Context: an optimization exercise on an open-source flow, tuned for small area. The choices shown serve that exercise and are no tape-out recipe.
RTL that was checked went through simulation tests only; none was proved equivalent to the original.
The series may have gaps, and a smaller design here may also do less where the tests do not look.
Function not checked in runs 8 to 10: the RTL went through the layout flow alone.

**flow/run.sh**
```bash
#!/bin/bash
# synth_recipe.tcl (not shown) runs the flow's synth.tcl, then flattens the netlist and writes it again
# the make line also repeats each setting of config.mk as NAME=value (left out here)
make -C /OpenROAD-flow-scripts/flow DESIGN_CONFIG=/design/flow/config.mk WORK_HOME=/design/flow/orfs CLKGATE_MAP_FILE= SYNTH_SCRIPT=/design/flow/synth_recipe.tcl finish
```
**flow/config.mk**
```make
export PLATFORM = sky130hd
export DESIGN_NAME = apb_spi_master
export DESIGN_NICKNAME = apb_spi_master
export VERILOG_FILES = /design/flow/design.v
export SDC_FILE = /design/flow/constraint.sdc
export NUM_CORES = 4
export LEC_CHECK = 0
export CAP_MARGIN = 20
export CORE_MARGIN = 2
export CORE_UTILIZATION = 40
export SLEW_MARGIN = 20
```
**flow/constraint.sdc**
```tcl
create_clock -name core_clock -period 5.0 [get_ports {pclk_i}]
set_input_delay 1.0000 -clock core_clock [delete_from_list [all_inputs] [get_ports {pclk_i}]]
set_output_delay 1.0000 -clock core_clock [all_outputs]
set_load 0.01 [all_outputs]
```
**flow/design.v**
```verilog
module spi_clkgen #(
    parameter CNT_WIDTH = 8
) (
    input  wire                 clk_i,
    input  wire                 rst_n_i,
    input  wire                 spi_clk_en_i,
    input  wire [CNT_WIDTH-1:0] spi_clk_div_i,       
    input  wire                 spi_clk_div_vld_i,
    output reg                  spi_clk_o,           
    output wire                 spi_fall_edge_o,
    output wire                 spi_rise_edge_o
);
    reg                  d_q;
    reg  [CNT_WIDTH-1:0] counter;
    wire [CNT_WIDTH-1:0] counter_next;   
    wire                 counter_disable;   
    wire                 counter_full;   
    assign counter_next    = counter + 'h1;
    assign counter_disable = !(spi_clk_en_i && spi_clk_div_vld_i);
    assign counter_full    = counter_next == spi_clk_div_i;
    assign spi_rise_edge_o = d_q & (~spi_clk_o);     
    assign spi_fall_edge_o = (~d_q) & spi_clk_o;     
    always @(posedge clk_i or negedge rst_n_i) begin
        if (!rst_n_i) begin
            counter <= 1'b0;
        end else begin
            if (counter_full || counter_disable) begin
                counter <= 'h0;
            end else begin
                counter <= counter_next;
            end
        end
    end
    always @(posedge clk_i or negedge rst_n_i) begin
        if (!rst_n_i) begin
            d_q <= 1'b0;
        end else begin
            if (counter_disable) begin
                d_q <= 1'b0;
            end else if (counter_full) begin
                d_q <= ~d_q;
            end
        end
    end
    always @(posedge clk_i or negedge rst_n_i) begin
        if (!rst_n_i) begin
            spi_clk_o <= 'h0;
        end else begin
            spi_clk_o <= d_q;
        end
    end
endmodule
module spi_tx (
    input  wire        clk_i,                  
    input  wire        rst_n_i,                
    input  wire        en_i,
    input  wire        tx_edge_i,              
    output wire        tx_done_o,              
    output wire        sdo,                    
    input  wire [15:0] tx_bits_len_i,
    input  wire        tx_bits_len_update_i,
    input  wire [31:0] tx_data_i,
    input  wire        tx_data_vld_i,
    output wire        tx_data_rdy_o
);
    localparam IDLE = 1'b0, TRANSMIT = 1'b1;
    reg         state;   
    reg  [15:0] tx_bits_len;   
    reg  [31:0] tx_data;   
    reg  [15:0] tx_counter;   
    wire [15:0] tx_counter_next;   
    wire        state_next;   
    wire        state_go_idle;   
    wire        state_go_transmit;   
    wire        state_is_idle;   
    wire        state_is_transmit;   
    wire        word_done;   
    wire        tx_active;   
    assign tx_counter_next   = tx_counter + 16'h1;
    assign sdo               = tx_data[31];
    assign state_is_idle     = state == IDLE;
    assign state_is_transmit = state == TRANSMIT;
    assign tx_data_rdy_o     = state_is_idle;
    assign word_done         = (tx_counter[4:0] == 5'b11111) && tx_edge_i;
    assign tx_done_o         = (tx_counter_next == tx_bits_len) && tx_edge_i;
    assign tx_active         = state_is_transmit && tx_edge_i && (!tx_done_o);
    assign state_go_idle     = state_is_transmit && (word_done && !tx_data_vld_i) || tx_done_o;
    assign state_go_transmit = state_is_idle && en_i && tx_data_vld_i;
    assign state_next        = state_go_transmit ? TRANSMIT : (state_go_idle ? IDLE : state);
    always @(posedge clk_i or negedge rst_n_i) begin
        if (!rst_n_i) begin
            tx_bits_len <= 16'h0;
        end else begin
            if (tx_bits_len_update_i) begin
                tx_bits_len <= tx_bits_len_i;
            end
        end
    end
    always @(posedge clk_i or negedge rst_n_i) begin
        if (!rst_n_i) begin
            tx_counter <= 16'h0;
        end else begin
            if (state_go_transmit) begin
                tx_counter <= 16'h0;
            end else if (tx_active) begin
                tx_counter <= tx_counter_next;
            end
        end
    end
    always @(posedge clk_i or negedge rst_n_i) begin
        if (!rst_n_i) begin
            tx_data <= 32'h0;
        end else begin
            if (state_go_transmit || (word_done && tx_data_vld_i)) begin
                tx_data <= tx_data_i;
            end else if (tx_active) begin
                tx_data <= {tx_data[30:0], tx_data[31]};
            end
        end
    end
    always @(posedge clk_i or negedge rst_n_i) begin
        if (!rst_n_i) begin
            state <= IDLE;
        end else begin
            state <= state_next;
        end
    end
endmodule
module spi_rx (
    input  wire        clk_i,                  
    input  wire        rst_n_i,                
    input  wire        en_i,                   
    input  wire        sdi,                    
    output wire        rx_done_o,              
    input  wire        rx_edge_i,              
    input  wire [15:0] rx_bits_len_i,
    input  wire        rx_bits_len_update_i,
    output wire [31:0] rx_data_o,
    output wire        rx_data_vld_o,
    input  wire        rx_data_rdy_i
);
    localparam IDLE = 0, RECEIVE = 1;
    reg         state;   
    reg  [15:0] rx_bits_len;   
    reg  [31:0] rx_data;   
    reg  [15:0] rx_counter;   
    wire [15:0] rx_counter_next;   
    wire        state_next;   
    wire        state_go_idle;   
    wire        state_go_receive;   
    wire        state_is_idle;   
    wire        state_is_receive;   
    wire        word_done;   
    wire        rx_active;   
    assign rx_counter_next  = rx_counter + 16'h1;
    assign rx_data_o        = rx_data;
    assign state_is_idle    = state == IDLE;
    assign state_is_receive = state == RECEIVE;
    assign rx_data_vld_o    = state_is_idle;
    assign word_done        = (rx_counter == 5'b11111) && rx_edge_i;
    assign rx_done_o        = (rx_counter_next == rx_bits_len) && rx_edge_i;
    assign rx_active        = state_is_receive && rx_edge_i;
    assign state_go_idle    = state_is_receive && (word_done && !rx_data_rdy_i) || rx_done_o;
    assign state_go_receive = state_is_idle && en_i && rx_data_rdy_i;
    assign state_next       = state_go_receive ? RECEIVE : (state_go_idle ? IDLE : state);
    always @(posedge clk_i or negedge rst_n_i) begin
        if (!rst_n_i) begin
            rx_bits_len <= 16'h0;
        end else begin
            if (rx_bits_len_update_i) begin
                rx_bits_len <= rx_bits_len_i;
            end
        end
    end
    always @(posedge clk_i or negedge rst_n_i) begin
        if (!rst_n_i) begin
            rx_counter <= 16'h0;
        end else begin
            if (state_go_receive) begin
                rx_counter <= 16'h0;
            end else if (rx_active) begin
                rx_counter <= rx_counter_next;
            end
        end
    end
    always @(posedge clk_i or negedge rst_n_i) begin
        if (!rst_n_i) begin
            rx_data <= 32'h0;
        end else begin
            if (rx_active) begin
                rx_data <= {rx_data[30:0], sdi};
            end
        end
    end
    always @(posedge clk_i or negedge rst_n_i) begin
        if (!rst_n_i) begin
            state <= IDLE;
        end else begin
            state <= state_next;
        end
    end
endmodule
module spi_master_controller (
    input  wire        clk_i,                  
    input  wire        rst_n_i,                
    input  wire [15:0] spi_clk_div_i,          
    input  wire        spi_clk_div_vld_i,      
    input  wire [31:0] stream_data_tx_i,       
    input  wire        stream_data_tx_vld_i,   
    output wire        stream_data_tx_rdy_o,   
    output wire [31:0] stream_data_rx_o,       
    output wire        stream_data_rx_vld_o,   
    input  wire        stream_data_rx_rdy_i,   
    output wire        spi_clk_o,              
    output reg         spi_cs_n_o,             
    output wire        spi_sdo_o,              
    input  wire        spi_sdi_i,              
    output reg         eot_o                   
);
    localparam ReadReq = 4'b1010, WriteReq = 4'b1011;
    localparam IDLE = 3'd0, CMD = 1, ADDR = 2, DUMMY = 3, TX = 4, RX = 5, EOT = 6;
    reg  [ 2:0] state;
    reg  [ 2:0] state_next;
    wire        state_is_idle;
    wire        state_is_cmd;
    wire        state_is_addr;
    wire        state_is_dummy;
    wire        state_is_tx;
    wire        state_is_rx;
    wire        state_is_eot;
    wire        state_go_idle;
    wire        state_go_cmd;
    wire        state_go_addr;
    wire        state_go_dummy;
    wire        state_go_tx;
    wire        state_go_rx;
    wire        state_go_eot;
    reg         spi_clk_en;
    wire        spi_clk_rise_edge;
    wire        spi_clk_fall_edge;
    reg         spi_tx_en;
    reg         spi_rx_en;
    reg  [ 3:0] cmd;   
    reg  [ 3:0] addr;   
    reg  [ 7:0] wr_rd_len;   
    reg  [15:0] wr_data;   
    reg  [31:0] tx_data;
    reg         tx_data_vld;
    wire        tx_data_rdy;
    reg  [15:0] tx_len;
    reg         tx_len_vld;
    reg  [15:0] rx_len;
    reg         rx_len_vld;
    reg         rx_wait;
    wire        tx_done;
    wire        rx_done;
    wire        spi_rd_seq;   
    wire        spi_wr_seq;   
    reg  [ 7:0] dummy_cnt;
    wire        dummy_cnt_is_2;   
    assign spi_rd_seq     = cmd == ReadReq;
    assign spi_wr_seq     = cmd == WriteReq;
    assign dummy_cnt_is_2 = dummy_cnt == 2;
    assign state_is_idle  = state == IDLE;
    assign state_is_cmd   = state == CMD;
    assign state_is_addr  = state == ADDR;
    assign state_is_dummy = state == DUMMY;
    assign state_is_tx    = state == TX;
    assign state_is_rx    = state == RX;
    assign state_is_eot   = state == EOT;
    assign state_go_cmd   = state_is_idle & stream_data_tx_vld_i & (spi_rd_seq | spi_wr_seq);
    assign state_go_addr  = state_is_cmd & tx_done;
    assign state_go_dummy = state_is_addr & tx_done;
    assign state_go_rx    = state_is_dummy & dummy_cnt_is_2 & spi_rd_seq;
    assign state_go_tx    = state_is_dummy & dummy_cnt_is_2 & spi_wr_seq;
    assign state_go_eot   = (state_is_rx & rx_wait & spi_clk_fall_edge) | (state_is_tx & tx_done);
    assign state_go_idle  = state_is_eot;
    spi_clkgen #(
        .CNT_WIDTH(16)
    ) clk_gen (
        .clk_i            (clk_i),
        .rst_n_i          (rst_n_i),
        .spi_clk_en_i     (spi_clk_en),
        .spi_clk_div_i    (spi_clk_div_i),
        .spi_clk_div_vld_i(spi_clk_div_vld_i),
        .spi_clk_o        (spi_clk_o),
        .spi_fall_edge_o  (spi_clk_fall_edge),
        .spi_rise_edge_o  (spi_clk_rise_edge)
    );
    spi_tx spi_transfer (
        .clk_i               (clk_i),
        .rst_n_i             (rst_n_i),
        .en_i                (spi_tx_en),
        .tx_edge_i           (spi_clk_fall_edge),
        .tx_done_o           (tx_done),
        .sdo                 (spi_sdo_o),
        .tx_bits_len_i       (tx_len),
        .tx_bits_len_update_i(tx_len_vld),
        .tx_data_i           (tx_data),
        .tx_data_vld_i       (tx_data_vld),
        .tx_data_rdy_o       (tx_data_rdy)
    );
    spi_rx spi_receiver (
        .clk_i               (clk_i),
        .rst_n_i             (rst_n_i),
        .en_i                (spi_rx_en),
        .rx_edge_i           (spi_clk_rise_edge),
        .rx_done_o           (rx_done),
        .sdi                 (spi_sdi_i),
        .rx_bits_len_i       (rx_len),
        .rx_bits_len_update_i(rx_len_vld),
        .rx_data_o           (stream_data_rx_o),
        .rx_data_vld_o       (stream_data_rx_vld_o),
        .rx_data_rdy_i       (stream_data_rx_rdy_i)
    );
    always @(posedge clk_i or negedge rst_n_i) begin
        if (!rst_n_i) begin
            {cmd, addr, wr_rd_len, wr_data} <= 32'h0;
        end else begin
            if (eot_o) begin
                {cmd, addr, wr_rd_len, wr_data} <= 32'h0;
            end else if ((state == IDLE) && stream_data_tx_vld_i) begin
                {cmd, addr, wr_rd_len, wr_data} <= stream_data_tx_i;
            end
        end
    end
    always @(posedge clk_i or negedge rst_n_i) begin
        if (!rst_n_i) begin
            state <= IDLE;
        end else begin
            state <= state_next;
        end
    end
    always @(*) begin
        if (state_go_cmd) begin
            state_next = CMD;
        end else if (state_go_addr) begin
            state_next = ADDR;
        end else if (state_go_dummy) begin
            state_next = DUMMY;
        end else if (state_go_rx) begin
            state_next = RX;
        end else if (state_go_tx) begin
            state_next = TX;
        end else if (state_go_eot) begin
            state_next = EOT;
        end else if (state_go_idle) begin
            state_next = IDLE;
        end else begin
            state_next = state;
        end
    end
    always @(posedge clk_i or negedge rst_n_i) begin
        if (!rst_n_i) begin
            spi_clk_en <= 1'b0;
        end else begin
            if (state_go_cmd) begin
                spi_clk_en <= 1'b1;
            end else if (state_go_eot) begin
                spi_clk_en <= 1'b0;
            end
        end
    end
    always @(posedge clk_i or negedge rst_n_i) begin
        if (!rst_n_i) begin
            dummy_cnt <= 8'd0;
        end else begin
            if (state_go_dummy) begin
                dummy_cnt <= 8'd0;
            end else if (state_is_dummy && spi_clk_fall_edge) begin
                dummy_cnt <= dummy_cnt + 8'd1;
            end
        end
    end
    always @(posedge clk_i or negedge rst_n_i) begin
        if (!rst_n_i) begin
            spi_tx_en   <= 1'b0;
            tx_len      <= 16'h0;
            tx_len_vld  <= 1'b0;
            tx_data     <= 32'b0;
            tx_data_vld <= 1'b0;
        end else begin
            if (state_go_dummy || state_go_eot || state_go_idle) begin
                spi_tx_en   <= 1'b0;
                tx_len      <= 16'h0;
                tx_len_vld  <= 1'b0;
                tx_data     <= 32'h0;
                tx_data_vld <= 1'b1;
            end else if (state_go_cmd) begin
                spi_tx_en   <= 1'b1;
                tx_len      <= 16'h4;
                tx_len_vld  <= 1'b1;
                tx_data     <= {cmd, 28'h0};
                tx_data_vld <= 1'b1;
            end else if (state_go_addr) begin
                spi_tx_en   <= 1'b1;
                tx_len      <= 16'h4;
                tx_len_vld  <= 1'b1;
                tx_data     <= {addr, 28'h0};
                tx_data_vld <= 1'b1;
            end else if (state_go_tx) begin
                spi_tx_en   <= 1'b1;
                tx_len      <= wr_rd_len;
                tx_len_vld  <= 1'b1;
                tx_data     <= {wr_data, 16'h0};
                tx_data_vld <= 1'b1;
            end
        end
    end
    always @(posedge clk_i or negedge rst_n_i) begin
        if (!rst_n_i) begin
            spi_rx_en  <= 1'b0;
            rx_len     <= 16'h0;
            rx_len_vld <= 1'b0;
        end else begin
            if (state_go_eot) begin
                spi_rx_en  <= 1'b0;
                rx_len     <= 16'h0;
                rx_len_vld <= 1'b0;
            end else if (state_go_rx) begin
                spi_rx_en  <= 1'b1;
                rx_len     <= wr_rd_len;
                rx_len_vld <= 1'b1;
            end
        end
    end
    always @(posedge clk_i or negedge rst_n_i) begin
        if (!rst_n_i) begin
            rx_wait <= 1'b0;
        end else begin
            if (spi_clk_fall_edge) begin
                rx_wait <= 1'b0;
            end else if (rx_done) begin
                rx_wait <= 1'b1;
            end
        end
    end
    always @(posedge clk_i or negedge rst_n_i) begin
        if (!rst_n_i) begin
            spi_cs_n_o <= 1'b1;
        end else begin
            if (state_go_cmd) begin
                spi_cs_n_o <= 1'b0;
            end else if (state_go_eot) begin
                spi_cs_n_o <= 1'b1;
            end
        end
    end
    always @(posedge clk_i or negedge rst_n_i) begin
        if (!rst_n_i) begin
            eot_o <= 1'b0;
        end else begin
            eot_o <= state_go_eot;
        end
    end
    assign stream_data_tx_rdy_o = state_is_idle;
endmodule
module apb_spi_rf (
    input  wire        pclk_i,
    input  wire        rst_n_i,
    input  wire        psel_i,
    input  wire        penable_i,
    input  wire [ 3:0] paddr_i,
    input  wire        pwrite_i,
    input  wire [31:0] pwdata_i,
    output wire [31:0] prdata_o,
    output wire        pready_o,
    output wire        spi_clk_div_vld_o,
    output wire [15:0] spi_clk_div_o,
    input  wire        eot_i,                  
    output wire [31:0] stream_data_tx_o,       
    output wire        stream_data_tx_vld_o,   
    input  wire        stream_data_tx_rdy_i,   
    input  wire [31:0] stream_data_rx_i,       
    input  wire        stream_data_rx_vld_i,   
    output wire        stream_data_rx_rdy_o    
);
    reg  [31:0] regs             [0:5];
    reg  [31:0] reg_data_out;
    wire [31:0] reg_ctrl_next;
    wire [ 3:0] cmd;
    wire [ 3:0] addr;
    wire [ 7:0] len;
    wire [15:0] wdata;
    wire        rd_en;
    wire        wr_en;
    wire        reg_ctrl_tx_flag;
    wire        reg_ctrl_rx_flag;
    assign pready_o             = 1'b1;
    assign wr_en                = psel_i & penable_i & pwrite_i;
    assign rd_en                = psel_i & penable_i & (~pwrite_i);
    assign stream_data_tx_vld_o = regs[4'd5][0];
    assign stream_data_rx_rdy_o = regs[4'd5][1];
    assign spi_clk_div_vld_o    = 1'b1;
    assign spi_clk_div_o        = regs[4'd5][31:16];
    assign reg_ctrl_tx_flag     = eot_i ? 1'b0 : regs[4'd5][0];   
    assign reg_ctrl_rx_flag     = eot_i ? 1'b0 : regs[4'd5][1];   
    assign reg_ctrl_next        = {spi_clk_div_o, 14'd0, reg_ctrl_rx_flag, reg_ctrl_tx_flag};
    assign cmd                  = regs[4'd0][3:0];
    assign addr                 = regs[4'd1][3:0];
    assign len                  = regs[4'd2][7:0];
    assign wdata                = regs[4'd3][15:0];
    assign stream_data_tx_o     = {cmd, addr, len, wdata};
    assign prdata_o             = reg_data_out;
    always @(posedge pclk_i or negedge rst_n_i) begin
        if (!rst_n_i) begin
            regs[4'd0]   <= 32'h0;
            regs[4'd1]  <= 32'h0;
            regs[4'd2]   <= 32'h0;
            regs[4'd3] <= 32'h0;
            regs[4'd5]  <= 32'h0;
        end else begin
            if (wr_en) begin
                case (paddr_i)
                    4'd0: begin
                        regs[4'd0] <= pwdata_i;
                    end
                    4'd1: begin
                        regs[4'd1] <= pwdata_i;
                    end
                    4'd2: begin
                        regs[4'd2] <= pwdata_i;
                    end
                    4'd3: begin
                        regs[4'd3] <= pwdata_i;
                    end
                    4'd5: begin
                        regs[4'd5] <= {
                            pwdata_i[31:16] < 4 ? 16'd4 : pwdata_i[31:16], pwdata_i[15:0]
                        };
                    end
                    default: begin
                        regs[4'd0]   <= regs[4'd0];
                        regs[4'd1]  <= regs[4'd1];
                        regs[4'd2]   <= regs[4'd2];
                        regs[4'd3] <= regs[4'd3];
                        regs[4'd5]  <= reg_ctrl_next;
                    end
                endcase
            end else begin
                regs[4'd0]   <= regs[4'd0];
                regs[4'd1]  <= regs[4'd1];
                regs[4'd2]   <= regs[4'd2];
                regs[4'd3] <= regs[4'd3];
                regs[4'd5]  <= reg_ctrl_next;
            end
        end
    end
    always @(posedge pclk_i or negedge rst_n_i) begin
        if (!rst_n_i) begin
            regs[4'd4] <= 32'h0;
        end else begin
            if (stream_data_rx_vld_i) begin
                regs[4'd4] <= stream_data_rx_i;
            end
        end
    end
    always @(posedge pclk_i or negedge rst_n_i) begin
        if (!rst_n_i) begin
            reg_data_out <= 32'h0;
        end else begin
            if (psel_i & (~pwrite_i)) begin
                case (paddr_i)
                    4'd0: begin
                        reg_data_out <= regs[4'd0];
                    end
                    4'd1: begin
                        reg_data_out <= regs[4'd1];
                    end
                    4'd2: begin
                        reg_data_out <= regs[4'd2];
                    end
                    4'd3: begin
                        reg_data_out <= regs[4'd3];
                    end
                    4'd4: begin
                        reg_data_out <= regs[4'd4];
                    end
                    4'd5: begin
                        reg_data_out <= regs[4'd5];
                    end
                    default: begin
                        reg_data_out <= 32'h0;
                    end
                endcase
            end
        end
    end
endmodule
module apb_spi_master (
    input  wire        pclk_i,
    input  wire        rst_n_i,
    input  wire        psel_i,
    input  wire        penable_i,
    input  wire [ 3:0] paddr_i,
    input  wire        pwrite_i,
    input  wire [31:0] pwdata_i,
    output wire [31:0] prdata_o,
    output wire        pready_o,
    output wire        spi_clk_o,
    output wire        spi_sdo_o,
    output wire        spi_cs_n_o,
    input  wire        spi_sdi_i
);
    wire        eot;
    wire [31:0] stream_data_tx;
    wire        stream_data_tx_vld;
    wire        stream_data_tx_rdy;
    wire [31:0] spi_stream_rx;
    wire        spi_stream_rx_rdy;
    wire        spi_stream_rx_vld;
    wire        spi_clk_div_vld;
    wire [15:0] spi_clk_div;
    spi_master_controller spi_master (
        .clk_i               (pclk_i),
        .rst_n_i             (rst_n_i),
        .spi_clk_div_i       (spi_clk_div),
        .spi_clk_div_vld_i   (spi_clk_div_vld),
        .stream_data_tx_i    (stream_data_tx),
        .stream_data_tx_vld_i(stream_data_tx_vld),
        .stream_data_tx_rdy_o(stream_data_tx_rdy),
        .stream_data_rx_o    (spi_stream_rx),
        .stream_data_rx_vld_o(spi_stream_rx_vld),
        .stream_data_rx_rdy_i(spi_stream_rx_rdy),
        .spi_clk_o           (spi_clk_o),
        .spi_cs_n_o          (spi_cs_n_o),
        .spi_sdo_o           (spi_sdo_o),
        .spi_sdi_i           (spi_sdi_i),
        .eot_o               (eot)
    );
    apb_spi_rf apb_registers (
        .pclk_i              (pclk_i),
        .rst_n_i             (rst_n_i),
        .psel_i              (psel_i),
        .penable_i           (penable_i),
        .paddr_i             (paddr_i),
        .pwrite_i            (pwrite_i),
        .pwdata_i            (pwdata_i),
        .prdata_o            (prdata_o),
        .pready_o            (pready_o),
        .spi_clk_div_vld_o   (spi_clk_div_vld),
        .spi_clk_div_o       (spi_clk_div),
        .eot_i               (eot),                  
        .stream_data_tx_o    (stream_data_tx),       
        .stream_data_tx_vld_o(stream_data_tx_vld),   
        .stream_data_tx_rdy_i(stream_data_tx_rdy),   
        .stream_data_rx_i    (spi_stream_rx),        
        .stream_data_rx_vld_i(spi_stream_rx_vld),    
        .stream_data_rx_rdy_o(spi_stream_rx_rdy)     
    );
endmodule
```
run_1/registers.png
(1.5 px per um) Other sequential cells in the stronger gray, the rest of the logic in the fainter gray.
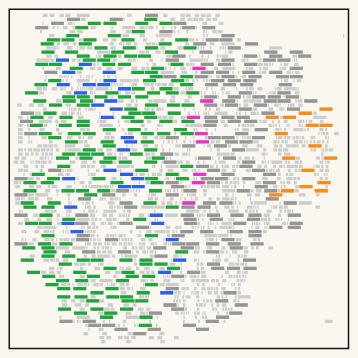
Key: blue = spi_master.spi_receiver.rx_data [placed flops 32]; magenta = spi_master.wr_rd_len [placed flops 8]; orange = spi_master.spi_transfer.tx_counter [placed flops 16, where middle right]; green = apb_registers.regs [placed flops 192]
Another 190 sequential cells are not colored.
fraction of area in registers: 48.70%
fin util: 46.27%
register cell area after layout: 10960 um2

run_1/met4.png
(3 px per um) Cells faint in the background.
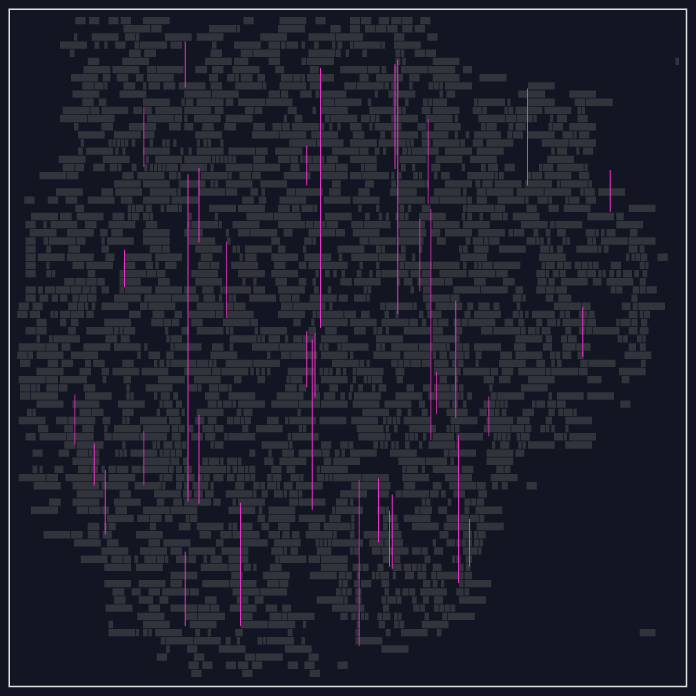
17 nets have wire on it. The longest straight run is 109 um. The layer carries 1120 um of wire. The wires run mostly vertical. The layer holds 2.4% of the routed length.

run_1/met3.png
(2 px per um) Cells faint in the background.
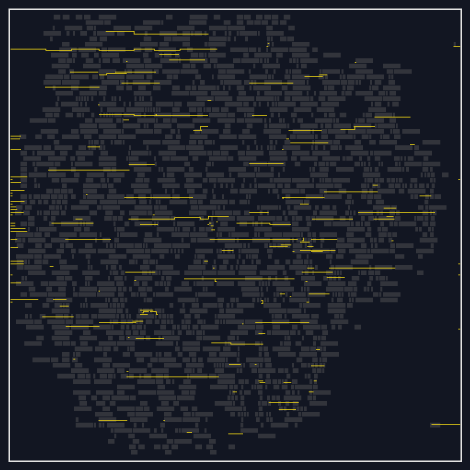
The longest straight run is 55.0 um. The wires run mostly horizontal. 95 nets have wire on it. The layer carries 1540 um of wire. The layer holds 3.3% of the routed length.
met3 capacity usage during global routing: 2.568%
final wirelength: 47.12 mm
via count: 13746

==> run_results.csv, run 1 <==
group,metric,value,unit
timing,finalClockSkew,0.02308,ns
floorplanning,core,48650,um2
setup_path,critPathSlowestCell,"o31ai_4",
placement,place_inst,2382,
global_routing,grt_pass1_wl,77.62,mm
timing,fin_crit,3.629,ns
global_routing,grt-ovfl-total,0,
final_layout,multi_input_area,8147,um2
final_layout,final_layout_size_suffix_gt1_share,17.25,%
timing,tightest_slew,1.053,ns
floorplanning,pin_count,78,
synth,synth_ff_type,"dfrtp_1",
synth,synth.largest_area_cell,"dfrtp_1",
timing,fin_crit_sh,72.58,%
clock_network,post_cts_buffers,0,
clock_network,cts-root-buf,"clkbuf_16",
setup_path,worst_ep_required_time,5.46,ns
clock_network,cts_tree,"built",
clock_network,clock-sinks,438,
timing,max_clock_freq,275.6,MHz
synth,synth-seq-cells,438,
detailed_routing,drtAntennaViolNets,0,
clock_network,htreeDepth,2,
floorplanning,start_util,40.24,%
placement,gp_congestion,0.8121,
clock_network,clk_pin_slew,0.06,ns
synth,synth_area_per_cell,11.04,um2
clock_network,cts_hold_buf,0,
global_routing,grt_max_degree,114,
setup_path,worstSetupStartpointType,"flip-flop",
floorplanning,die_h,225.2,um
final_layout,postLayoutCellArea,22510,um2
placement,port-buffer-count,76,
setup_path,crit_chain,"ha_1 -> and3_1 -> ha_1 -> xor2_1 -> nor4_1 -> and3_1 -> nand4_1 -> o31ai_4 -> buf_12 -> nor2_1 -> a211o_1",
clock_network,post_cts_resized,0,
clock_network,numCtsBuffers,49,
synth,netlist_instances,1773,
detailed_routing,first_pass_iters,6,
run,cap_violations,0,
min_path,min_path_type,"input pin to async pin",
detailed_routing,wl_per_cell,19.11,um
final_layout,syn_to_final_growth,14.97,%
synth,ys_top_cells_by_count,"dfrtp_1, nand2_1, mux2_2, nor2_1, clkbuf_1",
timing,setup_violations,0,
outcome,outcome,"no timing/DRC/antenna violations",
synth,synth_top_area_share,55.86,%
setup_path,critPathCaptureType,"flip-flop",
floorplanning,rows,81,
synth,synth.most_common_cell,"dfrtp_1",
synth,yosys_warnings,6,
synth,synthesis.nets,1821,
timing,slew_headroom,29.83,%
synth,yosysSeqAreaShare,56.00,%
timing,grt_setup_unrepaired,"false",
setup_path,worstPathMaxFanout,42,
timing,finalSetupTns,0,ns
synth,synth-edff-count,0,
timing,drv_slew,0,
clock_network,clk_path_buf_depth,3,
detailed_routing,drtIter0Drc,965,
synth,ys_types,78,
synth,ys_async_sr_fraction,100.0,%
synth,syn_area,19580,um2
detailed_routing,vias_per_cell,5.574,
setup_path,max_stage_delay,0.76,ns
final_layout,fin_cells,2466,
timing,finalHoldViolations,0,
placement,placed_cell_area,20990,um2
placement,dpl.hpwl,30.44,mm
final_layout,fill_cells,4485,
floorplanning,die_x,225.2,um
detailed_routing,drc,0,
setup_path,rrSetupSlack,1.37,ns
final_layout,diodes,0,
synth,synthTopCellsByArea,"dfrtp_1, mux2_2, nand2_1",
global_routing,antenna_found_initial,0,
floorplanning,die_area,50730,um2
global_routing,grt_pass1_vias,13928,
global_routing,grt_usage,19.15,%
setup_path,worst-endpoint-arrival,4.09,ns
clock_network,insertion_delay,0.59,ns
setup_path,crit_type,"flip-flop to flip-flop",
final_layout,nNetsFinal,1859,
## run 1: cells by family after synthesis
group	synth area share, %
adders and majority gates	0.3835
AOI/OAI and AO/OA	12.30
xor gates and xnor gates	2.831
buffers and inverters	2.761
other	0.01916
DFF	56.00
and+or+nand+nor	13.12
muxes	12.60
## run 1: path summary, 6_finish.rpt
kind                            cells past startpoint                                         startpoint                                                 end
min in group core_clock                             2          apb_registers.reg_data_out[6]$_DFFE_PN0P_           apb_registers.reg_data_out[6]$_DFFE_PN0P_
worst max register to register                     11  spi_master.spi_transfer.tx_counter[0]$_DFFE_PN0P_  spi_master.spi_transfer.tx_counter[12]$_DFFE_PN0P_
worst min-delay path                                1                                            rst_n_i   spi_master.spi_receiver.rx_counter[6]$_DFFE_PN0P_
max in group asynchronous                           2                                            rst_n_i             spi_master.clk_gen.counter[9]$_DFF_PN0_
worst min register to register                      2          apb_registers.reg_data_out[6]$_DFFE_PN0P_           apb_registers.reg_data_out[6]$_DFFE_PN0P_
worst max-delay path                               11  spi_master.spi_transfer.tx_counter[0]$_DFFE_PN0P_  spi_master.spi_transfer.tx_counter[12]$_DFFE_PN0P_
## run 1: layout make-up
| cell class | count | area share [%] |
|---|---|---|
| clock inverter | 13 | 0.4281 |
| tap | 622 | 3.458 |
| multi-input combinational | 1200 | 36.20 |
| sequential | 438 | 48.70 |
| clock buffer | 71 | 6.304 |
| inverter | 16 | 0.2668 |
| timing repair buffer | 106 | 4.642 |
## run 1: worst max-delay path, delay by kind of cell (launching register included)
kind / cells / cell delay, ns
buf+inv: 1 / 0.34
compound gates: 2 / 1.02
xor+xnor: 1 / 0.17
fa+ha+maj: 2 / 0.61
simple gates: 5 / 0.93
flops: 1 / 0.43
## run 1: stage by stage
stage / setup slack [ns] / hold slack (ns) / util (%)
global placement: 1.439 / 0.4587 / 43.13
global route: 1.026 / 0.4223 / 46.27
finish: 1.371 / 0.3654 / 46.27
floorplan: 1.967 / 0.4111 / -
detailed placement: 1.345 / 0.4627 / 43.15
CTS: 1.321 / 0.3908 / 46.27
## run 1: routing by layer
metal | vias up | share of wire [%] | global-route usage [%]
met5 | - | 0 | 0
met1 | 7020 | 48 | 27.40
met2 | 226 | 46 | 30.30
li1 | 6417 | - | -
met3 | 83 | 3.3 | 2.568
met4 | 0 | 2.4 | 6.003
## run 1: cell usage in the layout (no fill, tap or decap), types with 7 or more instances in the layout
cell | Yosys | routed
clkbuf_16 | 0 | 49
xnor2_1 | 30 | 30
nor4_1 | 13 | 12
nor2b_1 | 8 | 7
dfrtp_1 | 437 | 437
clkbuf_1 | 88 | 11
clkbuf_8 | 0 | 11
or3_1 | 7 | 7
a221oi_1 | 32 | 32
nor2_1 | 99 | 97
buf_4 | 2 | 25
clkinv_2 | 0 | 7
nor3_1 | 25 | 19
and2_1 | 9 | 9
inv_1 | 16 | 16
and4_1 | 9 | 9
o21ai_0 | 79 | 79
xor2_1 | 28 | 28
o31ai_1 | 10 | 10
nand2b_1 | 10 | 8
a22oi_1 | 64 | 64
mux2_2 | 187 | 187
nand3_1 | 31 | 31
a211o_1 | 9 | 9
nand4_1 | 19 | 19
a21oi_1 | 64 | 64
and3_1 | 24 | 24
nand2_1 | 284 | 284
a22o_1 | 39 | 39
clkdlybuf4s50_1 | 0 | 75
mux2i_1 | 36 | 36
## run 1: registers in the layout, summed over array words and instances, names as in the netlist, 16 cells and up
| register | count |
|---|---|
| spi_master.spi_receiver.rx_counter | 16 |
| spi_master.tx_data | 16 |
| spi_master.clk_gen.counter | 16 |
| spi_master.spi_transfer.tx_counter | 16 |
| spi_master.wr_data | 16 |
| apb_registers.reg_data_out | 32 |
| apb_registers.regs | 192 |
| spi_master.spi_receiver.rx_data | 32 |
| spi_master.spi_transfer.tx_data | 32 |
==> run 2, diff against run 1 <==
--- a/flow/config.mk
+++ b/flow/config.mk
@@ -7,2 +7,3 @@
 export LEC_CHECK = 0
+export ABC_AREA = 1
 export CAP_MARGIN = 20
run_2/gate_families.png
(1.5 px per um)
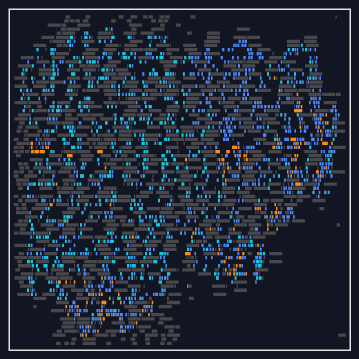
Key: orange = NOR gates [cells 141]; blue = NAND gates [cells 871, where spread over the die]; cyan = inverting AOI/OAI gates [cells 437]
fraction of area in multi-input gates: 32.46%
Post-Layout Cell Count: 3065
commonest non-fill, non-tap cell in the layout: nand2_1

run_2/met3.png
(2 px per um) Cells faint in the background.
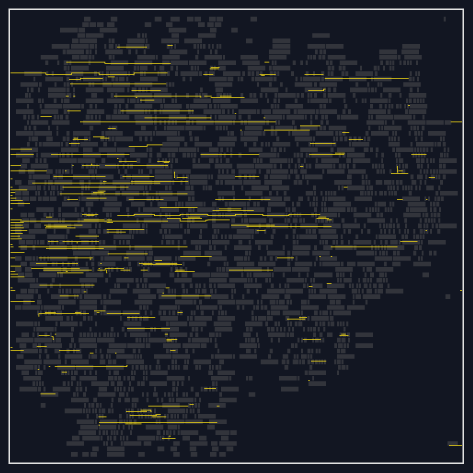
The longest straight run is 97.5 um. The layer holds 5.2% of the routed length.
via count: 15991
final wirelength: 51.63 mm
met3 capacity usage during global routing: 3.486%

==> run_results.csv, run 2 <==
group,metric,value,unit
setup_path,crit_type,"flip-flop to flip-flop",
detailed_routing,drtAntennaViolNets,0,
synth,synth.most_common_cell,"nand2_1",
synth,yosysSeqAreaShare,55.47,%
setup_path,rrSetupSlack,1.55,ns
synth,synth-seq-cells,438,
final_layout,postLayoutCellArea,22790,um2
clock_network,clock-sinks,438,
timing,finalHoldViolations,0,
clock_network,clk_path_buf_depth,3,
timing,fin_crit,3.446,ns
floorplanning,rows,81,
run,cap_violations,0,
synth,ys_async_sr_fraction,100.0,%
setup_path,cp_num_buf_inv,1,
floorplanning,die_area,51200,um2
final_layout,largest_reg_flops,192,
min_path,hold_depth,0,
clock_network,post_cts_buffers,0,
global_routing,grt_max_degree,105,
final_layout,nNetsFinal,2414,
global_routing,grt_usage,20.91,%
setup_path,max_stage_delay,0.46,ns
floorplanning,core,48850,um2
synth,netlist_instances,2315,
floorplanning,start_util,40.45,%
setup_path,worst-endpoint-arrival,3.89,ns
placement,port-buffer-count,76,
clock_network,numCtsBuffers,49,
synth,synthesis.nets,2363,
timing,max_clock_freq,290.2,MHz
timing,hold_slack,0.4037,ns
outcome,outcome,"no timing/DRC/antenna violations",
clock_network,cts-root-buf,"clkbuf_16",
detailed_routing,wl_met3,2.677,mm
final_layout,final_layout_size_suffix_gt1_share,6.789,%
floorplanning,die_x,226.3,um
timing,drv_slew,0,
placement,dpl.hpwl,34.47,mm
global_routing,antenna_found_initial,0,
setup_path,worstPathMaxFanout,38,
detailed_routing,wl_per_cell,16.84,um
final_layout,fill_cells,4804,
final_layout,layout_common_cells,"nand2_1, dfrtp_1, o21ai_0",
min_path,min_to,"spi_master.clk_gen.spi_clk_o$_DFF_PN0_",
detailed_routing,drc,0,
timing,finalClockSkew,0.02233,ns
final_layout,multi_input_area,7398,um2
synth,synth.largest_area_cell,"dfrtp_1",
setup_path,critPathCaptureType,"flip-flop",
global_routing,grt-ovfl-total,0,
timing,fin_crit_sh,68.92,%
detailed_routing,drtIter0Drc,1119,
setup_path,r2r_end,"spi_master.spi_transfer.tx_data[28]$_DFFE_PN0P_",
setup_path,crit_chain,"ha_1 -> nand2_1 -> nor2_2 -> ha_1 -> nand2_1 -> nand2_1 -> nor2_1 -> nand2_1 -> nor2_1 -> nand2_1 -> nor2_1 -> nand2_1 -> nor2_4 -> nand2_2 -> nand3_2 -> inv_2 -> nand3_1 -> nand3_1",
detailed_routing,highest_layer,"met4",
setup_path,critPathSlowestCell,"dfrtp_1",
clock_network,clk_pin_slew,0.06,ns
synth,synth_ff_type,"dfrtp_1",
clock_network,post_cts_resized,0,
detailed_routing,vias_per_cell,5.217,
min_path,hold_start,"spi_master.clk_gen.d_q$_DFFE_PN0P_",
timing,slew_headroom,25.75,%
clock_network,cts_hold_buf,0,
timing,grt_setup_unrepaired,"false",
timing,tightest_slew,1.108,ns
synth,synth_area_per_cell,8.536,um2
synth,synth_top_area_share,55.34,%
final_layout,regArea,10960,um2
timing,setup_violations,0,
detailed_routing,wl_met2,24.20,mm
final_layout,largest-register,"apb_registers.regs",
timing,finalSetupTns,0,ns
detailed_routing,wl_met1,23.48,mm
floorplanning,die_h,226.3,um
setup_path,critPathTopFamily,"simple AND/OR/NAND/NOR gates",
clock_network,cts_tree,"built",
global_routing,grt_pass1_vias,15853,
synth,yosys_warnings,6,
synth,synthTopCellsByArea,"dfrtp_1, nand2_1, o21ai_0",
final_layout,syn_to_final_growth,15.35,%
min_path,min_path_type,"flip-flop to flip-flop",
synth,synth-edff-count,0,
setup_path,worstSetupStartpointType,"flip-flop",
## run 2: changes by cell type after synthesis, moves of 38 or more
cell / change
mux2_2: -161
o21ai_0: +215
a22o_1: -39
nand3_1: +209
a22oi_1: -64
o22ai_1: +38
nand2_1: +302
inv_1: +244
a21oi_1: -54
## run 2: how the worst max path moves through the flow
| stage | start | to | slack, ns | cells past startpoint |
|---|---|---|---|---|
| detailed placement | pwrite_i | apb_registers.regs[1][22]$_DFFE_PN0P_ | 1.00 | 7 |
| CTS | spi_master.spi_transfer.tx_counter[0]$_DFFE_PN0P_ | spi_master.spi_transfer.tx_data[28]$_DFFE_PN0P_ | 1.54 | 18 |
| finish | spi_master.spi_transfer.tx_counter[0]$_DFFE_PN0P_ | spi_master.spi_transfer.tx_data[28]$_DFFE_PN0P_ | 1.55 | 18 |
| global placement | pwrite_i | apb_registers.regs[1][23]$_DFFE_PN0P_ | 0.99 | 7 |
| global route | spi_master.spi_transfer.tx_counter[0]$_DFFE_PN0P_ | spi_master.spi_transfer.tx_data[28]$_DFFE_PN0P_ | 1.24 | 18 |
| floorplan | spi_master.spi_transfer.tx_counter[0]$_DFFE_PN0P_ | spi_master.tx_data[18]$_DFFE_PN0P_ | 2.39 | 20 |
## run 2: through the flow
step	worst slack [ns]	utilization (%)
floorplan	2.394	-
global placement	0.9921	43.34
detailed placement	1.003	43.38
CTS	1.538	46.66
global route	1.236	46.66
finish	1.554	46.66
## run 2: cells by family (layout without fill, tap and decap cells)
group | Yosys count | in the layout | share of synthesized area (%)
other cells | 1 | 1 | 0.01898
flops | 438 | 438 | 55.47
buf+inv | 367 | 453 | 7.319
simple gates | 1016 | 1016 | 22.01
mux | 26 | 26 | 1.482
compound gates | 437 | 437 | 12.26
fa+ha+maj | 6 | 6 | 0.3799
xor+xnor | 24 | 24 | 1.064
## run 2: final cells by class
type,instances,share of cell area [%]
Clock buffer,67,6.208
Multi-Input combinational cell,1510,32.46
Inverter,267,4.397
Tap cell,664,3.645
Sequential cell,438,48.09
Clock inverter,19,0.8343
Timing Repair Buffer,100,4.369
## run 2: worst register-to-register path, stage by stage, from the launching register on
cell and delay (ns):
dfrtp_1 0.46, ha_1 0.25, nand2_1 0.13, nor2_2 0.23
ha_1 0.28, nand2_1 0.07, nand2_1 0.07, nor2_1 0.10
nand2_1 0.05, nor2_1 0.10, nand2_1 0.06, nor2_1 0.12
nand2_1 0.10, nor2_4 0.19, nand2_2 0.11, nand3_2 0.34
inv_2 0.37, nand3_1 0.22, nand3_1 0.08
## run 2: per-layer routing
layer  GRT usage [%]  up-vias
li1                -     7727
met1           28.51     7782
met2           34.34      403
met3           3.486       79
met4           6.218        0
met5               0        -
==> run 3: a larger rewrite; changed files in full <==
==> flow/design.v <==
module apb_spi_master (
    input  wire        pclk_i,
    input  wire        rst_n_i,
    input  wire        psel_i,
    input  wire        penable_i,
    input  wire [ 3:0] paddr_i,
    input  wire        pwrite_i,
    input  wire [31:0] pwdata_i,
    output reg  [31:0] prdata_o,
    output wire        pready_o,
    output reg         spi_clk_o,
    output reg         spi_sdo_o,
    output wire        spi_cs_n_o,
    input  wire        spi_sdi_i
);
    localparam [2:0] S_IDLE = 3'd0, S_CMD = 3'd1, S_ADDR = 3'd2, S_DUMMY = 3'd3,
                     S_TX = 3'd4, S_RX = 3'd5, S_EOT = 3'd6;
    reg  [ 2:0] state;
    reg  [31:0] reg_cmd;
    reg  [31:0] reg_addr;
    reg  [31:0] reg_len;
    reg  [31:0] reg_wdata;
    reg  [31:0] reg_rdata;
    reg  [15:0] ctrl_div;    
    reg  [13:0] ctrl_mid;    
    reg         ctrl_rx;     
    reg         ctrl_tx;     
    reg         req_rd;      
    reg         req_wr;      
    reg         cmd_b;       
    reg  [ 3:0] req_addr;
    reg  [ 7:0] req_len;
    reg  [15:0] req_wdata;
    reg         tx_busy;
    reg  [15:0] tx_cnt;
    reg         rx_busy;
    reg  [ 7:0] rx_len;
    reg  [15:0] rx_cnt;
    reg  [31:0] rx_data;
    reg         rx_wait;
    reg  [15:0] clk_cnt;
    reg         clk_q;
    wire        st_idle  = state == S_IDLE;
    wire        st_cmd   = state == S_CMD;
    wire        st_addr  = state == S_ADDR;
    wire        st_dummy = state == S_DUMMY;
    wire        st_tx    = state == S_TX;
    wire        st_rx    = state == S_RX;
    wire        st_eot   = state == S_EOT;
    wire        active   = !(st_idle || st_eot);
    wire        tx_phase = st_cmd || st_addr || st_tx;
    assign pready_o   = 1'b1;
    assign spi_cs_n_o = !active;
    wire [15:0] clk_cnt_next = clk_cnt + 16'd1;
    wire        clk_full     = clk_cnt_next == ctrl_div;
    wire        rise         = clk_q & ~spi_clk_o;
    wire        fall         = ~clk_q & spi_clk_o;
    always @(posedge pclk_i or negedge rst_n_i) begin
        if (!rst_n_i) begin
            clk_cnt   <= 16'd0;
            clk_q     <= 1'b0;
            spi_clk_o <= 1'b0;
        end else begin
            clk_cnt   <= (clk_full || !active) ? 16'd0 : clk_cnt_next;
            clk_q     <= active && (clk_q ^ clk_full);
            spi_clk_o <= clk_q;
        end
    end
    wire [15:0] tx_cnt_next = tx_cnt + 16'd1;
    wire [15:0] tx_len      = st_tx ? {8'd0, req_len} : 16'd4;
    wire        tx_done     = fall && (tx_cnt_next == tx_len);
    wire        tx_start    = tx_phase && !tx_busy;
    wire        tx_word     = tx_cnt[4:0] == 5'b11111;
    wire        tx_shift    = fall && tx_busy && (!tx_done || tx_word);
    wire        dummy_two   = tx_cnt[2] && tx_cnt[0];   
    wire        dummy_step  = st_dummy && fall && !dummy_two;
    wire [ 4:0] bit_idx     = tx_start ? 5'd0 : tx_cnt_next[4:0];
    reg         bit_val;
    always @(*) begin
        case (state)
            S_CMD:   bit_val = !bit_idx[0] || (bit_idx[1] && cmd_b);
            S_ADDR:  bit_val = req_addr[~bit_idx[1:0]];
            default: bit_val = !bit_idx[4] && req_wdata[~bit_idx[3:0]];
        endcase
    end
    always @(posedge pclk_i or negedge rst_n_i) begin
        if (!rst_n_i) begin
            tx_busy   <= 1'b0;
            tx_cnt    <= 16'd0;
            spi_sdo_o <= 1'b0;
        end else begin
            tx_busy <= tx_start || (tx_busy && !tx_done);
            if (tx_start) tx_cnt <= 16'd0;
            else if ((tx_busy && fall && !tx_done) || dummy_step) tx_cnt <= tx_cnt_next;
            if (tx_start || tx_shift) spi_sdo_o <= bit_val;
        end
    end
    wire [15:0] rx_cnt_next = rx_cnt + 16'd1;
    wire        rx_done     = rise && (rx_cnt_next == {8'd0, rx_len});
    wire        rx_word     = rise && (rx_cnt == 16'd31);
    wire        rx_start    = !rx_busy && st_rx && ctrl_rx;
    wire        rx_stop     = (rx_busy && rx_word && !ctrl_rx) || rx_done;
    always @(posedge pclk_i or negedge rst_n_i) begin
        if (!rst_n_i) begin
            rx_busy   <= 1'b0;
            rx_len    <= 8'd0;
            rx_cnt    <= 16'd0;
            rx_data   <= 32'd0;
            rx_wait   <= 1'b0;
            reg_rdata <= 32'd0;
        end else begin
            if (rx_start) rx_busy <= 1'b1;
            else if (rx_stop) rx_busy <= 1'b0;
            if (st_rx) rx_len <= req_len;
            if (rx_start) rx_cnt <= 16'd0;
            else if (rx_busy && rise) rx_cnt <= rx_cnt_next;
            if (rx_busy && rise) rx_data <= {rx_data[30:0], spi_sdi_i};
            if (fall) rx_wait <= 1'b0;
            else if (rx_done) rx_wait <= 1'b1;
            if (!rx_busy) reg_rdata <= rx_data;
        end
    end
    wire go_cmd = st_idle && ctrl_tx && (req_rd || req_wr);
    always @(posedge pclk_i or negedge rst_n_i) begin
        if (!rst_n_i) begin
            state     <= S_IDLE;
            req_rd    <= 1'b0;
            req_wr    <= 1'b0;
            cmd_b     <= 1'b0;
            req_addr  <= 4'd0;
            req_len   <= 8'd0;
            req_wdata <= 16'd0;
        end else begin
            case (state)
                S_IDLE:  if (go_cmd) state <= S_CMD;
                S_CMD:   if (tx_done) state <= S_ADDR;
                S_ADDR:  if (tx_done) state <= S_DUMMY;
                S_DUMMY: if (dummy_two) begin
                    if (req_rd) state <= S_RX;
                    else if (req_wr) state <= S_TX;
                end
                S_TX:    if (tx_done) state <= S_EOT;
                S_RX:    if (rx_wait && fall) state <= S_EOT;
                default: state <= S_IDLE;
            endcase
            if (st_idle) cmd_b <= req_wr;
            if (st_eot) begin
                req_rd <= 1'b0;
                req_wr <= 1'b0;
            end else if (st_idle && ctrl_tx) begin
                req_rd    <= reg_cmd[3:0] == 4'hA;
                req_wr    <= reg_cmd[3:0] == 4'hB;
                req_addr  <= reg_addr[3:0];
                req_len   <= reg_len[7:0];
                req_wdata <= reg_wdata[15:0];
            end
        end
    end
    wire wr_en   = psel_i && penable_i && pwrite_i;
    wire wr_low  = wr_en && (paddr_i[3:2] == 2'b00);
    wire wr_ctrl = wr_en && (paddr_i == 4'd5);
    always @(posedge pclk_i or negedge rst_n_i) begin
        if (!rst_n_i) begin
            reg_cmd   <= 32'd0;
            reg_addr  <= 32'd0;
            reg_len   <= 32'd0;
            reg_wdata <= 32'd0;
            ctrl_div  <= 16'd0;
            ctrl_mid  <= 14'd0;
            ctrl_rx   <= 1'b0;
            ctrl_tx   <= 1'b0;
        end else begin
            if (wr_en && paddr_i == 4'd0) reg_cmd <= pwdata_i;
            if (wr_en && paddr_i == 4'd1) reg_addr <= pwdata_i;
            if (wr_en && paddr_i == 4'd2) reg_len <= pwdata_i;
            if (wr_en && paddr_i == 4'd3) reg_wdata <= pwdata_i;
            if (wr_ctrl) begin
                ctrl_div <= (pwdata_i[31:16] < 16'd4) ? 16'd4 : pwdata_i[31:16];
                ctrl_mid <= pwdata_i[15:2];
                ctrl_rx  <= pwdata_i[1];
                ctrl_tx  <= pwdata_i[0];
            end else if (!wr_low) begin
                ctrl_mid <= 14'd0;
                ctrl_rx  <= ctrl_rx && !st_eot;
                ctrl_tx  <= ctrl_tx && !st_eot;
            end
        end
    end
    always @(posedge pclk_i or negedge rst_n_i) begin
        if (!rst_n_i) begin
            prdata_o <= 32'd0;
        end else if (psel_i && !pwrite_i) begin
            case (paddr_i)
                4'd0:    prdata_o <= reg_cmd;
                4'd1:    prdata_o <= reg_addr;
                4'd2:    prdata_o <= reg_len;
                4'd3:    prdata_o <= reg_wdata;
                4'd4:    prdata_o <= reg_rdata;
                4'd5:    prdata_o <= {ctrl_div, ctrl_mid, ctrl_rx, ctrl_tx};
                default: prdata_o <= 32'd0;
            endcase
        end
    end
endmodule
==> flow/config.mk <==
export PLATFORM = sky130hd
export DESIGN_NAME = apb_spi_master
export DESIGN_NICKNAME = apb_spi_master
export VERILOG_FILES = /design/flow/design.v
export SDC_FILE = /design/flow/constraint.sdc
export NUM_CORES = 4
export LEC_CHECK = 0
export CAP_MARGIN = 20
export CORE_MARGIN = 2
export CORE_UTILIZATION = 40
export CTS_BUF_LIST = sky130_fd_sc_hd__clkbuf_4
export SLEW_MARGIN = 20
run_3/final_clocks.png
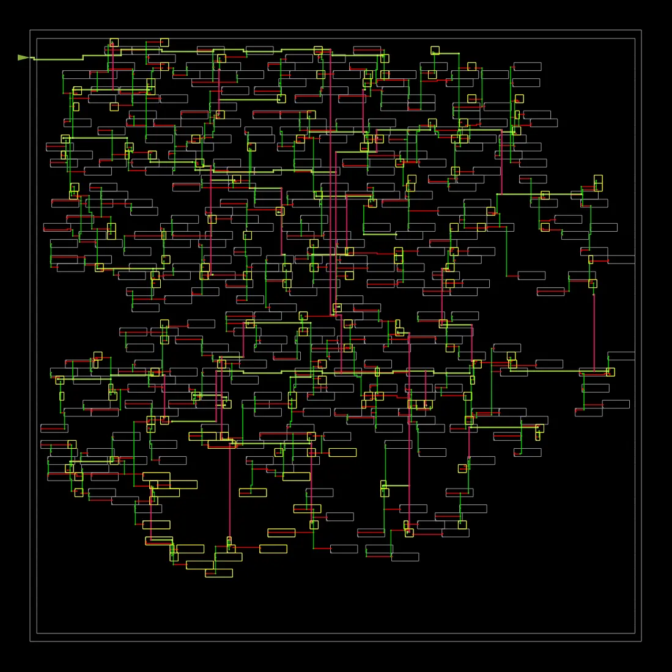
CLK BUF: 131
clk latency of the worst-skew pair: 0.74 ns
clock sink total: 352
Max Clock Skew: 0.05140 ns

run_3/gate_families.png
(2 px per um)
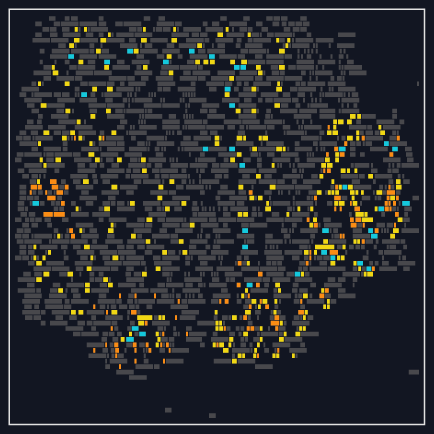
Key: cyan = AND-OR and OR-AND gates [cells 35]; orange = NOR gates [cells 111]; yellow = inverting AOI/OAI gates [cells 257, where spread over the die]
fraction of area in multi-input gates: 38.45%
commonest non-fill, non-tap cell in the layout: dfrtp_1

==> run_results.csv, run 3 <==
group,metric,value,unit
clock_network,numCtsBuffers,91,
placement,dpl.hpwl,27.05,mm
timing,max_clock_freq,275.5,MHz
setup_path,crit_type,"flip-flop to flip-flop",
clock_network,htreeDepth,3,
synth,synth_top_area_share,53.50,%
clock_network,clk_path_buf_depth,3,
setup_path,worstSetupStartpointType,"flip-flop",
global_routing,grt_usage,20.86,%
outcome,outcome,"no timing/DRC/antenna violations",
setup_path,crit_chain,"buf_4 -> ha_1 -> nand3_1 -> inv_1 -> ha_1 -> nor4bb_1 -> a31oi_1 -> o32ai_1 -> o211ai_2 -> or4b_4 -> mux2_2 -> a221o_1",
timing,grt_setup_unrepaired,"false",
floorplanning,core,40740,um2
synth,synth-seq-cells,352,
setup_path,cp_num_buf_inv,2,
detailed_routing,vias_per_cell,5.587,
timing,finalHoldViolations,0,
setup_path,rrSetupSlack,1.37,ns
synth,synthesis.nets,1559,
timing,hold_slack,0.2701,ns
setup_path,cp.depth,12,
timing,setup_violations,0,
synth,ys_top_cells_by_count,"dfrtp_1, nand2_1, mux2_2, o21ai_0, clkbuf_1",
floorplanning,die_area,42800,um2
synth,synth.largest_area_cell,"dfrtp_1",
detailed_routing,first_pass_iters,5,
synth,syn_area,16460,um2
timing,fin_crit,3.630,ns
run,cap_violations,0,
clock_network,cts_tree,"built",
setup_path,critPathTopFamily,"simple AND/OR/NAND/NOR gates",
placement,gp_congestion,0.8285,
setup_path,worst_ep_required_time,5.63,ns
setup_path,critPathSlowestCell,"or4b_4",
timing,drv_slew,0,
detailed_routing,drtAntennaViolNets,0,
global_routing,grt_pass1_wl,69.41,mm
synth,synth-edff-count,0,
synth,synth.most_common_cell,"dfrtp_1",
[run 3: path summary, 6_finish.rpt]
kind | start | to
setup / recovery | tx_cnt[0]$_DFFE_PN0P_ | state[0]$_DFFE_PN0P_
hold / removal | rst_n_i | rx_len[3]$_DFFE_PN0N_
setup reg to reg | tx_cnt[0]$_DFFE_PN0P_ | state[0]$_DFFE_PN0P_
hold reg to reg | rx_data[0]$_DFFE_PN0P_ | rx_data[1]$_DFFE_PN0P_
max in group asynchronous | rst_n_i | rx_data[30]$_DFFE_PN0P_
min in group core_clock | rx_data[0]$_DFFE_PN0P_ | rx_data[1]$_DFFE_PN0P_
[run 3: layer usage]
metal | vias up | track usage [%] | wire length (um) | share of wire (%)
li1 | 5691 | - | - | -
met1 | 6199 | 29.81 | 20410 | 47
met2 | 348 | 31.55 | 19630 | 45
met3 | 82 | 4.537 | 2302 | 5.3
met4 | 0 | 6.864 | 1064 | 2.5
met5 | - | 0 | 0 | 0
[run 3: worst register-to-register path: stages (launching register included)]
cell and delay, ns:
dfrtp_1 0.36, buf_4 0.20, ha_1 0.26, nand3_1 0.25, inv_1 0.10, ha_1 0.35
nor4bb_1 0.29, a31oi_1 0.06, o32ai_1 0.22, o211ai_2 0.20, or4b_4 0.67, mux2_2 0.31
a221o_1 0.28
[run 3: per-stage QoR]
step           utilization [%]  worst slack [ns]  cells  area [um2]
2_1_floorplan                -             1.886   1513       16460
3_3_place_gp             43.57             1.311   2052       17750
3_5_place_dp             43.61             1.362   2052       17770
4_1_cts                  46.21             1.338   2202       18830
5_1_grt                  46.25             1.067   2204       18840
6_report                 46.25             1.370   2205       18840
[run 3: final cells by class]
class | instances | area [um2]
Fill cell | 3854 | 21900
Tap cell | 532 | 665.6
Clock inverter | 19 | 77.57
Clock buffer | 131 | 983.4
Sequential cell | 352 | 8808
Antenna cell | 3 | 7.507
Inverter | 18 | 67.56
Timing Repair Buffer | 104 | 988.4
Multi-Input combinational cell | 1046 | 7244
[run 3: cell families after synthesis]
kind of cell,share of synthesized area (%)
other,0.02278
buffers and inverters,2.911
and+or+nand+nor,14.07
xor gates and xnor gates,2.706
adders and majority gates,0.3040
DFF,53.50
AOI/OAI and AO/OA,12.59
muxes,13.90
==> run 4, diff against run 3 <==
--- a/flow/config.mk
+++ b/flow/config.mk
@@ -10,3 +10,2 @@
 export CORE_UTILIZATION = 40
-export CTS_BUF_LIST = sky130_fd_sc_hd__clkbuf_4
 export SLEW_MARGIN = 20
run_4/met3.png
(2 px per um) Cells faint in the background.
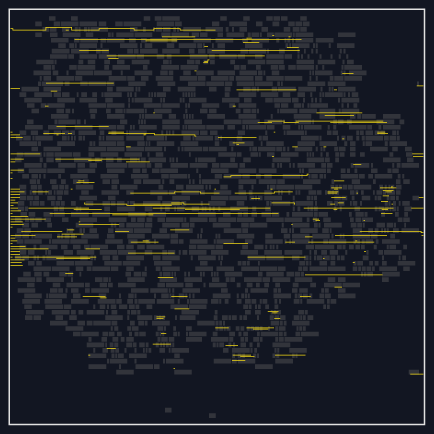
The layer carries 2180 um of wire. 132 nets have wire on it. The layer holds 5.1% of the routed length. The wires run mostly horizontal. The longest straight run is 114 um.

run_4/gate_families.png
(2 px per um)
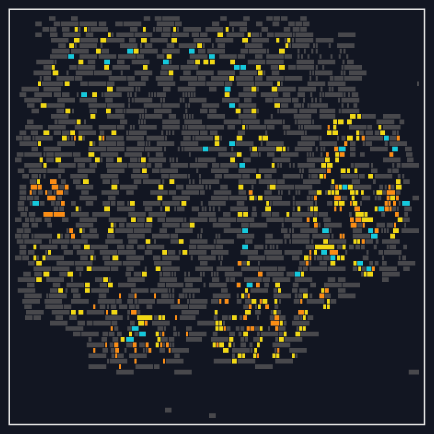
Key: yellow = inverting AOI/OAI gates [cells 257, where spread over the die]; orange = NOR gates [cells 111]; cyan = AND-OR and OR-AND gates [cells 35]
Post-Layout Cell Count: 2119
fraction of area in multi-input gates: 38.07%

==> run_results.csv, run 4 <==
group,metric,value,unit
final_layout,syn_to_final_growth,15.60,%
synth,synth_top_family_by_area,"simple AND/OR/NAND/NOR gates",
synth,ys_top_cells_by_count,"dfrtp_1, nand2_1, mux2_2, o21ai_0, clkbuf_1",
setup_path,worst-r2r-cell-count,12,
floorplanning,core,40740,um2
detailed_routing,drtIter0Drc,924,
setup_path,critPathTopFamily,"simple AND/OR/NAND/NOR gates",
timing,finalHoldViolations,0,
final_layout,final_layout_size_suffix_gt1_share,19.16,%
synth,yosys_warnings,1,
final_layout,fill_cells,3793,
floorplanning,die_h,206.9,um
setup_path,rrSetupSlack,1.29,ns
floorplanning,pin_count,78,
synth,synth-seq-cells,352,
clock_network,cts-root-buf,"clkbuf_16",
timing,drv_slew,0,
synth,synthMuxAreaShare,13.90,%
setup_path,worst-endpoint-arrival,4.13,ns
timing,max_clock_freq,269.8,MHz
clock_network,insertion_delay,0.54,ns
global_routing,grt_pass1_wl,68.70,mm
timing,fin_crit_sh,74.14,%
clock_network,clk_path_buf_depth,3,
final_layout,nNetsFinal,1606,
synth,synth-edff-count,0,
clock_network,numCtsBuffers,38,
detailed_routing,first_pass_iters,4,
setup_path,worst_ep_required_time,5.42,ns
floorplanning,die_area,42800,um2
final_layout,final_common_cell,"dfrtp_1",
floorplanning,rows,74,
timing,tightest_slew,1.057,ns
min_path,hold_depth,2,
synth,synth_ff_type,"dfrtp_1",
outcome,outcome,"no timing/DRC/antenna violations",
detailed_routing,wl_per_cell,20.16,um
synth,ys_types,85,
synth,yosys.area_share.simple,14.07,%
setup_path,worstSetupStartpointType,"flip-flop",
timing,grt_setup_unrepaired,"false",
clock_network,clk_pin_slew,0.06,ns
global_routing,grt_max_degree,92,
setup_path,reg2reg_from,"tx_cnt[0]$_DFFE_PN0P_",
placement,dpl.hpwl,27.05,mm
detailed_routing,vias_per_cell,5.678,
run,cap_violations,0,
synth,ys_async_sr_fraction,100.0,%
clock_network,cts_tree,"built",
timing,finalSetupTns,0,ns
floorplanning,start_util,40.41,%
setup_path,crit_chain,"buf_4 -> ha_1 -> nand3_1 -> inv_1 -> ha_1 -> nor4bb_1 -> a31oi_1 -> o32ai_1 -> o211ai_2 -> or4b_4 -> mux2_2 -> a221o_1",
synth,synth.largest_area_cell,"dfrtp_1",
timing,setup_violations,0,
timing,slew_headroom,29.53,%
detailed_routing,drtAntennaViolNets,0,
synth,syn_area,16460,um2
final_layout,regArea,8808,um2
final_layout,postLayoutCellArea,19030,um2
global_routing,antenna_found_initial,0,
placement,port-buffer-count,76,
placement,gp_congestion,0.8285,
final_layout,multi_input_area,7244,um2
clock_network,cts_hold_buf,0,
synth,synthTopCellsByArea,"dfrtp_1, mux2_2, nand2_1",
synth,synthesis.nets,1559,
timing,fin_crit,3.707,ns
clock_network,htreeDepth,2,
min_path,hold_start,"req_wdata[2]$_DFFE_PN0P_",
global_routing,grt_pass1_vias,11995,
setup_path,max_stage_delay,0.67,ns
synth,yosysSeqAreaShare,53.50,%
detailed_routing,drc,0,
synth,synth_compound_area_share,12.59,%
setup_path,worstPathMaxFanout,18,
placement,placed_cell_area,17770,um2
clock_network,post_cts_buffers,0,
==> run 4: cell counts after synthesis <==
No cell type changed its count.
==> run 4: per-stage QoR <==
stage,setup slack (ns),hold WS [ns],util (%)
2_1_floorplan,1.886,0.4119,-
3_3_place_gp,1.311,0.4534,43.57
3_5_place_dp,1.362,0.4567,43.61
4_1_cts,1.383,0.4769,46.69
5_1_grt,1.080,0.5032,46.71
6_report,1.293,0.4728,46.71
==> run 4: worst register-to-register path, stage by stage, from the launching register on <==
cell	delay, ns
dfrtp_1	0.35
buf_4	0.20
ha_1	0.26
nand3_1	0.25
inv_1	0.11
ha_1	0.36
nor4bb_1	0.32
a31oi_1	0.07
o32ai_1	0.22
o211ai_2	0.19
or4b_4	0.67
mux2_2	0.31
a221o_1	0.29
==> run 4: cell families after synthesis <==
kind of cell,count (synthesis)
and+or+nand+nor,500
DFF,352
AOI/OAI and AO/OA,292
muxes,203
buffers and inverters,115
xor gates and xnor gates,46
adders and majority gates,4
other,1
==> run 4: worst max-delay path by stage <==
stage | startpoint | cells after the start | endpoint
6_report | tx_cnt[0]$_DFFE_PN0P_ | 12 | state[0]$_DFFE_PN0P_
5_1_grt | tx_cnt[0]$_DFFE_PN0P_ | 12 | state[0]$_DFFE_PN0P_
4_1_cts | tx_cnt[0]$_DFFE_PN0P_ | 12 | state[0]$_DFFE_PN0P_
3_5_place_dp | paddr_i[3] | 7 | reg_wdata[10]$_DFFE_PN0P_
3_3_place_gp | paddr_i[0] | 8 | prdata_o[18]$_DFFE_PN0P_
2_1_floorplan | tx_cnt[1]$_DFFE_PN0P_ | 11 | state[0]$_DFFE_PN0P_
==> run 4: final cells by class <==
type / instances / share of cell area [%]
sequential: 352 / 46.29
multi-input combinational: 1046 / 38.07
clock buffer: 54 / 5.733
timing repair buffer: 104 / 5.194
tap: 532 / 3.498
clock inverter: 13 / 0.8678
inverter: 18 / 0.3550
==> run 4: routing by layer <==
metal  wire, um  track usage, %  up-vias
met5          0               0        -
met4        979           5.800        0
met3       2180           3.815       66
met2      19580           31.62      307
met1      19980           29.55     6122
li1           -               -     5536
==> run 5, diff against run 4 <==
--- a/flow/config.mk
+++ b/flow/config.mk
@@ -10,2 +10,5 @@
 export CORE_UTILIZATION = 40
+export CTS_BUF_LIST = sky130_fd_sc_hd__clkbuf_2 sky130_fd_sc_hd__clkbuf_4 sky130_fd_sc_hd__clkbuf_8
+export CTS_CLUSTER_DIAMETER = 60
+export CTS_CLUSTER_SIZE = 20
 export SLEW_MARGIN = 20
run_5/final_clocks.png
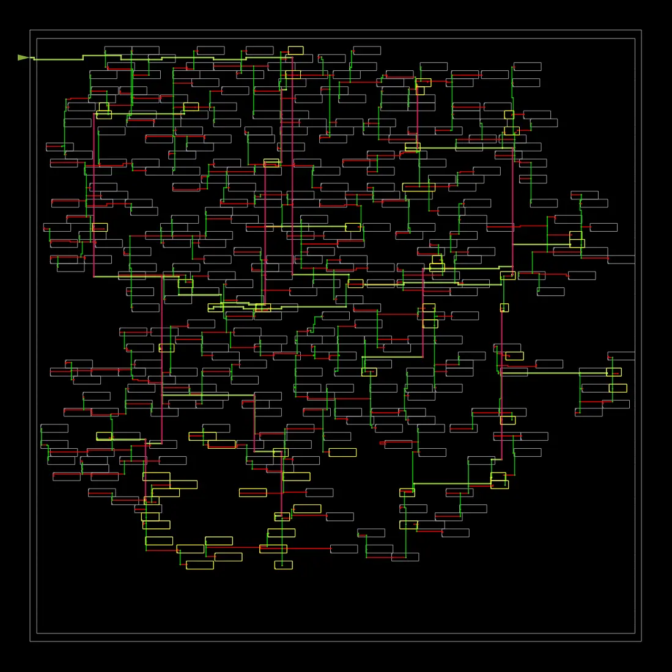
CLK BUF: 28
TritonCTS buffer count: 27

run_5/zoom.png
Region (143, 143) to (168, 168) um. Cells in gray, sequential cells in the stronger gray; small squares are vias.
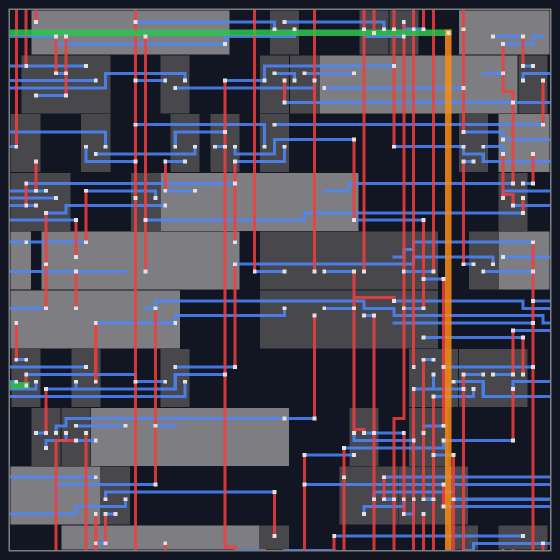
Key: green = met3; orange = met4; red = met2; blue = met1
Most frequent: nand2_1 (21), dfrtp_1 (6). Sequential cells in the window: 6. Netlist names of flops here include req_wdata (4). 37 logic cells have their middle in the window.

==> run_results.csv, run 5 <==
group,metric,value,unit
setup_path,worst-endpoint-arrival,4.15,ns
synth,synth.largest_area_cell,"dfrtp_1",
setup_path,crit_chain,"buf_4 -> ha_1 -> nand3_1 -> inv_1 -> ha_1 -> nor4bb_1 -> a31oi_1 -> o32ai_1 -> o211ai_2 -> or4b_4 -> mux2_2 -> a221o_1",
synth,synthMuxAreaShare,13.90,%
floorplanning,die_x,206.9,um
timing,tightest_slew,1.083,ns
global_routing,grt_max_degree,92,
setup_path,max_stage_delay,0.67,ns
global_routing,grt_pass1_vias,11748,
floorplanning,core,40740,um2
global_routing,grt_pass1_wl,67.72,mm
clock_network,htreeDepth,1,
setup_path,cp_num_buf_inv,2,
detailed_routing,drt-total-wl,42.30,mm
floorplanning,die_h,206.9,um
synth,netlist_instances,1513,
final_layout,multi_input_area,7244,um2
synth,synth-edff-count,0,
setup_path,critPathSlowestCell,"or4b_4",
timing,finalSetupTns,0,ns
detailed_routing,vias_per_cell,5.673,
timing,max_clock_freq,273.6,MHz
final_layout,fill_cells,3852,
detailed_routing,wl_met1,20.30,mm
detailed_routing,wl_per_cell,20.19,um
final_layout,final_layout_size_suffix_gt1_share,18.37,%
timing,finalHoldViolations,0,
synth,synth_compound_area_share,12.59,%
detailed_routing,first_pass_iters,5,
clock_network,post_cts_resized,0,
setup_path,critPathCaptureType,"flip-flop",
detailed_routing,wl_met2,19.39,mm
timing,fin_crit,3.656,ns
synth,yosysSeqAreaShare,53.50,%
clock_network,insertion_delay,0.65,ns
synth,synth_xor_area_share,2.706,%
synth,yosys.area_share.simple,14.07,%
synth,synth-seq-cells,352,
final_layout,syn_to_final_growth,11.48,%
detailed_routing,drc,0,
final_layout,regArea,8808,um2
clock_network,clk_pin_slew,0.12,ns
synth,yosys_warnings,1,
placement,placed_cell_area,17770,um2
placement,port-buffer-count,76,
synth,synth_top_area_share,53.50,%
clock_network,cts-root-buf,"clkbuf_8",
setup_path,critPathTopFamily,"simple AND/OR/NAND/NOR gates",
synth,synthesis.nets,1559,
outcome,outcome,"no timing/DRC/antenna violations",
placement,gp_congestion,0.8285,
global_routing,grt_usage,20.17,%
timing,grt_setup_unrepaired,"false",
clock_network,cts_tree,"built",
run,cap_violations,0,
clock_network,clk_path_buf_depth,3,
floorplanning,die_area,42800,um2
floorplanning,pin_count,78,
setup_path,cp_common_cell,"ha_1",
clock_network,cts_hold_buf,0,
detailed_routing,dr_total_vias,11884,
detailed_routing,wl_met3,1.808,mm
synth,ys_types,85,
synth,ys_async_sr_fraction,100.0,%
detailed_routing,drtIter0Drc,1056,
placement,dpl.hpwl,27.05,mm
timing,drv_slew,0,
setup_path,worstSetupStartpointType,"flip-flop",
detailed_routing,drtAntennaViolNets,0,
global_routing,antenna_found_initial,0,
synth,synthAdderAreaFrac,0.3040,%
setup_path,crit_type,"flip-flop to flip-flop",
timing,fin_crit_sh,73.11,%
synth,syn_area,16460,um2
synth,synthTopCellsByArea,"dfrtp_1, mux2_2, nand2_1",
synth,synth_top_family_by_area,"simple AND/OR/NAND/NOR gates",
floorplanning,start_util,40.41,%
setup_path,worst_ep_required_time,5.50,ns
min_path,min_path_type,"input pin to async pin",
final_layout,final_common_cell,"dfrtp_1",
synth,synth.most_common_cell,"dfrtp_1",
synth,synth_area_per_cell,10.88,um2
final_layout,layout_common_cells,"dfrtp_1, nand2_1, mux2_2",
timing,finalClockSkew,0.05970,ns
synth,synth_ff_type,"dfrtp_1",
final_layout,postLayoutCellArea,18350,um2
synth,ys_top_cells_by_count,"dfrtp_1, nand2_1, mux2_2, o21ai_0, clkbuf_1",
timing,slew_headroom,27.81,%
clock_network,clock-sinks,352,
global_routing,grt-ovfl-total,0,
floorplanning,rows,74,
detailed_routing,highest_layer,"met4",
final_layout,nNetsFinal,1595,
timing,setup_violations,0,
setup_path,worstPathMaxFanout,18,
clock_network,post_cts_buffers,0,
[run 5: area by class of cell]
class	instances	area share, %
sequential	352	47.99
multi-input combinational	1046	39.47
timing repair buffer	104	5.385
tap	532	3.627
clock buffer	28	2.100
clock inverter	14	1.043
inverter	18	0.3681
antenna	1	0.01363
[run 5: kinds of logic (layout without fill, tap and decap cells)]
group,after synthesis,in the layout
simple gates,500,500
flops,352,352
buf+inv,115,164
mux,203,203
other cells,1,2
xor+xnor,46,46
compound gates,292,292
fa+ha+maj,4,4
[run 5: layer usage]
layer | up-vias | GRT usage, %
met5 | - | 0
met2 | 228 | 31.54
li1 | 5486 | -
met3 | 55 | 3.297
met1 | 6115 | 29.69
met4 | 0 | 4.078
[run 5: worst paths after layout]
check | startpoint | end | slack (ns) | depth (start not counted)
worst max-delay path | tx_cnt[0]$_DFFE_PN0P_ | state[0]$_DFFE_PN0P_ | 1.34 | 12
worst min-delay path | rst_n_i | rx_data[1]$_DFFE_PN0P_ | 0.38 | 1
worst max register to register | tx_cnt[0]$_DFFE_PN0P_ | state[0]$_DFFE_PN0P_ | 1.34 | 12
worst min register to register | rx_data[0]$_DFFE_PN0P_ | rx_data[1]$_DFFE_PN0P_ | 0.48 | 2
max in group asynchronous | rst_n_i | rx_data[30]$_DFFE_PN0P_ | 3.48 | 2
min in group core_clock | rx_data[0]$_DFFE_PN0P_ | rx_data[1]$_DFFE_PN0P_ | 0.48 | 2
[run 5: metrics by stage]
step / instances / hold slack (ns) / utilization [%] / setup WS (ns)
after floorplan: 1513 / 0.4119 / - / 1.886
after global placement: 2052 / 0.4534 / 43.57 / 1.311
after detailed placement: 2052 / 0.4567 / 43.61 / 1.362
after CTS: 2094 / 0.3785 / 45.02 / 1.363
after global routing: 2094 / 0.4125 / 45.05 / 1.066
final: 2095 / 0.3834 / 45.05 / 1.344
[run 5: worst reg2reg max path, cell delays in order, from the launching register on]
cell and delay (ns):
dfrtp_1 0.37, buf_4 0.20, ha_1 0.26, nand3_1 0.24, inv_1 0.10, ha_1 0.35
nor4bb_1 0.29, a31oi_1 0.06, o32ai_1 0.22, o211ai_2 0.19, or4b_4 0.67, mux2_2 0.31
a221o_1 0.29
==> run 6, diff against run 5 <==
--- a/flow/config.mk
+++ b/flow/config.mk
@@ -13,2 +13,3 @@
 export CTS_CLUSTER_SIZE = 20
+export GPL_TIMING_DRIVEN = 0
 export SLEW_MARGIN = 20
run_6/met4.png
(3 px per um) Cells faint in the background.
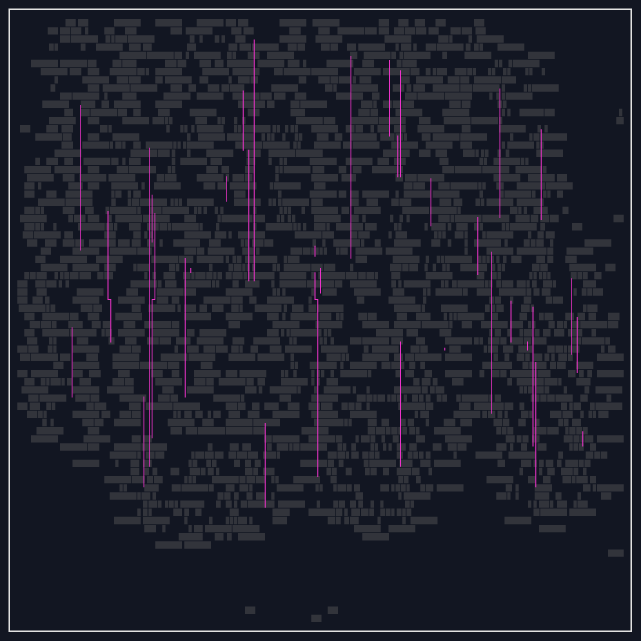
The longest straight run is 106 um. The layer holds 2.7% of the routed length. 21 nets have wire on it.

run_6/gate_families.png
(2 px per um)
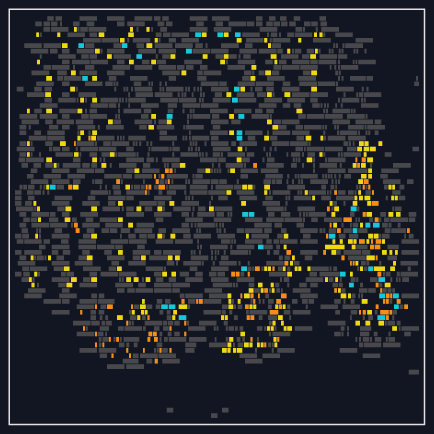
Key: yellow = inverting AOI/OAI gates [cells 257, where spread over the die]; orange = NOR gates [cells 111]; cyan = AND-OR and OR-AND gates [cells 35, where spread over the die]

==> run_results.csv, run 6 <==
group,metric,value,unit
placement,gp_congestion,0.8394,
clock_network,htreeDepth,1,
synth,synth-edff-count,0,
timing,tightest_slew,1.120,ns
global_routing,grt_usage,20.41,%
detailed_routing,dr_total_vias,12156,
synth,yosysSeqAreaShare,53.50,%
synth,synth-seq-cells,352,
timing,setup_violations,0,
synth,syn_area,16460,um2
min_path,min_path_type,"input pin to async pin",
setup_path,worst_ep_required_time,4.00,ns
setup_path,crit_chain,"clkbuf_1 -> nor2_1 -> nor3_1 -> clkdlybuf4s50_1",
timing,fin_crit,4.099,ns
setup_path,crit_type,"flip-flop to primary output",
run,cap_violations,0,
floorplanning,die_x,206.9,um
synth,synthAdderAreaFrac,0.3040,%
timing,slew_headroom,24.73,%
setup_path,max_stage_delay,0.71,ns
synth,synthTopCellsByArea,"dfrtp_1, mux2_2, nand2_1",
synth,yosys.area_share.simple,14.07,%
global_routing,grt_pass1_wl,68.29,mm
floorplanning,rows,74,
synth,synth_xor_area_share,2.706,%
placement,dpl.hpwl,30.48,mm
clock_network,clk_pin_slew,0.12,ns
floorplanning,core,40740,um2
detailed_routing,vias_per_cell,5.581,
floorplanning,die_area,42800,um2
synth,synth_area_per_cell,10.88,um2
clock_network,clk_path_buf_depth,3,
detailed_routing,drt-total-wl,43.24,mm
setup_path,worstPathMaxFanout,10,
setup_path,cp_num_buf_inv,2,
clock_network,insertion_delay,0.65,ns
timing,max_clock_freq,244.0,MHz
timing,drv_slew,0,
global_routing,grt-ovfl-total,0,
placement,place_ws,0.9840,ns
synth,synth_top_area_share,53.50,%
timing,grt_setup_unrepaired,"false",
synth,ys_async_sr_fraction,100.0,%
detailed_routing,drtAntennaViolNets,0,
placement,port-buffer-count,76,
clock_network,clock-sinks,352,
detailed_routing,wl_per_cell,19.85,um
synth,synth.most_common_cell,"dfrtp_1",
clock_network,cts-root-buf,"clkbuf_8",
detailed_routing,drtIter0Drc,874,
global_routing,antenna_found_initial,3,
detailed_routing,first_pass_iters,5,
clock_network,post_cts_resized,0,
synth,synth_top_family_by_area,"simple AND/OR/NAND/NOR gates",
synth,ys_types,85,
synth,ys_top_cells_by_count,"dfrtp_1, nand2_1, mux2_2, o21ai_0, clkbuf_1",
setup_path,rrSetupSlack,1.22,ns
global_routing,grt_pass1_vias,11948,
synth,synth_ff_type,"dfrtp_1",
synth,synthesis.nets,1559,
setup_path,critPathSlowestCell,"nor3_1",
synth,yosys_warnings,1,
clock_network,cts_hold_buf,0,
global_routing,grt_max_degree,100,
setup_path,critPathTopFamily,"buffers and inverters",
detailed_routing,drc,0,
final_layout,syn_to_final_growth,13.29,%
final_layout,layout_common_cells,"dfrtp_1, nand2_1, mux2_2",
timing,fin_crit_sh,81.98,%
setup_path,worst-endpoint-arrival,3.10,ns
setup_path,critPathCaptureType,"primary output",
clock_network,post_cts_buffers,0,
clock_network,numCtsBuffers,29,
synth,netlist_instances,1513,
timing,timing.final.ws_setup,0.9009,ns
timing,hold_slack,0.3360,ns
final_layout,final_layout_size_suffix_gt1_share,16.83,%
floorplanning,die_h,206.9,um
timing,finalHoldViolations,0,
setup_path,worstSetupStartpointType,"flip-flop",
floorplanning,start_util,40.41,%
clock_network,cts_tree,"built",
outcome,outcome,"no timing/DRC/antenna violations",
final_layout,nNetsFinal,1669,
floorplanning,pin_count,78,
timing,finalClockSkew,0.02860,ns
final_layout,diodes,0,
final_layout,final_common_cell,"dfrtp_1",
synth,synthMuxAreaShare,13.90,%
synth,synth_compound_area_share,12.59,%
synth,synth.largest_area_cell,"dfrtp_1",
## run 6: cell counts after synthesis
No cell type changed its count.
## run 6: layer usage
metal | share of wire [%] | global-route usage [%] | vias to the layer above
met3 | 6.5 | 4.741 | 77
met5 | 0.11 | 0 | -
met4 | 2.7 | 5.572 | 6
met1 | 46 | 28.84 | 6098
li1 | - | - | 5668
met2 | 45 | 31.52 | 307
## run 6: cell families after synthesis
| logic type | count (synthesis) |
|---|---|
| AO/OA/AOI/OAI | 292 |
| XOR/XNOR | 46 |
| adder cells (fa/ha/maj) | 4 |
| buffers and inverters | 115 |
| flip-flops | 352 |
| multiplexers | 203 |
| other | 1 |
| AND/OR/NAND/NOR | 500 |
## run 6: area by class of cell
type	instances	area, um2
multi-input combinational	1046	7187
clock inverter	24	250.2
sequential	352	8808
buffer	97	411.6
tap	532	665.6
fill	3848	22090
clock buffer	30	412.9
timing repair buffer	79	848.3
inverter	18	67.56
## run 6: per-stage QoR
stage | std cells | utilization (%) | TNS (ns) | cell area [um2]
global route | 2178 | 45.78 | 0 | 18650
finish | 2178 | 45.78 | 0 | 18650
detailed placement | 2124 | 44.14 | 0 | 17980
global placement | 2121 | 43.91 | -4437.11 | 17890
floorplan | 1513 | - | 0 | 16460
CTS | 2178 | 45.77 | 0 | 18650
## run 6: path summary, 6_finish.rpt
path / depth (start not counted) / end / startpoint
hold / removal: 1 / rx_cnt[5]$_DFFE_PN0P_ / rst_n_i
min in group core_clock: 0 / spi_clk_o$_DFF_PN0_ / clk_q$_DFF_PN0_
max in group asynchronous: 3 / reg_addr[16]$_DFFE_PN0P_ / rst_n_i
setup reg to reg: 12 / tx_cnt[10]$_DFFE_PN0P_ / tx_cnt[1]$_DFFE_PN0P_
setup / recovery: 4 / spi_cs_n_o / state[1]$_DFFE_PN0P_
hold reg to reg: 0 / spi_clk_o$_DFF_PN0_ / clk_q$_DFF_PN0_
==> run 7, diff against run 6 <==
--- a/flow/config.mk
+++ b/flow/config.mk
@@ -10,6 +10,5 @@
 export CORE_UTILIZATION = 40
-export CTS_BUF_LIST = sky130_fd_sc_hd__clkbuf_2 sky130_fd_sc_hd__clkbuf_4 sky130_fd_sc_hd__clkbuf_8
-export CTS_CLUSTER_DIAMETER = 60
-export CTS_CLUSTER_SIZE = 20
-export GPL_TIMING_DRIVEN = 0
+export CTS_BUF_LIST = sky130_fd_sc_hd__clkbuf_4 sky130_fd_sc_hd__clkbuf_8
+export CTS_CLUSTER_DIAMETER = 50
+export CTS_CLUSTER_SIZE = 16
 export SLEW_MARGIN = 20
run_7/final_clocks.png
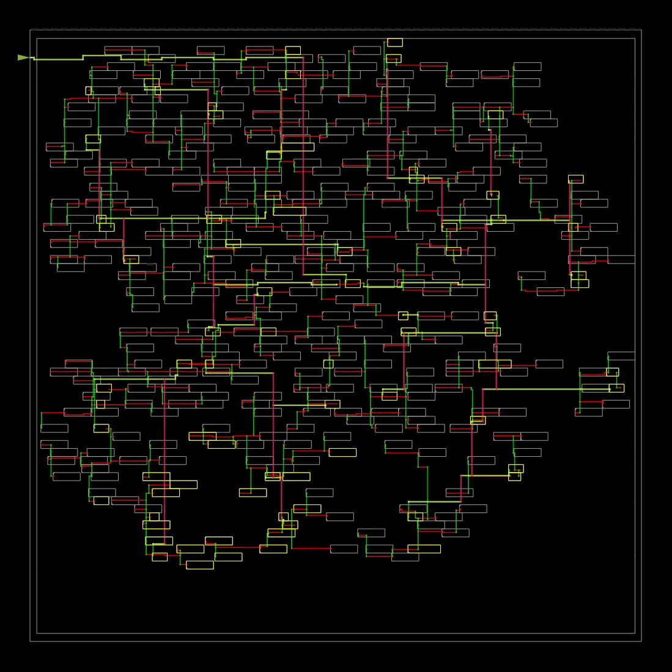
TritonCTS buffer count: 35
clk latency of the worst-skew pair: 0.59 ns

run_7/met3.png
(2 px per um) Cells faint in the background.
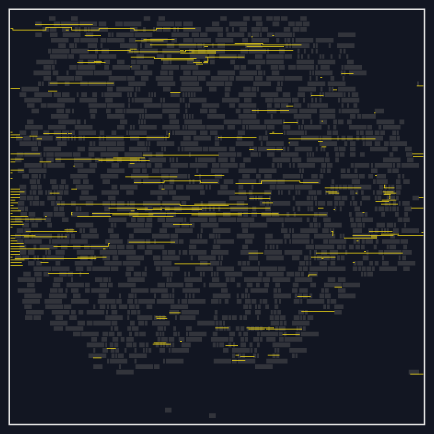
The layer carries 2280 um of wire. The wires run mostly horizontal. The layer holds 5.4% of the routed length. The longest straight run is 92.9 um. 130 nets have wire on it.
via count: 11914
final wirelength: 42.47 mm
met3 capacity usage during global routing: 3.375%

==> run_results.csv, run 7 <==
group,metric,value,unit
synth,synth_top_area_share,53.50,%
synth,synth.most_common_cell,"dfrtp_1",
timing,slew_headroom,28.52,%
synth,synthTopCellsByArea,"dfrtp_1, mux2_2, nand2_1",
global_routing,grt_usage,20.32,%
setup_path,critPathSlowestCell,"or4b_4",
timing,finalClockSkew,0.03540,ns
setup_path,crit_start,"tx_cnt[0]$_DFFE_PN0P_",
clock_network,clock-sinks,352,
clock_network,clk_path_buf_depth,3,
setup_path,worst-r2r-cell-count,12,
final_layout,fill_cells,3838,
floorplanning,die_area,42800,um2
detailed_routing,drtIter0Drc,1021,
synth,ys_async_sr_fraction,100.0,%
global_routing,grt_pass1_wl,68.11,mm
clock_network,htreeDepth,2,
detailed_routing,wl_per_cell,20.09,um
timing,fin_crit_sh,72.65,%
synth,synth.largest_area_cell,"dfrtp_1",
clock_network,cts_hold_buf,0,
final_layout,nNetsFinal,1603,
synth,ys_top_cells_by_count,"dfrtp_1, nand2_1, mux2_2, o21ai_0, clkbuf_1",
synth,syn_area,16460,um2
clock_network,cts_tree,"built",
setup_path,crit_end,"state[0]$_DFFE_PN0P_",
setup_path,worst-endpoint-arrival,4.09,ns
setup_path,max_stage_delay,0.66,ns
detailed_routing,vias_per_cell,5.636,
timing,finalHoldViolations,0,
final_layout,fin_cells,2114,
setup_path,r2r_end,"state[0]$_DFFE_PN0P_",
detailed_routing,drtAntennaViolNets,0,
synth,yosys_warnings,1,
run,cap_violations,0,
synth,yosysSeqAreaShare,53.50,%
synth,synth_area_per_cell,10.88,um2
floorplanning,rows,74,
timing,setup_violations,0,
setup_path,critPathCaptureType,"flip-flop",
final_layout,layout_common_cells,"dfrtp_1, nand2_1, mux2_2",
timing,tightest_slew,1.072,ns
synth,netlist_instances,1513,
global_routing,antenna_found_initial,0,
timing,drv_slew,0,
global_routing,grt_max_degree,92,
synth,synth-seq-cells,352,
final_layout,final_layout_size_suffix_gt1_share,19.35,%
setup_path,crit_chain,"buf_4 -> ha_1 -> nand3_1 -> inv_1 -> ha_1 -> nor4bb_1 -> a31oi_1 -> o32ai_1 -> o211ai_2 -> or4b_4 -> mux2_2 -> a221o_1",
placement,place_inst,2052,
synth,ys_types,85,
clock_network,post_cts_resized,0,
timing,max_clock_freq,275.3,MHz
timing,grt_setup_unrepaired,"false",
floorplanning,pin_count,78,
synth,synthesis.nets,1559,
placement,gp_congestion,0.8285,
floorplanning,die_x,206.9,um
detailed_routing,first_pass_iters,5,
setup_path,crit_type,"flip-flop to flip-flop",
setup_path,worstPathMaxFanout,18,
outcome,outcome,"no timing/DRC/antenna violations",
clock_network,clk_pin_slew,0.08,ns
timing,fin_crit,3.633,ns
placement,dpl.hpwl,27.05,mm
clock_network,cts-root-buf,"clkbuf_8",
clock_network,post_cts_buffers,0,
setup_path,reg2reg_from,"tx_cnt[0]$_DFFE_PN0P_",
final_layout,final_common_cell,"dfrtp_1",
synth,synth-edff-count,0,
setup_path,worst_ep_required_time,5.46,ns
setup_path,worstSetupStartpointType,"flip-flop",
floorplanning,start_util,40.41,%
detailed_routing,drc,0,
timing,finalSetupTns,0,ns
timing,timing.final.ws_setup,1.367,ns
setup_path,rrSetupSlack,1.37,ns
global_routing,grt-ovfl-total,0,
run 7: stage by stage:
step,utilization [%],hold WS [ns],area [um2]
2_1_floorplan,-,0.4119,16460
3_3_place_gp,43.57,0.4534,17750
3_5_place_dp,43.61,0.4567,17770
4_1_cts,45.63,0.4418,18590
5_1_grt,45.65,0.4673,18600
6_report,45.66,0.4490,18600
run 7: cell type report:
| class | count | area, um2 | area share, % |
|---|---|---|---|
| Sequential cell | 352 | 8808 | 47.35 |
| Multi-Input combinational cell | 1046 | 7244 | 38.95 |
| Timing Repair Buffer | 104 | 988.4 | 5.314 |
| Tap cell | 532 | 665.6 | 3.578 |
| Clock buffer | 41 | 558.0 | 3.000 |
| Clock inverter | 20 | 266.5 | 1.433 |
| Inverter | 18 | 67.56 | 0.3632 |
| Antenna cell | 1 | 2.502 | 0.01345 |
run 7: kinds of logic after synthesis:
group	share of synthesized area, %
fa+ha+maj	0.3040
mux	13.90
flops	53.50
xor+xnor	2.706
buf+inv	2.911
other cells	0.02278
simple gates	14.07
compound gates	12.59
run 7: worst min-delay path by stage:
stage	start	to	slack, ns	depth (start not counted)
global route	rst_n_i	reg_cmd[2]$_DFFE_PN0P_	0.47	1
global placement	clk_q$_DFF_PN0_	spi_clk_o$_DFF_PN0_	0.45	0
CTS	rst_n_i	reg_cmd[2]$_DFFE_PN0P_	0.44	1
detailed placement	clk_q$_DFF_PN0_	spi_clk_o$_DFF_PN0_	0.46	0
finish	rst_n_i	rx_cnt[11]$_DFFE_PN0P_	0.45	1
floorplan	clk_q$_DFF_PN0_	spi_clk_o$_DFF_PN0_	0.41	0
run 7: worst max-delay path: cells and delay by family, from the launching register on:
kind	cells	cell delay (ns)
muxes	1	0.31
and+or+nand+nor	3	1.19
AOI/OAI and AO/OA	4	0.76
DFF	1	0.36
buffers and inverters	2	0.30
adders and majority gates	2	0.61
run 7: layer usage:
metal	vias up	global-route usage (%)	share of wire (%)
met5	-	0	0
met4	0	5.420	2.3
met3	67	3.375	5.4
met2	311	31.07	45
met1	6020	29.96	47
li1	5516	-	-
==> run 8, diff against run 7 <==
--- a/flow/design.v
+++ b/flow/design.v
@@ -15,2 +15,6 @@
 );
+    always @(posedge pclk_i) begin
+        if (fall) rx_wait <= 1'b0;
+        else if (rx_done) rx_wait <= 1'b1;
+    end
     localparam [2:0] S_IDLE = 3'd0, S_CMD = 3'd1, S_ADDR = 3'd2, S_DUMMY = 3'd3,
@@ -53,3 +57,15 @@
     assign spi_cs_n_o = !active;
-    wire [15:0] clk_cnt_next = clk_cnt + 16'd1;
+    function [15:0] inc16;
+        input [15:0] x;
+        integer i;
+        reg c;
+        begin
+            c = 1'b1;
+            for (i = 0; i < 16; i = i + 1) begin
+                inc16[i] = x[i] ^ c;
+                c = c & x[i];
+            end
+        end
+    endfunction
+    wire [15:0] clk_cnt_next = inc16(clk_cnt);
     wire        clk_full     = clk_cnt_next == ctrl_div;
@@ -57,5 +73,7 @@
     wire        fall         = ~clk_q & spi_clk_o;
-    always @(posedge pclk_i or negedge rst_n_i) begin
-        if (!rst_n_i) begin
-            clk_cnt   <= 16'd0;
+    always @(posedge pclk_i) begin
+        clk_cnt <= (clk_full || !active) ? 16'd0 : clk_cnt_next;
+    end
+    always @(posedge pclk_i or negedge rst_n_i) begin
+        if (!rst_n_i) begin
             clk_q     <= 1'b0;
@@ -63,3 +81,2 @@
         end else begin
-            clk_cnt   <= (clk_full || !active) ? 16'd0 : clk_cnt_next;
             clk_q     <= active && (clk_q ^ clk_full);
@@ -68,3 +85,3 @@
     end
-    wire [15:0] tx_cnt_next = tx_cnt + 16'd1;
+    wire [15:0] tx_cnt_next = inc16(tx_cnt);
     wire [15:0] tx_len      = st_tx ? {8'd0, req_len} : 16'd4;
@@ -85,2 +102,6 @@
     end
+    always @(posedge pclk_i) begin
+        if (tx_start) tx_cnt <= 16'd0;
+        else if ((tx_busy && fall && !tx_done) || dummy_step) tx_cnt <= tx_cnt_next;
+    end
     always @(posedge pclk_i or negedge rst_n_i) begin
@@ -88,3 +109,2 @@
             tx_busy   <= 1'b0;
-            tx_cnt    <= 16'd0;
             spi_sdo_o <= 1'b0;
@@ -92,4 +112,2 @@
             tx_busy <= tx_start || (tx_busy && !tx_done);
-            if (tx_start) tx_cnt <= 16'd0;
-            else if ((tx_busy && fall && !tx_done) || dummy_step) tx_cnt <= tx_cnt_next;
             if (tx_start || tx_shift) spi_sdo_o <= bit_val;
@@ -97,3 +115,3 @@
     end
-    wire [15:0] rx_cnt_next = rx_cnt + 16'd1;
+    wire [15:0] rx_cnt_next = inc16(rx_cnt);
     wire        rx_done     = rise && (rx_cnt_next == {8'd0, rx_len});
@@ -108,3 +126,2 @@
             rx_data   <= 32'd0;
-            rx_wait   <= 1'b0;
             reg_rdata <= 32'd0;
@@ -117,6 +134,8 @@
             if (rx_busy && rise) rx_data <= {rx_data[30:0], spi_sdi_i};
-            if (fall) rx_wait <= 1'b0;
-            else if (rx_done) rx_wait <= 1'b1;
             if (!rx_busy) reg_rdata <= rx_data;
         end
+    end
+    always @(posedge pclk_i) begin
+        if (fall) rx_wait <= 1'b0;
+        else if (rx_done) rx_wait <= 1'b1;
     end
@@ -128,6 +147,2 @@
             req_wr    <= 1'b0;
-            cmd_b     <= 1'b0;
-            req_addr  <= 4'd0;
-            req_len   <= 8'd0;
-            req_wdata <= 16'd0;
         end else begin
@@ -145,3 +160,2 @@
             endcase
-            if (st_idle) cmd_b <= req_wr;
             if (st_eot) begin
@@ -152,6 +166,11 @@
                 req_wr    <= reg_cmd[3:0] == 4'hB;
-                req_addr  <= reg_addr[3:0];
-                req_len   <= reg_len[7:0];
-                req_wdata <= reg_wdata[15:0];
             end
+        end
+    end
+    always @(posedge pclk_i) begin
+        if (st_idle) cmd_b <= req_wr;
+        if (st_idle && ctrl_tx) begin
+            req_addr  <= reg_addr[3:0];
+            req_len   <= reg_len[7:0];
+            req_wdata <= reg_wdata[15:0];
         end
--- a/flow/config.mk
+++ b/flow/config.mk
@@ -10,5 +10,5 @@
 export CORE_UTILIZATION = 40
-export CTS_BUF_LIST = sky130_fd_sc_hd__clkbuf_4 sky130_fd_sc_hd__clkbuf_8
-export CTS_CLUSTER_DIAMETER = 50
-export CTS_CLUSTER_SIZE = 16
+export CTS_BUF_LIST = sky130_fd_sc_hd__clkbuf_2 sky130_fd_sc_hd__clkbuf_4 sky130_fd_sc_hd__clkbuf_8
+export CTS_CLUSTER_DIAMETER = 60
+export CTS_CLUSTER_SIZE = 20
 export SLEW_MARGIN = 20
run_8/zoom.png
Region (137, 137) to (162, 162) um. Cells in gray, sequential cells in the stronger gray; small squares are vias.
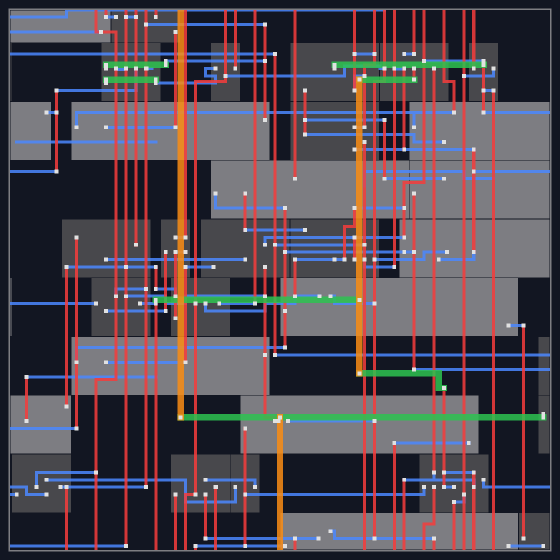
Key: orange = met4; red = met2; blue = met1; green = met3
Netlist names of flops here include reg_len (2), req_len (2), req_wdata (2). Sequential cells in the window: 9. 26 logic cells have their middle in the window. Most frequent: mux2_2 (5), a22oi_1 (5), dfrtp_1 (5).

run_8/met3.png
(2 px per um) Cells faint in the background.
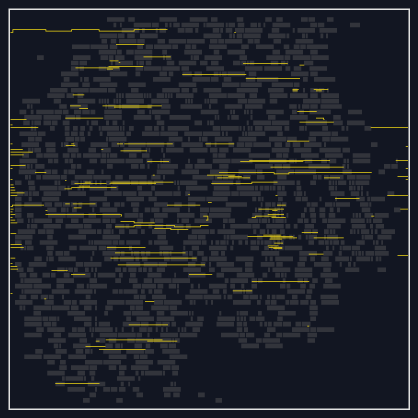
The longest straight run is 43.2 um. The layer carries 1640 um of wire. 91 nets have wire on it. The wires run mostly horizontal.
via count: 10197
met3 capacity usage during global routing: 2.464%
final wirelength: 37.24 mm

==> run_results.csv, run 8 <==
group,metric,value,unit
synth,yosysSeqAreaShare,57.64,%
setup_path,rrSetupSlack,0.37,ns
synth,yosys_warnings,2,
final_layout,final_common_cell,"dfrtp_1",
clock_network,cts-root-buf,"clkbuf_8",
timing,fin_crit_sh,92.59,%
detailed_routing,drtAntennaViolNets,0,
setup_path,critPathCaptureType,"flip-flop",
setup_path,r2r_end,"spi_sdo_o$_DFFE_PN0P_",
detailed_routing,wl_per_cell,20.08,um
synth,synth_top_family_by_area,"multiplexers",
final_layout,final_layout_size_suffix_gt1_share,21.44,%
timing,setup_violations,0,
synth,synth_compound_area_share,10.97,%
setup_path,crit_start,"tx_cnt[0]$_SDFFE_PP0P_",
synth,synth-seq-cells,352,
detailed_routing,vias_per_cell,5.500,
final_layout,diodes,0,
floorplanning,start_util,40.58,%
detailed_routing,drc,0,
clock_network,cts_hold_buf,0,
floorplanning,pin_count,78,
synth,synth.most_common_cell,"dfrtp_1",
placement,gp_congestion,0.7908,
clock_network,cts_tree,"built",
synth,synthMuxAreaShare,13.79,%
synth,synth_ff_type,"dfrtp_1",
placement,place_inst,1796,
synth,synthAdderAreaFrac,3.447,%
final_layout,utilization,46.17,%
setup_path,worstPathMaxFanout,5,
global_routing,antenna_found_initial,0,
synth,syn_area,15250,um2
synth,synth_xor_area_share,2.068,%
final_layout,layout_common_cells,"dfrtp_1, nand2_1, mux2_2",
clock_network,insertion_delay,0.65,ns
detailed_routing,drtIter0Drc,749,
timing,fin_crit,4.630,ns
setup_path,critPathSlowestCell,"mux2_2",
setup_path,crit_chain,"ha_1 -> ha_1 -> ha_1 -> ha_1 -> ha_1 -> ha_1 -> ha_1 -> ha_1 -> ha_1 -> ha_1 -> ha_1 -> ha_1 -> ha_1 -> ha_1 -> nor4_2 -> nand4_1 -> nor4_2 -> and4b_4 -> a21oi_1 -> nor2_1 -> mux2_2",
floorplanning,die_h,199.2,um
setup_path,cp_common_cell,"ha_1",
setup_path,reg2reg_from,"tx_cnt[0]$_SDFFE_PP0P_",
floorplanning,core,37580,um2
synth,synth.largest_area_cell,"dfrtp_1",
synth,netlist_instances,1257,
timing,tightest_slew,1.006,ns
setup_path,worst_ep_required_time,5.52,ns
timing,max_clock_freq,216.0,MHz
clock_network,htreeDepth,1,
synth,ys_types,67,
placement,dpl.hpwl,23.89,mm
timing,slew_headroom,32.69,%
synth,yosys.area_share.simple,9.634,%
synth,synth-edff-count,29,
final_layout,fin_cells,1854,
timing,finalClockSkew,0.03904,ns
setup_path,worst-r2r-cell-count,21,
final_layout,fill_cells,3477,
floorplanning,die_x,199.2,um
clock_network,clk_path_buf_depth,3,
outcome,outcome,"no timing/DRC/antenna violations",
clock_network,clock-sinks,352,
clock_network,numCtsBuffers,30,
timing,hold_slack,0.3091,ns
setup_path,max_stage_delay,0.35,ns
floorplanning,die_area,39690,um2
timing,finalSetupTns,0,ns
detailed_routing,first_pass_iters,5,
global_routing,grt-ovfl-total,0,
synth,ys_top_cells_by_count,"dfrtp_1, nand2_1, mux2_2, a22oi_1, o21ai_0",
setup_path,crit_type,"flip-flop to flip-flop",
global_routing,grt_max_degree,119,
final_layout,nNetsFinal,1403,
clock_network,clk_pin_slew,0.12,ns
run,cap_violations,0,
synth,synth_area_per_cell,12.13,um2
setup_path,crit_end,"spi_sdo_o$_DFFE_PN0P_",
final_layout,syn_to_final_growth,13.79,%
synth,ys_async_sr_fraction,82.39,%
placement,port-buffer-count,76,
synth,synthTopCellsByArea,"dfrtp_1, mux2_2, edfxtp_1",
min_path,min_path_type,"input pin to async pin",
global_routing,grt_pass1_wl,60.26,mm
## run 8: changes by cell type in the layout (fill, tap and decap cells not counted), moves of 25 or more
| cell | before | now |
|---|---|---|
| ha_1 | 4 | 42 |
| nand2_1 | 294 | 207 |
| nor2_1 | 45 | 20 |
| dfrtp_1 | 352 | 290 |
| dfxtp_1 | 0 | 33 |
| edfxtp_1 | 0 | 29 |
## run 8: metal layers
layer | global-route usage, % | share of wire (%)
met5 | 0 | 0
met4 | 4.146 | 1.7
met3 | 2.464 | 4.4
met2 | 30.97 | 47
met1 | 28.66 | 47
## run 8: worst min path at each step
stage                     cells past startpoint               startpoint  slack [ns]                        to
after detailed placement                      2  tx_cnt[12]$_SDFFE_PP0P_        0.44   tx_cnt[12]$_SDFFE_PP0P_
after floorplan                               0          clk_q$_DFF_PN0_        0.41       spi_clk_o$_DFF_PN0_
after CTS                                     1                  rst_n_i        0.28  prdata_o[13]$_DFFE_PN0P_
final                                         1                  rst_n_i        0.31   reg_cmd[13]$_DFFE_PN0P_
after global placement                        2   tx_cnt[9]$_SDFFE_PP0P_        0.44    tx_cnt[9]$_SDFFE_PP0P_
after global routing                          1                  rst_n_i        0.31   reg_cmd[13]$_DFFE_PN0P_
## run 8: per-stage QoR
step	worst slack [ns]	cell area, um2
final	0.3704	17350
after floorplan	0.5812	15250
after CTS	0.1976	17320
after global placement	0.3637	16610
after global routing	-0.009453	17350
after detailed placement	0.2283	16610
## run 8: logic make-up (layout without fill, tap and decap cells)
kind of cell / count (synthesis) / in the layout
AOI/OAI and AO/OA: 236 / 236
xor gates and xnor gates: 36 / 36
adders and majority gates: 42 / 42
buffers and inverters: 86 / 172
DFF: 352 / 352
muxes: 185 / 185
other: 1 / 1
and+or+nand+nor: 319 / 319
## run 8: final cells by class
type | count | area (um2) | share of cell area, %
Sequential cell | 352 | 8788 | 50.65
Multi-Input combinational cell | 819 | 6161 | 35.51
Timing Repair Buffer | 105 | 1012 | 5.834
Tap cell | 511 | 639.4 | 3.685
Clock buffer | 36 | 483.0 | 2.784
Clock inverter | 20 | 225.2 | 1.298
Inverter | 11 | 41.29 | 0.2380
## run 8: timing repair
| item | 4_1_cts | 5_1_grt |
|---|---|---|
| setup buffers | 0 | 1 |
| gates resized for setup | 0 | 2 |
| setup endpoints to repair | 0 | 17 |
## run 8: worst max-delay path, delay by kind of cell, from the launching register on
family	cells	cell delay (ns)
adder cells (fa/ha/maj)	14	2.71
flip-flops	1	0.33
multiplexers	1	0.35
AND/OR/NAND/NOR	5	1.08
AO/OA/AOI/OAI	1	0.08
==> run 9, diff against run 8 <==
--- a/flow/config.mk
+++ b/flow/config.mk
@@ -7,3 +7,3 @@
 export LEC_CHECK = 0
-export CAP_MARGIN = 20
+export CAP_MARGIN = 0
 export CORE_MARGIN = 2
@@ -13,2 +13,2 @@
 export CTS_CLUSTER_SIZE = 20
-export SLEW_MARGIN = 20
+export SLEW_MARGIN = 0
run_9/gate_families.png
(2 px per um)
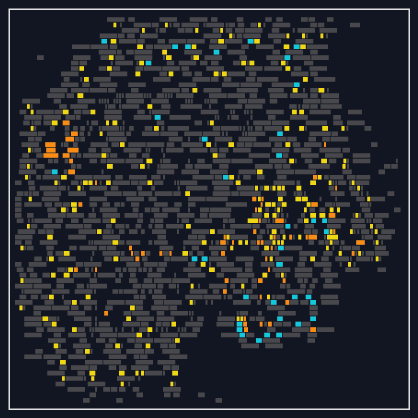
Key: cyan = AND-OR and OR-AND gates [cells 37]; yellow = inverting AOI/OAI gates [cells 199, where spread over the die]; orange = NOR gates [cells 61]
Post-Layout Cell Count: 1853
fraction of area in multi-input gates: 35.53%

run_9/met4.png
(3 px per um) Cells faint in the background.
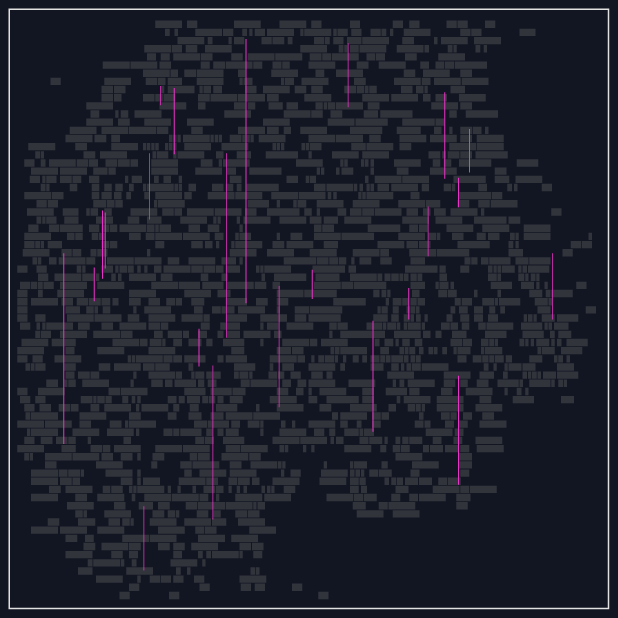
The longest straight run is 87.7 um. The layer carries 642 um of wire. The layer holds 1.7% of the routed length.

==> run_results.csv, run 9 <==
group,metric,value,unit
outcome,outcome,"no timing/DRC/antenna violations",
detailed_routing,drt-total-wl,37.26,mm
placement,place_ws,0.2283,ns
final_layout,layout_common_cells,"dfrtp_1, nand2_1, mux2_2",
global_routing,grt_use_met2,30.97,%
final_layout,final_layout_size_suffix_gt1_share,21.39,%
global_routing,grt-ovfl-total,0,
synth,synth-edff-count,29,
global_routing,grt_pass1_vias,10362,
timing,fin_crit_sh,92.85,%
detailed_routing,vias_per_cell,5.482,
synth,ys_types,67,
clock_network,insertion_delay,0.65,ns
synth,synth_area_per_cell,12.13,um2
setup_path,worstSetupStartpointType,"flip-flop",
global_routing,grt_usage,19.50,%
placement,port-buffer-count,76,
placement,placed_cell_area,16610,um2
final_layout,diodes,0,
global_routing,busiest_layer,"met2",
setup_path,worstPathMaxFanout,5,
setup_path,critPathCaptureType,"flip-flop",
synth,yosys_warnings,2,
placement,dpl.hpwl,23.89,mm
global_routing,grt_pass1_wl,60.26,mm
synth,synth-seq-cells,352,
timing,finalHoldViolations,0,
detailed_routing,first_pass_iters,5,
synth,synth_ff_type,"dfrtp_1",
synth,ys_async_sr_fraction,82.39,%
floorplanning,die_x,199.2,um
synth,yosysSeqAreaShare,57.64,%
timing,tightest_slew,1.132,ns
clock_network,htreeDepth,1,
clock_network,clk_pin_slew,0.12,ns
min_path,min_path_type,"input pin to async pin",
final_layout,fill_cells,3476,
clock_network,clock-sinks,352,
floorplanning,die_area,39690,um2
clock_network,numCtsBuffers,30,
synth,synthTopCellsByArea,"dfrtp_1, mux2_2, edfxtp_1",
clock_network,cts_tree,"built",
synth,ys_top_cells_by_count,"dfrtp_1, nand2_1, mux2_2, a22oi_1, o21ai_0",
floorplanning,start_util,40.58,%
final_layout,nNetsFinal,1402,
timing,finalClockSkew,0.03653,ns
global_routing,met1_usage,28.66,%
setup_path,r2r_end,"spi_sdo_o$_DFFE_PN0P_",
setup_path,reg2reg_from,"tx_cnt[0]$_SDFFE_PP0P_",
placement,gp_congestion,0.7908,
timing,finalSetupTns,0,ns
setup_path,worst-endpoint-arrival,5.16,ns
setup_path,crit_type,"flip-flop to flip-flop",
synth,synth.most_common_cell,"dfrtp_1",
synth,netlist_instances,1257,
timing,slew_headroom,24.28,%
global_routing,gr-usage-met3,2.464,%
timing,setup_violations,0,
synth,synth.largest_area_cell,"dfrtp_1",
clock_network,cts-root-buf,"clkbuf_8",
floorplanning,core,37580,um2
synth,synthesis.nets,1341,
detailed_routing,dr_total_vias,10158,
detailed_routing,wl_per_cell,20.11,um
setup_path,rrSetupSlack,0.36,ns
timing,max_clock_freq,215.4,MHz
global_routing,antenna_found_initial,0,
floorplanning,die_h,199.2,um
detailed_routing,drc,0,
floorplanning,pin_count,78,
setup_path,worst-r2r-cell-count,21,
clock_network,clk_path_buf_depth,3,
final_layout,syn_to_final_growth,13.72,%
final_layout,postLayoutCellArea,17340,um2
floorplanning,rows,71,
setup_path,worst_ep_required_time,5.52,ns
global_routing,grt_max_degree,119,
detailed_routing,drtIter0Drc,709,
run,cap_violations,0,
timing,hold_slack,0.3095,ns
synth,synth_top_area_share,47.60,%
-- run 9: cell counts after synthesis --
Identical to the previous run, type by type.
-- run 9: what timing repair did --
item | in CTS | in global routing
endpoints found under the setup margin | 0 | 17
hold buffers | 0 | 0
buffers inserted | 0 | 1
resized for setup | 0 | 2
-- run 9: logic make-up after synthesis --
family / count (synthesis) / share of synthesized area (%)
AOI/OAI and AO/OA: 236 / 10.97
xor gates and xnor gates: 36 / 2.068
adders and majority gates: 42 / 3.447
buffers and inverters: 86 / 2.421
DFF: 352 / 57.64
muxes: 185 / 13.79
other: 1 / 0.02459
and+or+nand+nor: 319 / 9.634
-- run 9: worst max path at each step --
stage,cells past startpoint,end,startpoint
floorplan,21,spi_sdo_o$_DFFE_PN0P_,tx_cnt[0]$_SDFFE_PP0P_
global placement,21,tx_cnt[0]$_SDFFE_PP0P_,tx_cnt[0]$_SDFFE_PP0P_
detailed placement,21,tx_cnt[7]$_SDFFE_PP0P_,tx_cnt[0]$_SDFFE_PP0P_
CTS,21,tx_cnt[7]$_SDFFE_PP0P_,tx_cnt[0]$_SDFFE_PP0P_
global route,21,spi_sdo_o$_DFFE_PN0P_,tx_cnt[0]$_SDFFE_PP0P_
finish,21,spi_sdo_o$_DFFE_PN0P_,tx_cnt[0]$_SDFFE_PP0P_
-- run 9: critical path: stages, from the launching register on --
cell     delay [ns]
dfxtp_1        0.33
ha_1           0.21
ha_1           0.19
ha_1           0.18
ha_1           0.17
ha_1           0.18
ha_1           0.18
ha_1           0.19
ha_1           0.18
ha_1           0.18
ha_1           0.19
ha_1           0.19
ha_1           0.19
ha_1           0.19
ha_1           0.30
nor4_2         0.15
nand4_1        0.18
nor4_2         0.30
and4b_4        0.33
a21oi_1        0.08
nor2_1         0.12
mux2_2         0.35
-- run 9: per-stage QoR --
stage                     std cells
after floorplan                1257
after global placement         1796
after detailed placement       1796
after CTS                      1852
after global routing           1853
final                          1853
-- run 9: area by class of cell --
class / count / area (um2) / area share (%)
inverters: 11 / 41.29 / 0.2381
repair buffers: 104 / 1001 / 5.773
clock buffers: 36 / 483.0 / 2.785
clock inverters: 20 / 225.2 / 1.299
well taps: 511 / 639.4 / 3.687
flip-flops and latches: 352 / 8788 / 50.69
multi-input cells: 819 / 6161 / 35.53
-- run 9: routing by layer --
metal  vias up  wire [um]
met4         0        641
met1      5205      17750
met5         -          0
met3        58       1580
met2       223      17290
li1       4672          -
==> run 10, diff against run 9 <==
==> flow/config.mk (replaced) <==
export PLATFORM = sky130hd
export DESIGN_NAME = apb_spi_master
export DESIGN_NICKNAME = apb_spi_master
export VERILOG_FILES = /design/flow/design.v
export SDC_FILE = /design/flow/constraint.sdc
export NUM_CORES = 4
export LEC_CHECK = 0
export CAP_MARGIN = 20
export CORE_MARGIN = 2
export CORE_UTILIZATION = 40
export SLEW_MARGIN = 20
run_10/gate_families.png
(2 px per um)
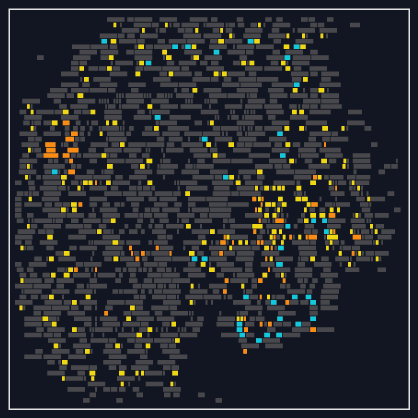
Key: cyan = AND-OR and OR-AND gates [cells 37]; orange = NOR gates [cells 61]; yellow = inverting AOI/OAI gates [cells 199, where spread over the die]
fraction of area in multi-input gates: 34.36%
Post-Layout Cell Count: 1869

run_10/met3.png
(2 px per um) Cells faint in the background.
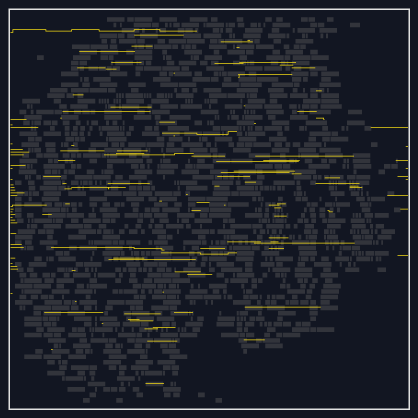
84 nets have wire on it. The layer carries 1510 um of wire. The wires run mostly horizontal.
met3 capacity usage during global routing: 3.004%
final wirelength: 37.47 mm
via count: 10190

==> run_results.csv, run 10 <==
group,metric,value,unit
timing,finalHoldViolations,0,
clock_network,post_cts_resized,0,
detailed_routing,vias_per_cell,5.452,
synth,synth_area_per_cell,12.13,um2
synth,synth.largest_area_cell,"dfrtp_1",
setup_path,rrSetupSlack,0.35,ns
clock_network,cts_tree,"built",
timing,drv_slew,0,
detailed_routing,first_pass_iters,5,
final_layout,nNetsFinal,1411,
synth,ys_types,67,
global_routing,grt_usage,19.72,%
clock_network,cts-root-buf,"clkbuf_16",
floorplanning,die_h,199.2,um
synth,yosys_warnings,2,
floorplanning,start_util,40.58,%
run,cap_violations,0,
global_routing,grt_pass1_wl,60.89,mm
floorplanning,die_area,39690,um2
clock_network,clock-sinks,352,
synth,ys_top_cells_by_count,"dfrtp_1, nand2_1, mux2_2, a22oi_1, o21ai_0",
detailed_routing,drc,0,
setup_path,crit_end,"spi_sdo_o$_DFFE_PN0P_",
timing,setup_violations,0,
global_routing,grt-ovfl-total,0,
timing,fin_crit_sh,93.00,%
final_layout,final_common_cell,"dfrtp_1",
min_path,min_path_type,"input pin to async pin",
floorplanning,rows,71,
outcome,outcome,"no timing/DRC/antenna violations",
placement,port-buffer-count,76,
timing,finalSetupTns,0,ns
setup_path,worst_ep_required_time,5.39,ns
setup_path,crit_chain,"ha_1 -> ha_1 -> ha_1 -> ha_1 -> ha_1 -> ha_1 -> ha_1 -> ha_1 -> ha_1 -> ha_1 -> ha_1 -> ha_1 -> ha_1 -> ha_1 -> nor4_2 -> nand4_1 -> nor4_2 -> and4b_4 -> a21oi_1 -> nor2_1 -> mux2_2",
final_layout,utilization,47.71,%
global_routing,antenna_found_initial,0,
setup_path,crit_type,"flip-flop to flip-flop",
final_layout,syn_to_final_growth,17.59,%
synth,synth_ff_type,"dfrtp_1",
setup_path,crit_start,"tx_cnt[0]$_SDFFE_PP0P_",
timing,tightest_slew,1.006,ns
clock_network,clk_pin_slew,0.06,ns
clock_network,numCtsBuffers,39,
detailed_routing,drtIter0Drc,723,
clock_network,htreeDepth,2,
synth,ys_async_sr_fraction,82.39,%
timing,fin_crit,4.650,ns
floorplanning,core,37580,um2
synth,synth_top_area_share,47.60,%
setup_path,r2r_end,"spi_sdo_o$_DFFE_PN0P_",
timing,hold_slack,0.4367,ns
synth,synthTopCellsByArea,"dfrtp_1, mux2_2, edfxtp_1",
detailed_routing,drtAntennaViolNets,0,
clock_network,insertion_delay,0.53,ns
global_routing,grt_max_degree,119,
setup_path,max_stage_delay,0.35,ns
synth,netlist_instances,1257,
synth,synth-seq-cells,352,
placement,gp_congestion,0.7908,
synth,syn_area,15250,um2
setup_path,critPathSlowestCell,"mux2_2",
final_layout,fill_cells,3396,
global_routing,grt_pass1_vias,10572,
setup_path,worst-r2r-cell-count,21,
detailed_routing,wl_per_cell,20.05,um
setup_path,worst-endpoint-arrival,5.04,ns
setup_path,cp_common_cell,"ha_1",
clock_network,cts_hold_buf,0,
clock_network,clk_path_buf_depth,3,
final_layout,layout_common_cells,"dfrtp_1, nand2_1, mux2_2",
synth,synth.most_common_cell,"dfrtp_1",
synth,synthesis.nets,1341,
final_layout,final_layout_size_suffix_gt1_share,21.50,%
timing,max_clock_freq,215.0,MHz
setup_path,worstSetupStartpointType,"flip-flop",
synth,synth-edff-count,29,
final_layout,diodes,0,
timing,slew_headroom,32.68,%
floorplanning,pin_count,78,
synth,yosysSeqAreaShare,57.64,%
setup_path,reg2reg_from,"tx_cnt[0]$_SDFFE_PP0P_",
placement,place_inst,1796,
setup_path,worstPathMaxFanout,5,
floorplanning,die_x,199.2,um
placement,dpl.hpwl,23.89,mm
setup_path,critPathCaptureType,"flip-flop",
timing,grt_setup_unrepaired,"false",
timing,finalClockSkew,0.02279,ns
clock_network,post_cts_buffers,0,
[run 10: cell families after synthesis]
kind of cell	count (synthesis)	share of synthesized area, %
AOI/OAI and AO/OA	236	10.97
and+or+nand+nor	319	9.634
other	1	0.02459
DFF	352	57.64
xor gates and xnor gates	36	2.068
buffers and inverters	86	2.421
muxes	185	13.79
adders and majority gates	42	3.447
[run 10: cell type report]
| class | instances | area (um2) | area share [%] |
|---|---|---|---|
| Clock buffer | 62 | 1205 | 6.720 |
| Timing Repair Buffer | 104 | 1005 | 5.604 |
| Sequential cell | 352 | 8788 | 49.02 |
| Multi-Input combinational cell | 819 | 6161 | 34.36 |
| Clock inverter | 10 | 90.09 | 0.5024 |
| Tap cell | 511 | 639.4 | 3.566 |
| Inverter | 11 | 41.29 | 0.2303 |
[run 10: how the worst min path moves through the flow]
stage                                to  slack (ns)  cells after the start
3_5_place_dp    tx_cnt[12]$_SDFFE_PP0P_        0.44                      2
4_1_cts        prdata_o[14]$_DFFE_PN0P_        0.44                      1
2_1_floorplan       spi_clk_o$_DFF_PN0_        0.41                      0
5_1_grt        prdata_o[14]$_DFFE_PN0P_        0.46                      1
3_3_place_gp     tx_cnt[9]$_SDFFE_PP0P_        0.44                      2
6_report        prdata_o[7]$_DFFE_PN0P_        0.44                      1
[run 10: through the flow]
step	instance area [um2]	worst slack (ns)
3_5_place_dp	16610	0.2283
6_report	17930	0.3499
3_3_place_gp	16610	0.3637
4_1_cts	17900	0.2117
2_1_floorplan	15250	0.5812
5_1_grt	17930	0.01812
[run 10: per-layer routing]
layer / vias to the layer above / GRT usage [%] / part of all wire [%]
li1: 4717 / - / -
met4: 0 / 4.256 / 1.6
met1: 5222 / 28.63 / 48
met3: 46 / 3.004 / 4.0
met2: 205 / 31.32 / 47
met5: - / 0 / 0
[run 10: critical path, delay by kind of cell (launching register included)]
kind / cells / cell delay, ns
fa+ha+maj: 14 / 2.71
compound gates: 1 / 0.08
flops: 1 / 0.32
simple gates: 5 / 1.10
mux: 1 / 0.35

==> gallery <==
Signal wires on met3.
(2 px per um) Cells faint in the background.
Plate I
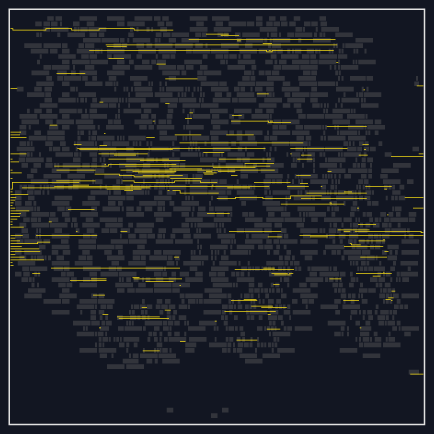
Plate II
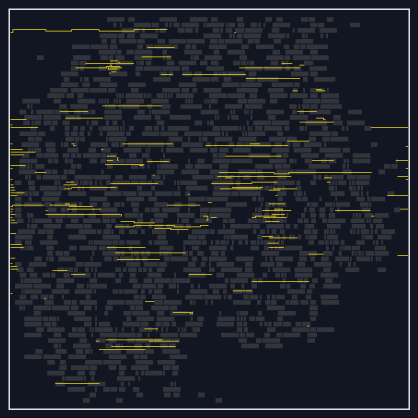
Plate III
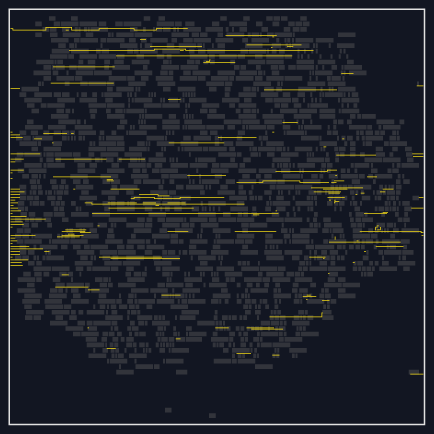
Plate I: run 6
Plate III: run 5
Plate II: run 9

Key to Plate II:
The longest straight run is 41.4 um. The wires run mostly horizontal. The layer holds 4.2% of the routed length.


## Gallery

Clock nets.
picture 1
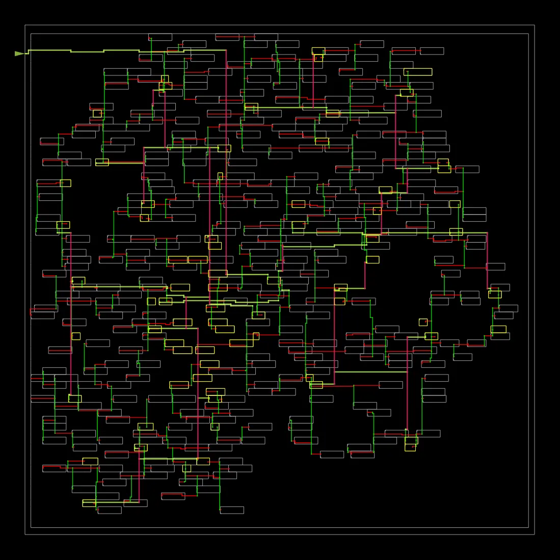
picture 2
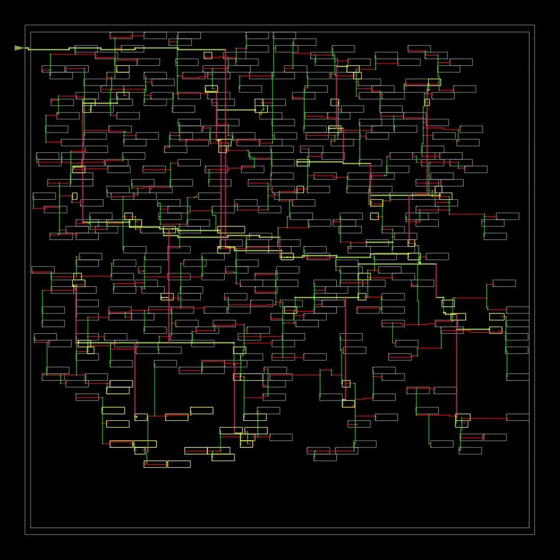
picture 3
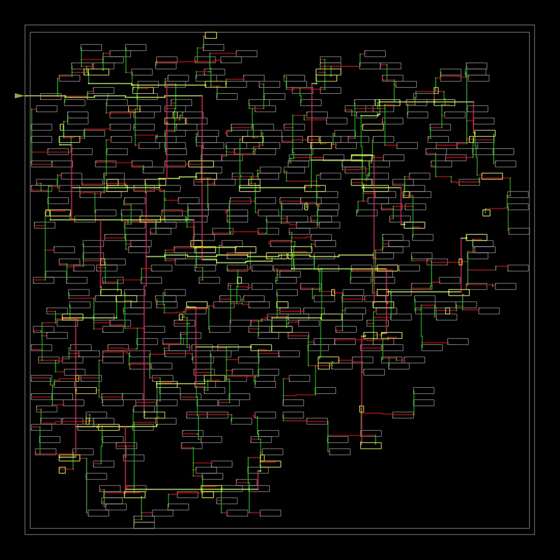
picture 3 -> run 2
picture 1 -> run 9
picture 2 -> run 6
The one with the most clock buffers is picture 3.

static timing again, ports no longer ideal:
No port has a modelled driver above. Below, the same layouts with a new extraction and two added sets of constraints.
Step 1: set_driving_cell puts a clkbuf_16 on pclk_i and a buf_2 on each other input, an assumption about the parent block.
Step 2 times the ports against the registers' clock, not the clock port: input delays grow and output delays shrink by t, the midpoint of the rising clock arrivals with the driver on.
a / b / c = ideal ports / drivers / drivers and shift; a / b = the first two.
| run | shift t [ns] | setup slack, ns | slew at the worst register clock pin (ns) |
|---|---|---|---|
| run 1 | 0.639 | 1.371 / 1.371 / 1.371 | 0.06 / 0.06 |
| run 2 | 0.626 | 1.554 / 1.554 / 0.956 | 0.06 / 0.06 |
| run 3 | 0.768 | 1.370 / 1.343 / 1.359 | 0.08 / 0.08 |
| run 4 | 0.594 | 1.293 / 1.293 / 1.293 | 0.06 / 0.06 |
| run 5 | 0.675 | 1.344 / 1.344 / 1.344 | 0.12 / 0.12 |
| run 6 | 0.684 | 0.901 / 0.848 / 0.939 | 0.12 / 0.12 |
| run 7 | 0.623 | 1.367 / 1.367 / 1.358 | 0.10 / 0.10 |
| run 8 | 0.680 | 0.370 / 0.370 / 0.370 | 0.12 / 0.12 |
| run 9 | 0.681 | 0.358 / 0.358 / 0.358 | 0.12 / 0.12 |
| run 10 | 0.572 | 0.350 / 0.350 / 0.350 | 0.06 / 0.06 |
After both steps setup and hold are still met in every run listed. The setup slack of run 2, which loses most, moves by 0.000 ns with the drivers and by -0.598 ns with both steps.
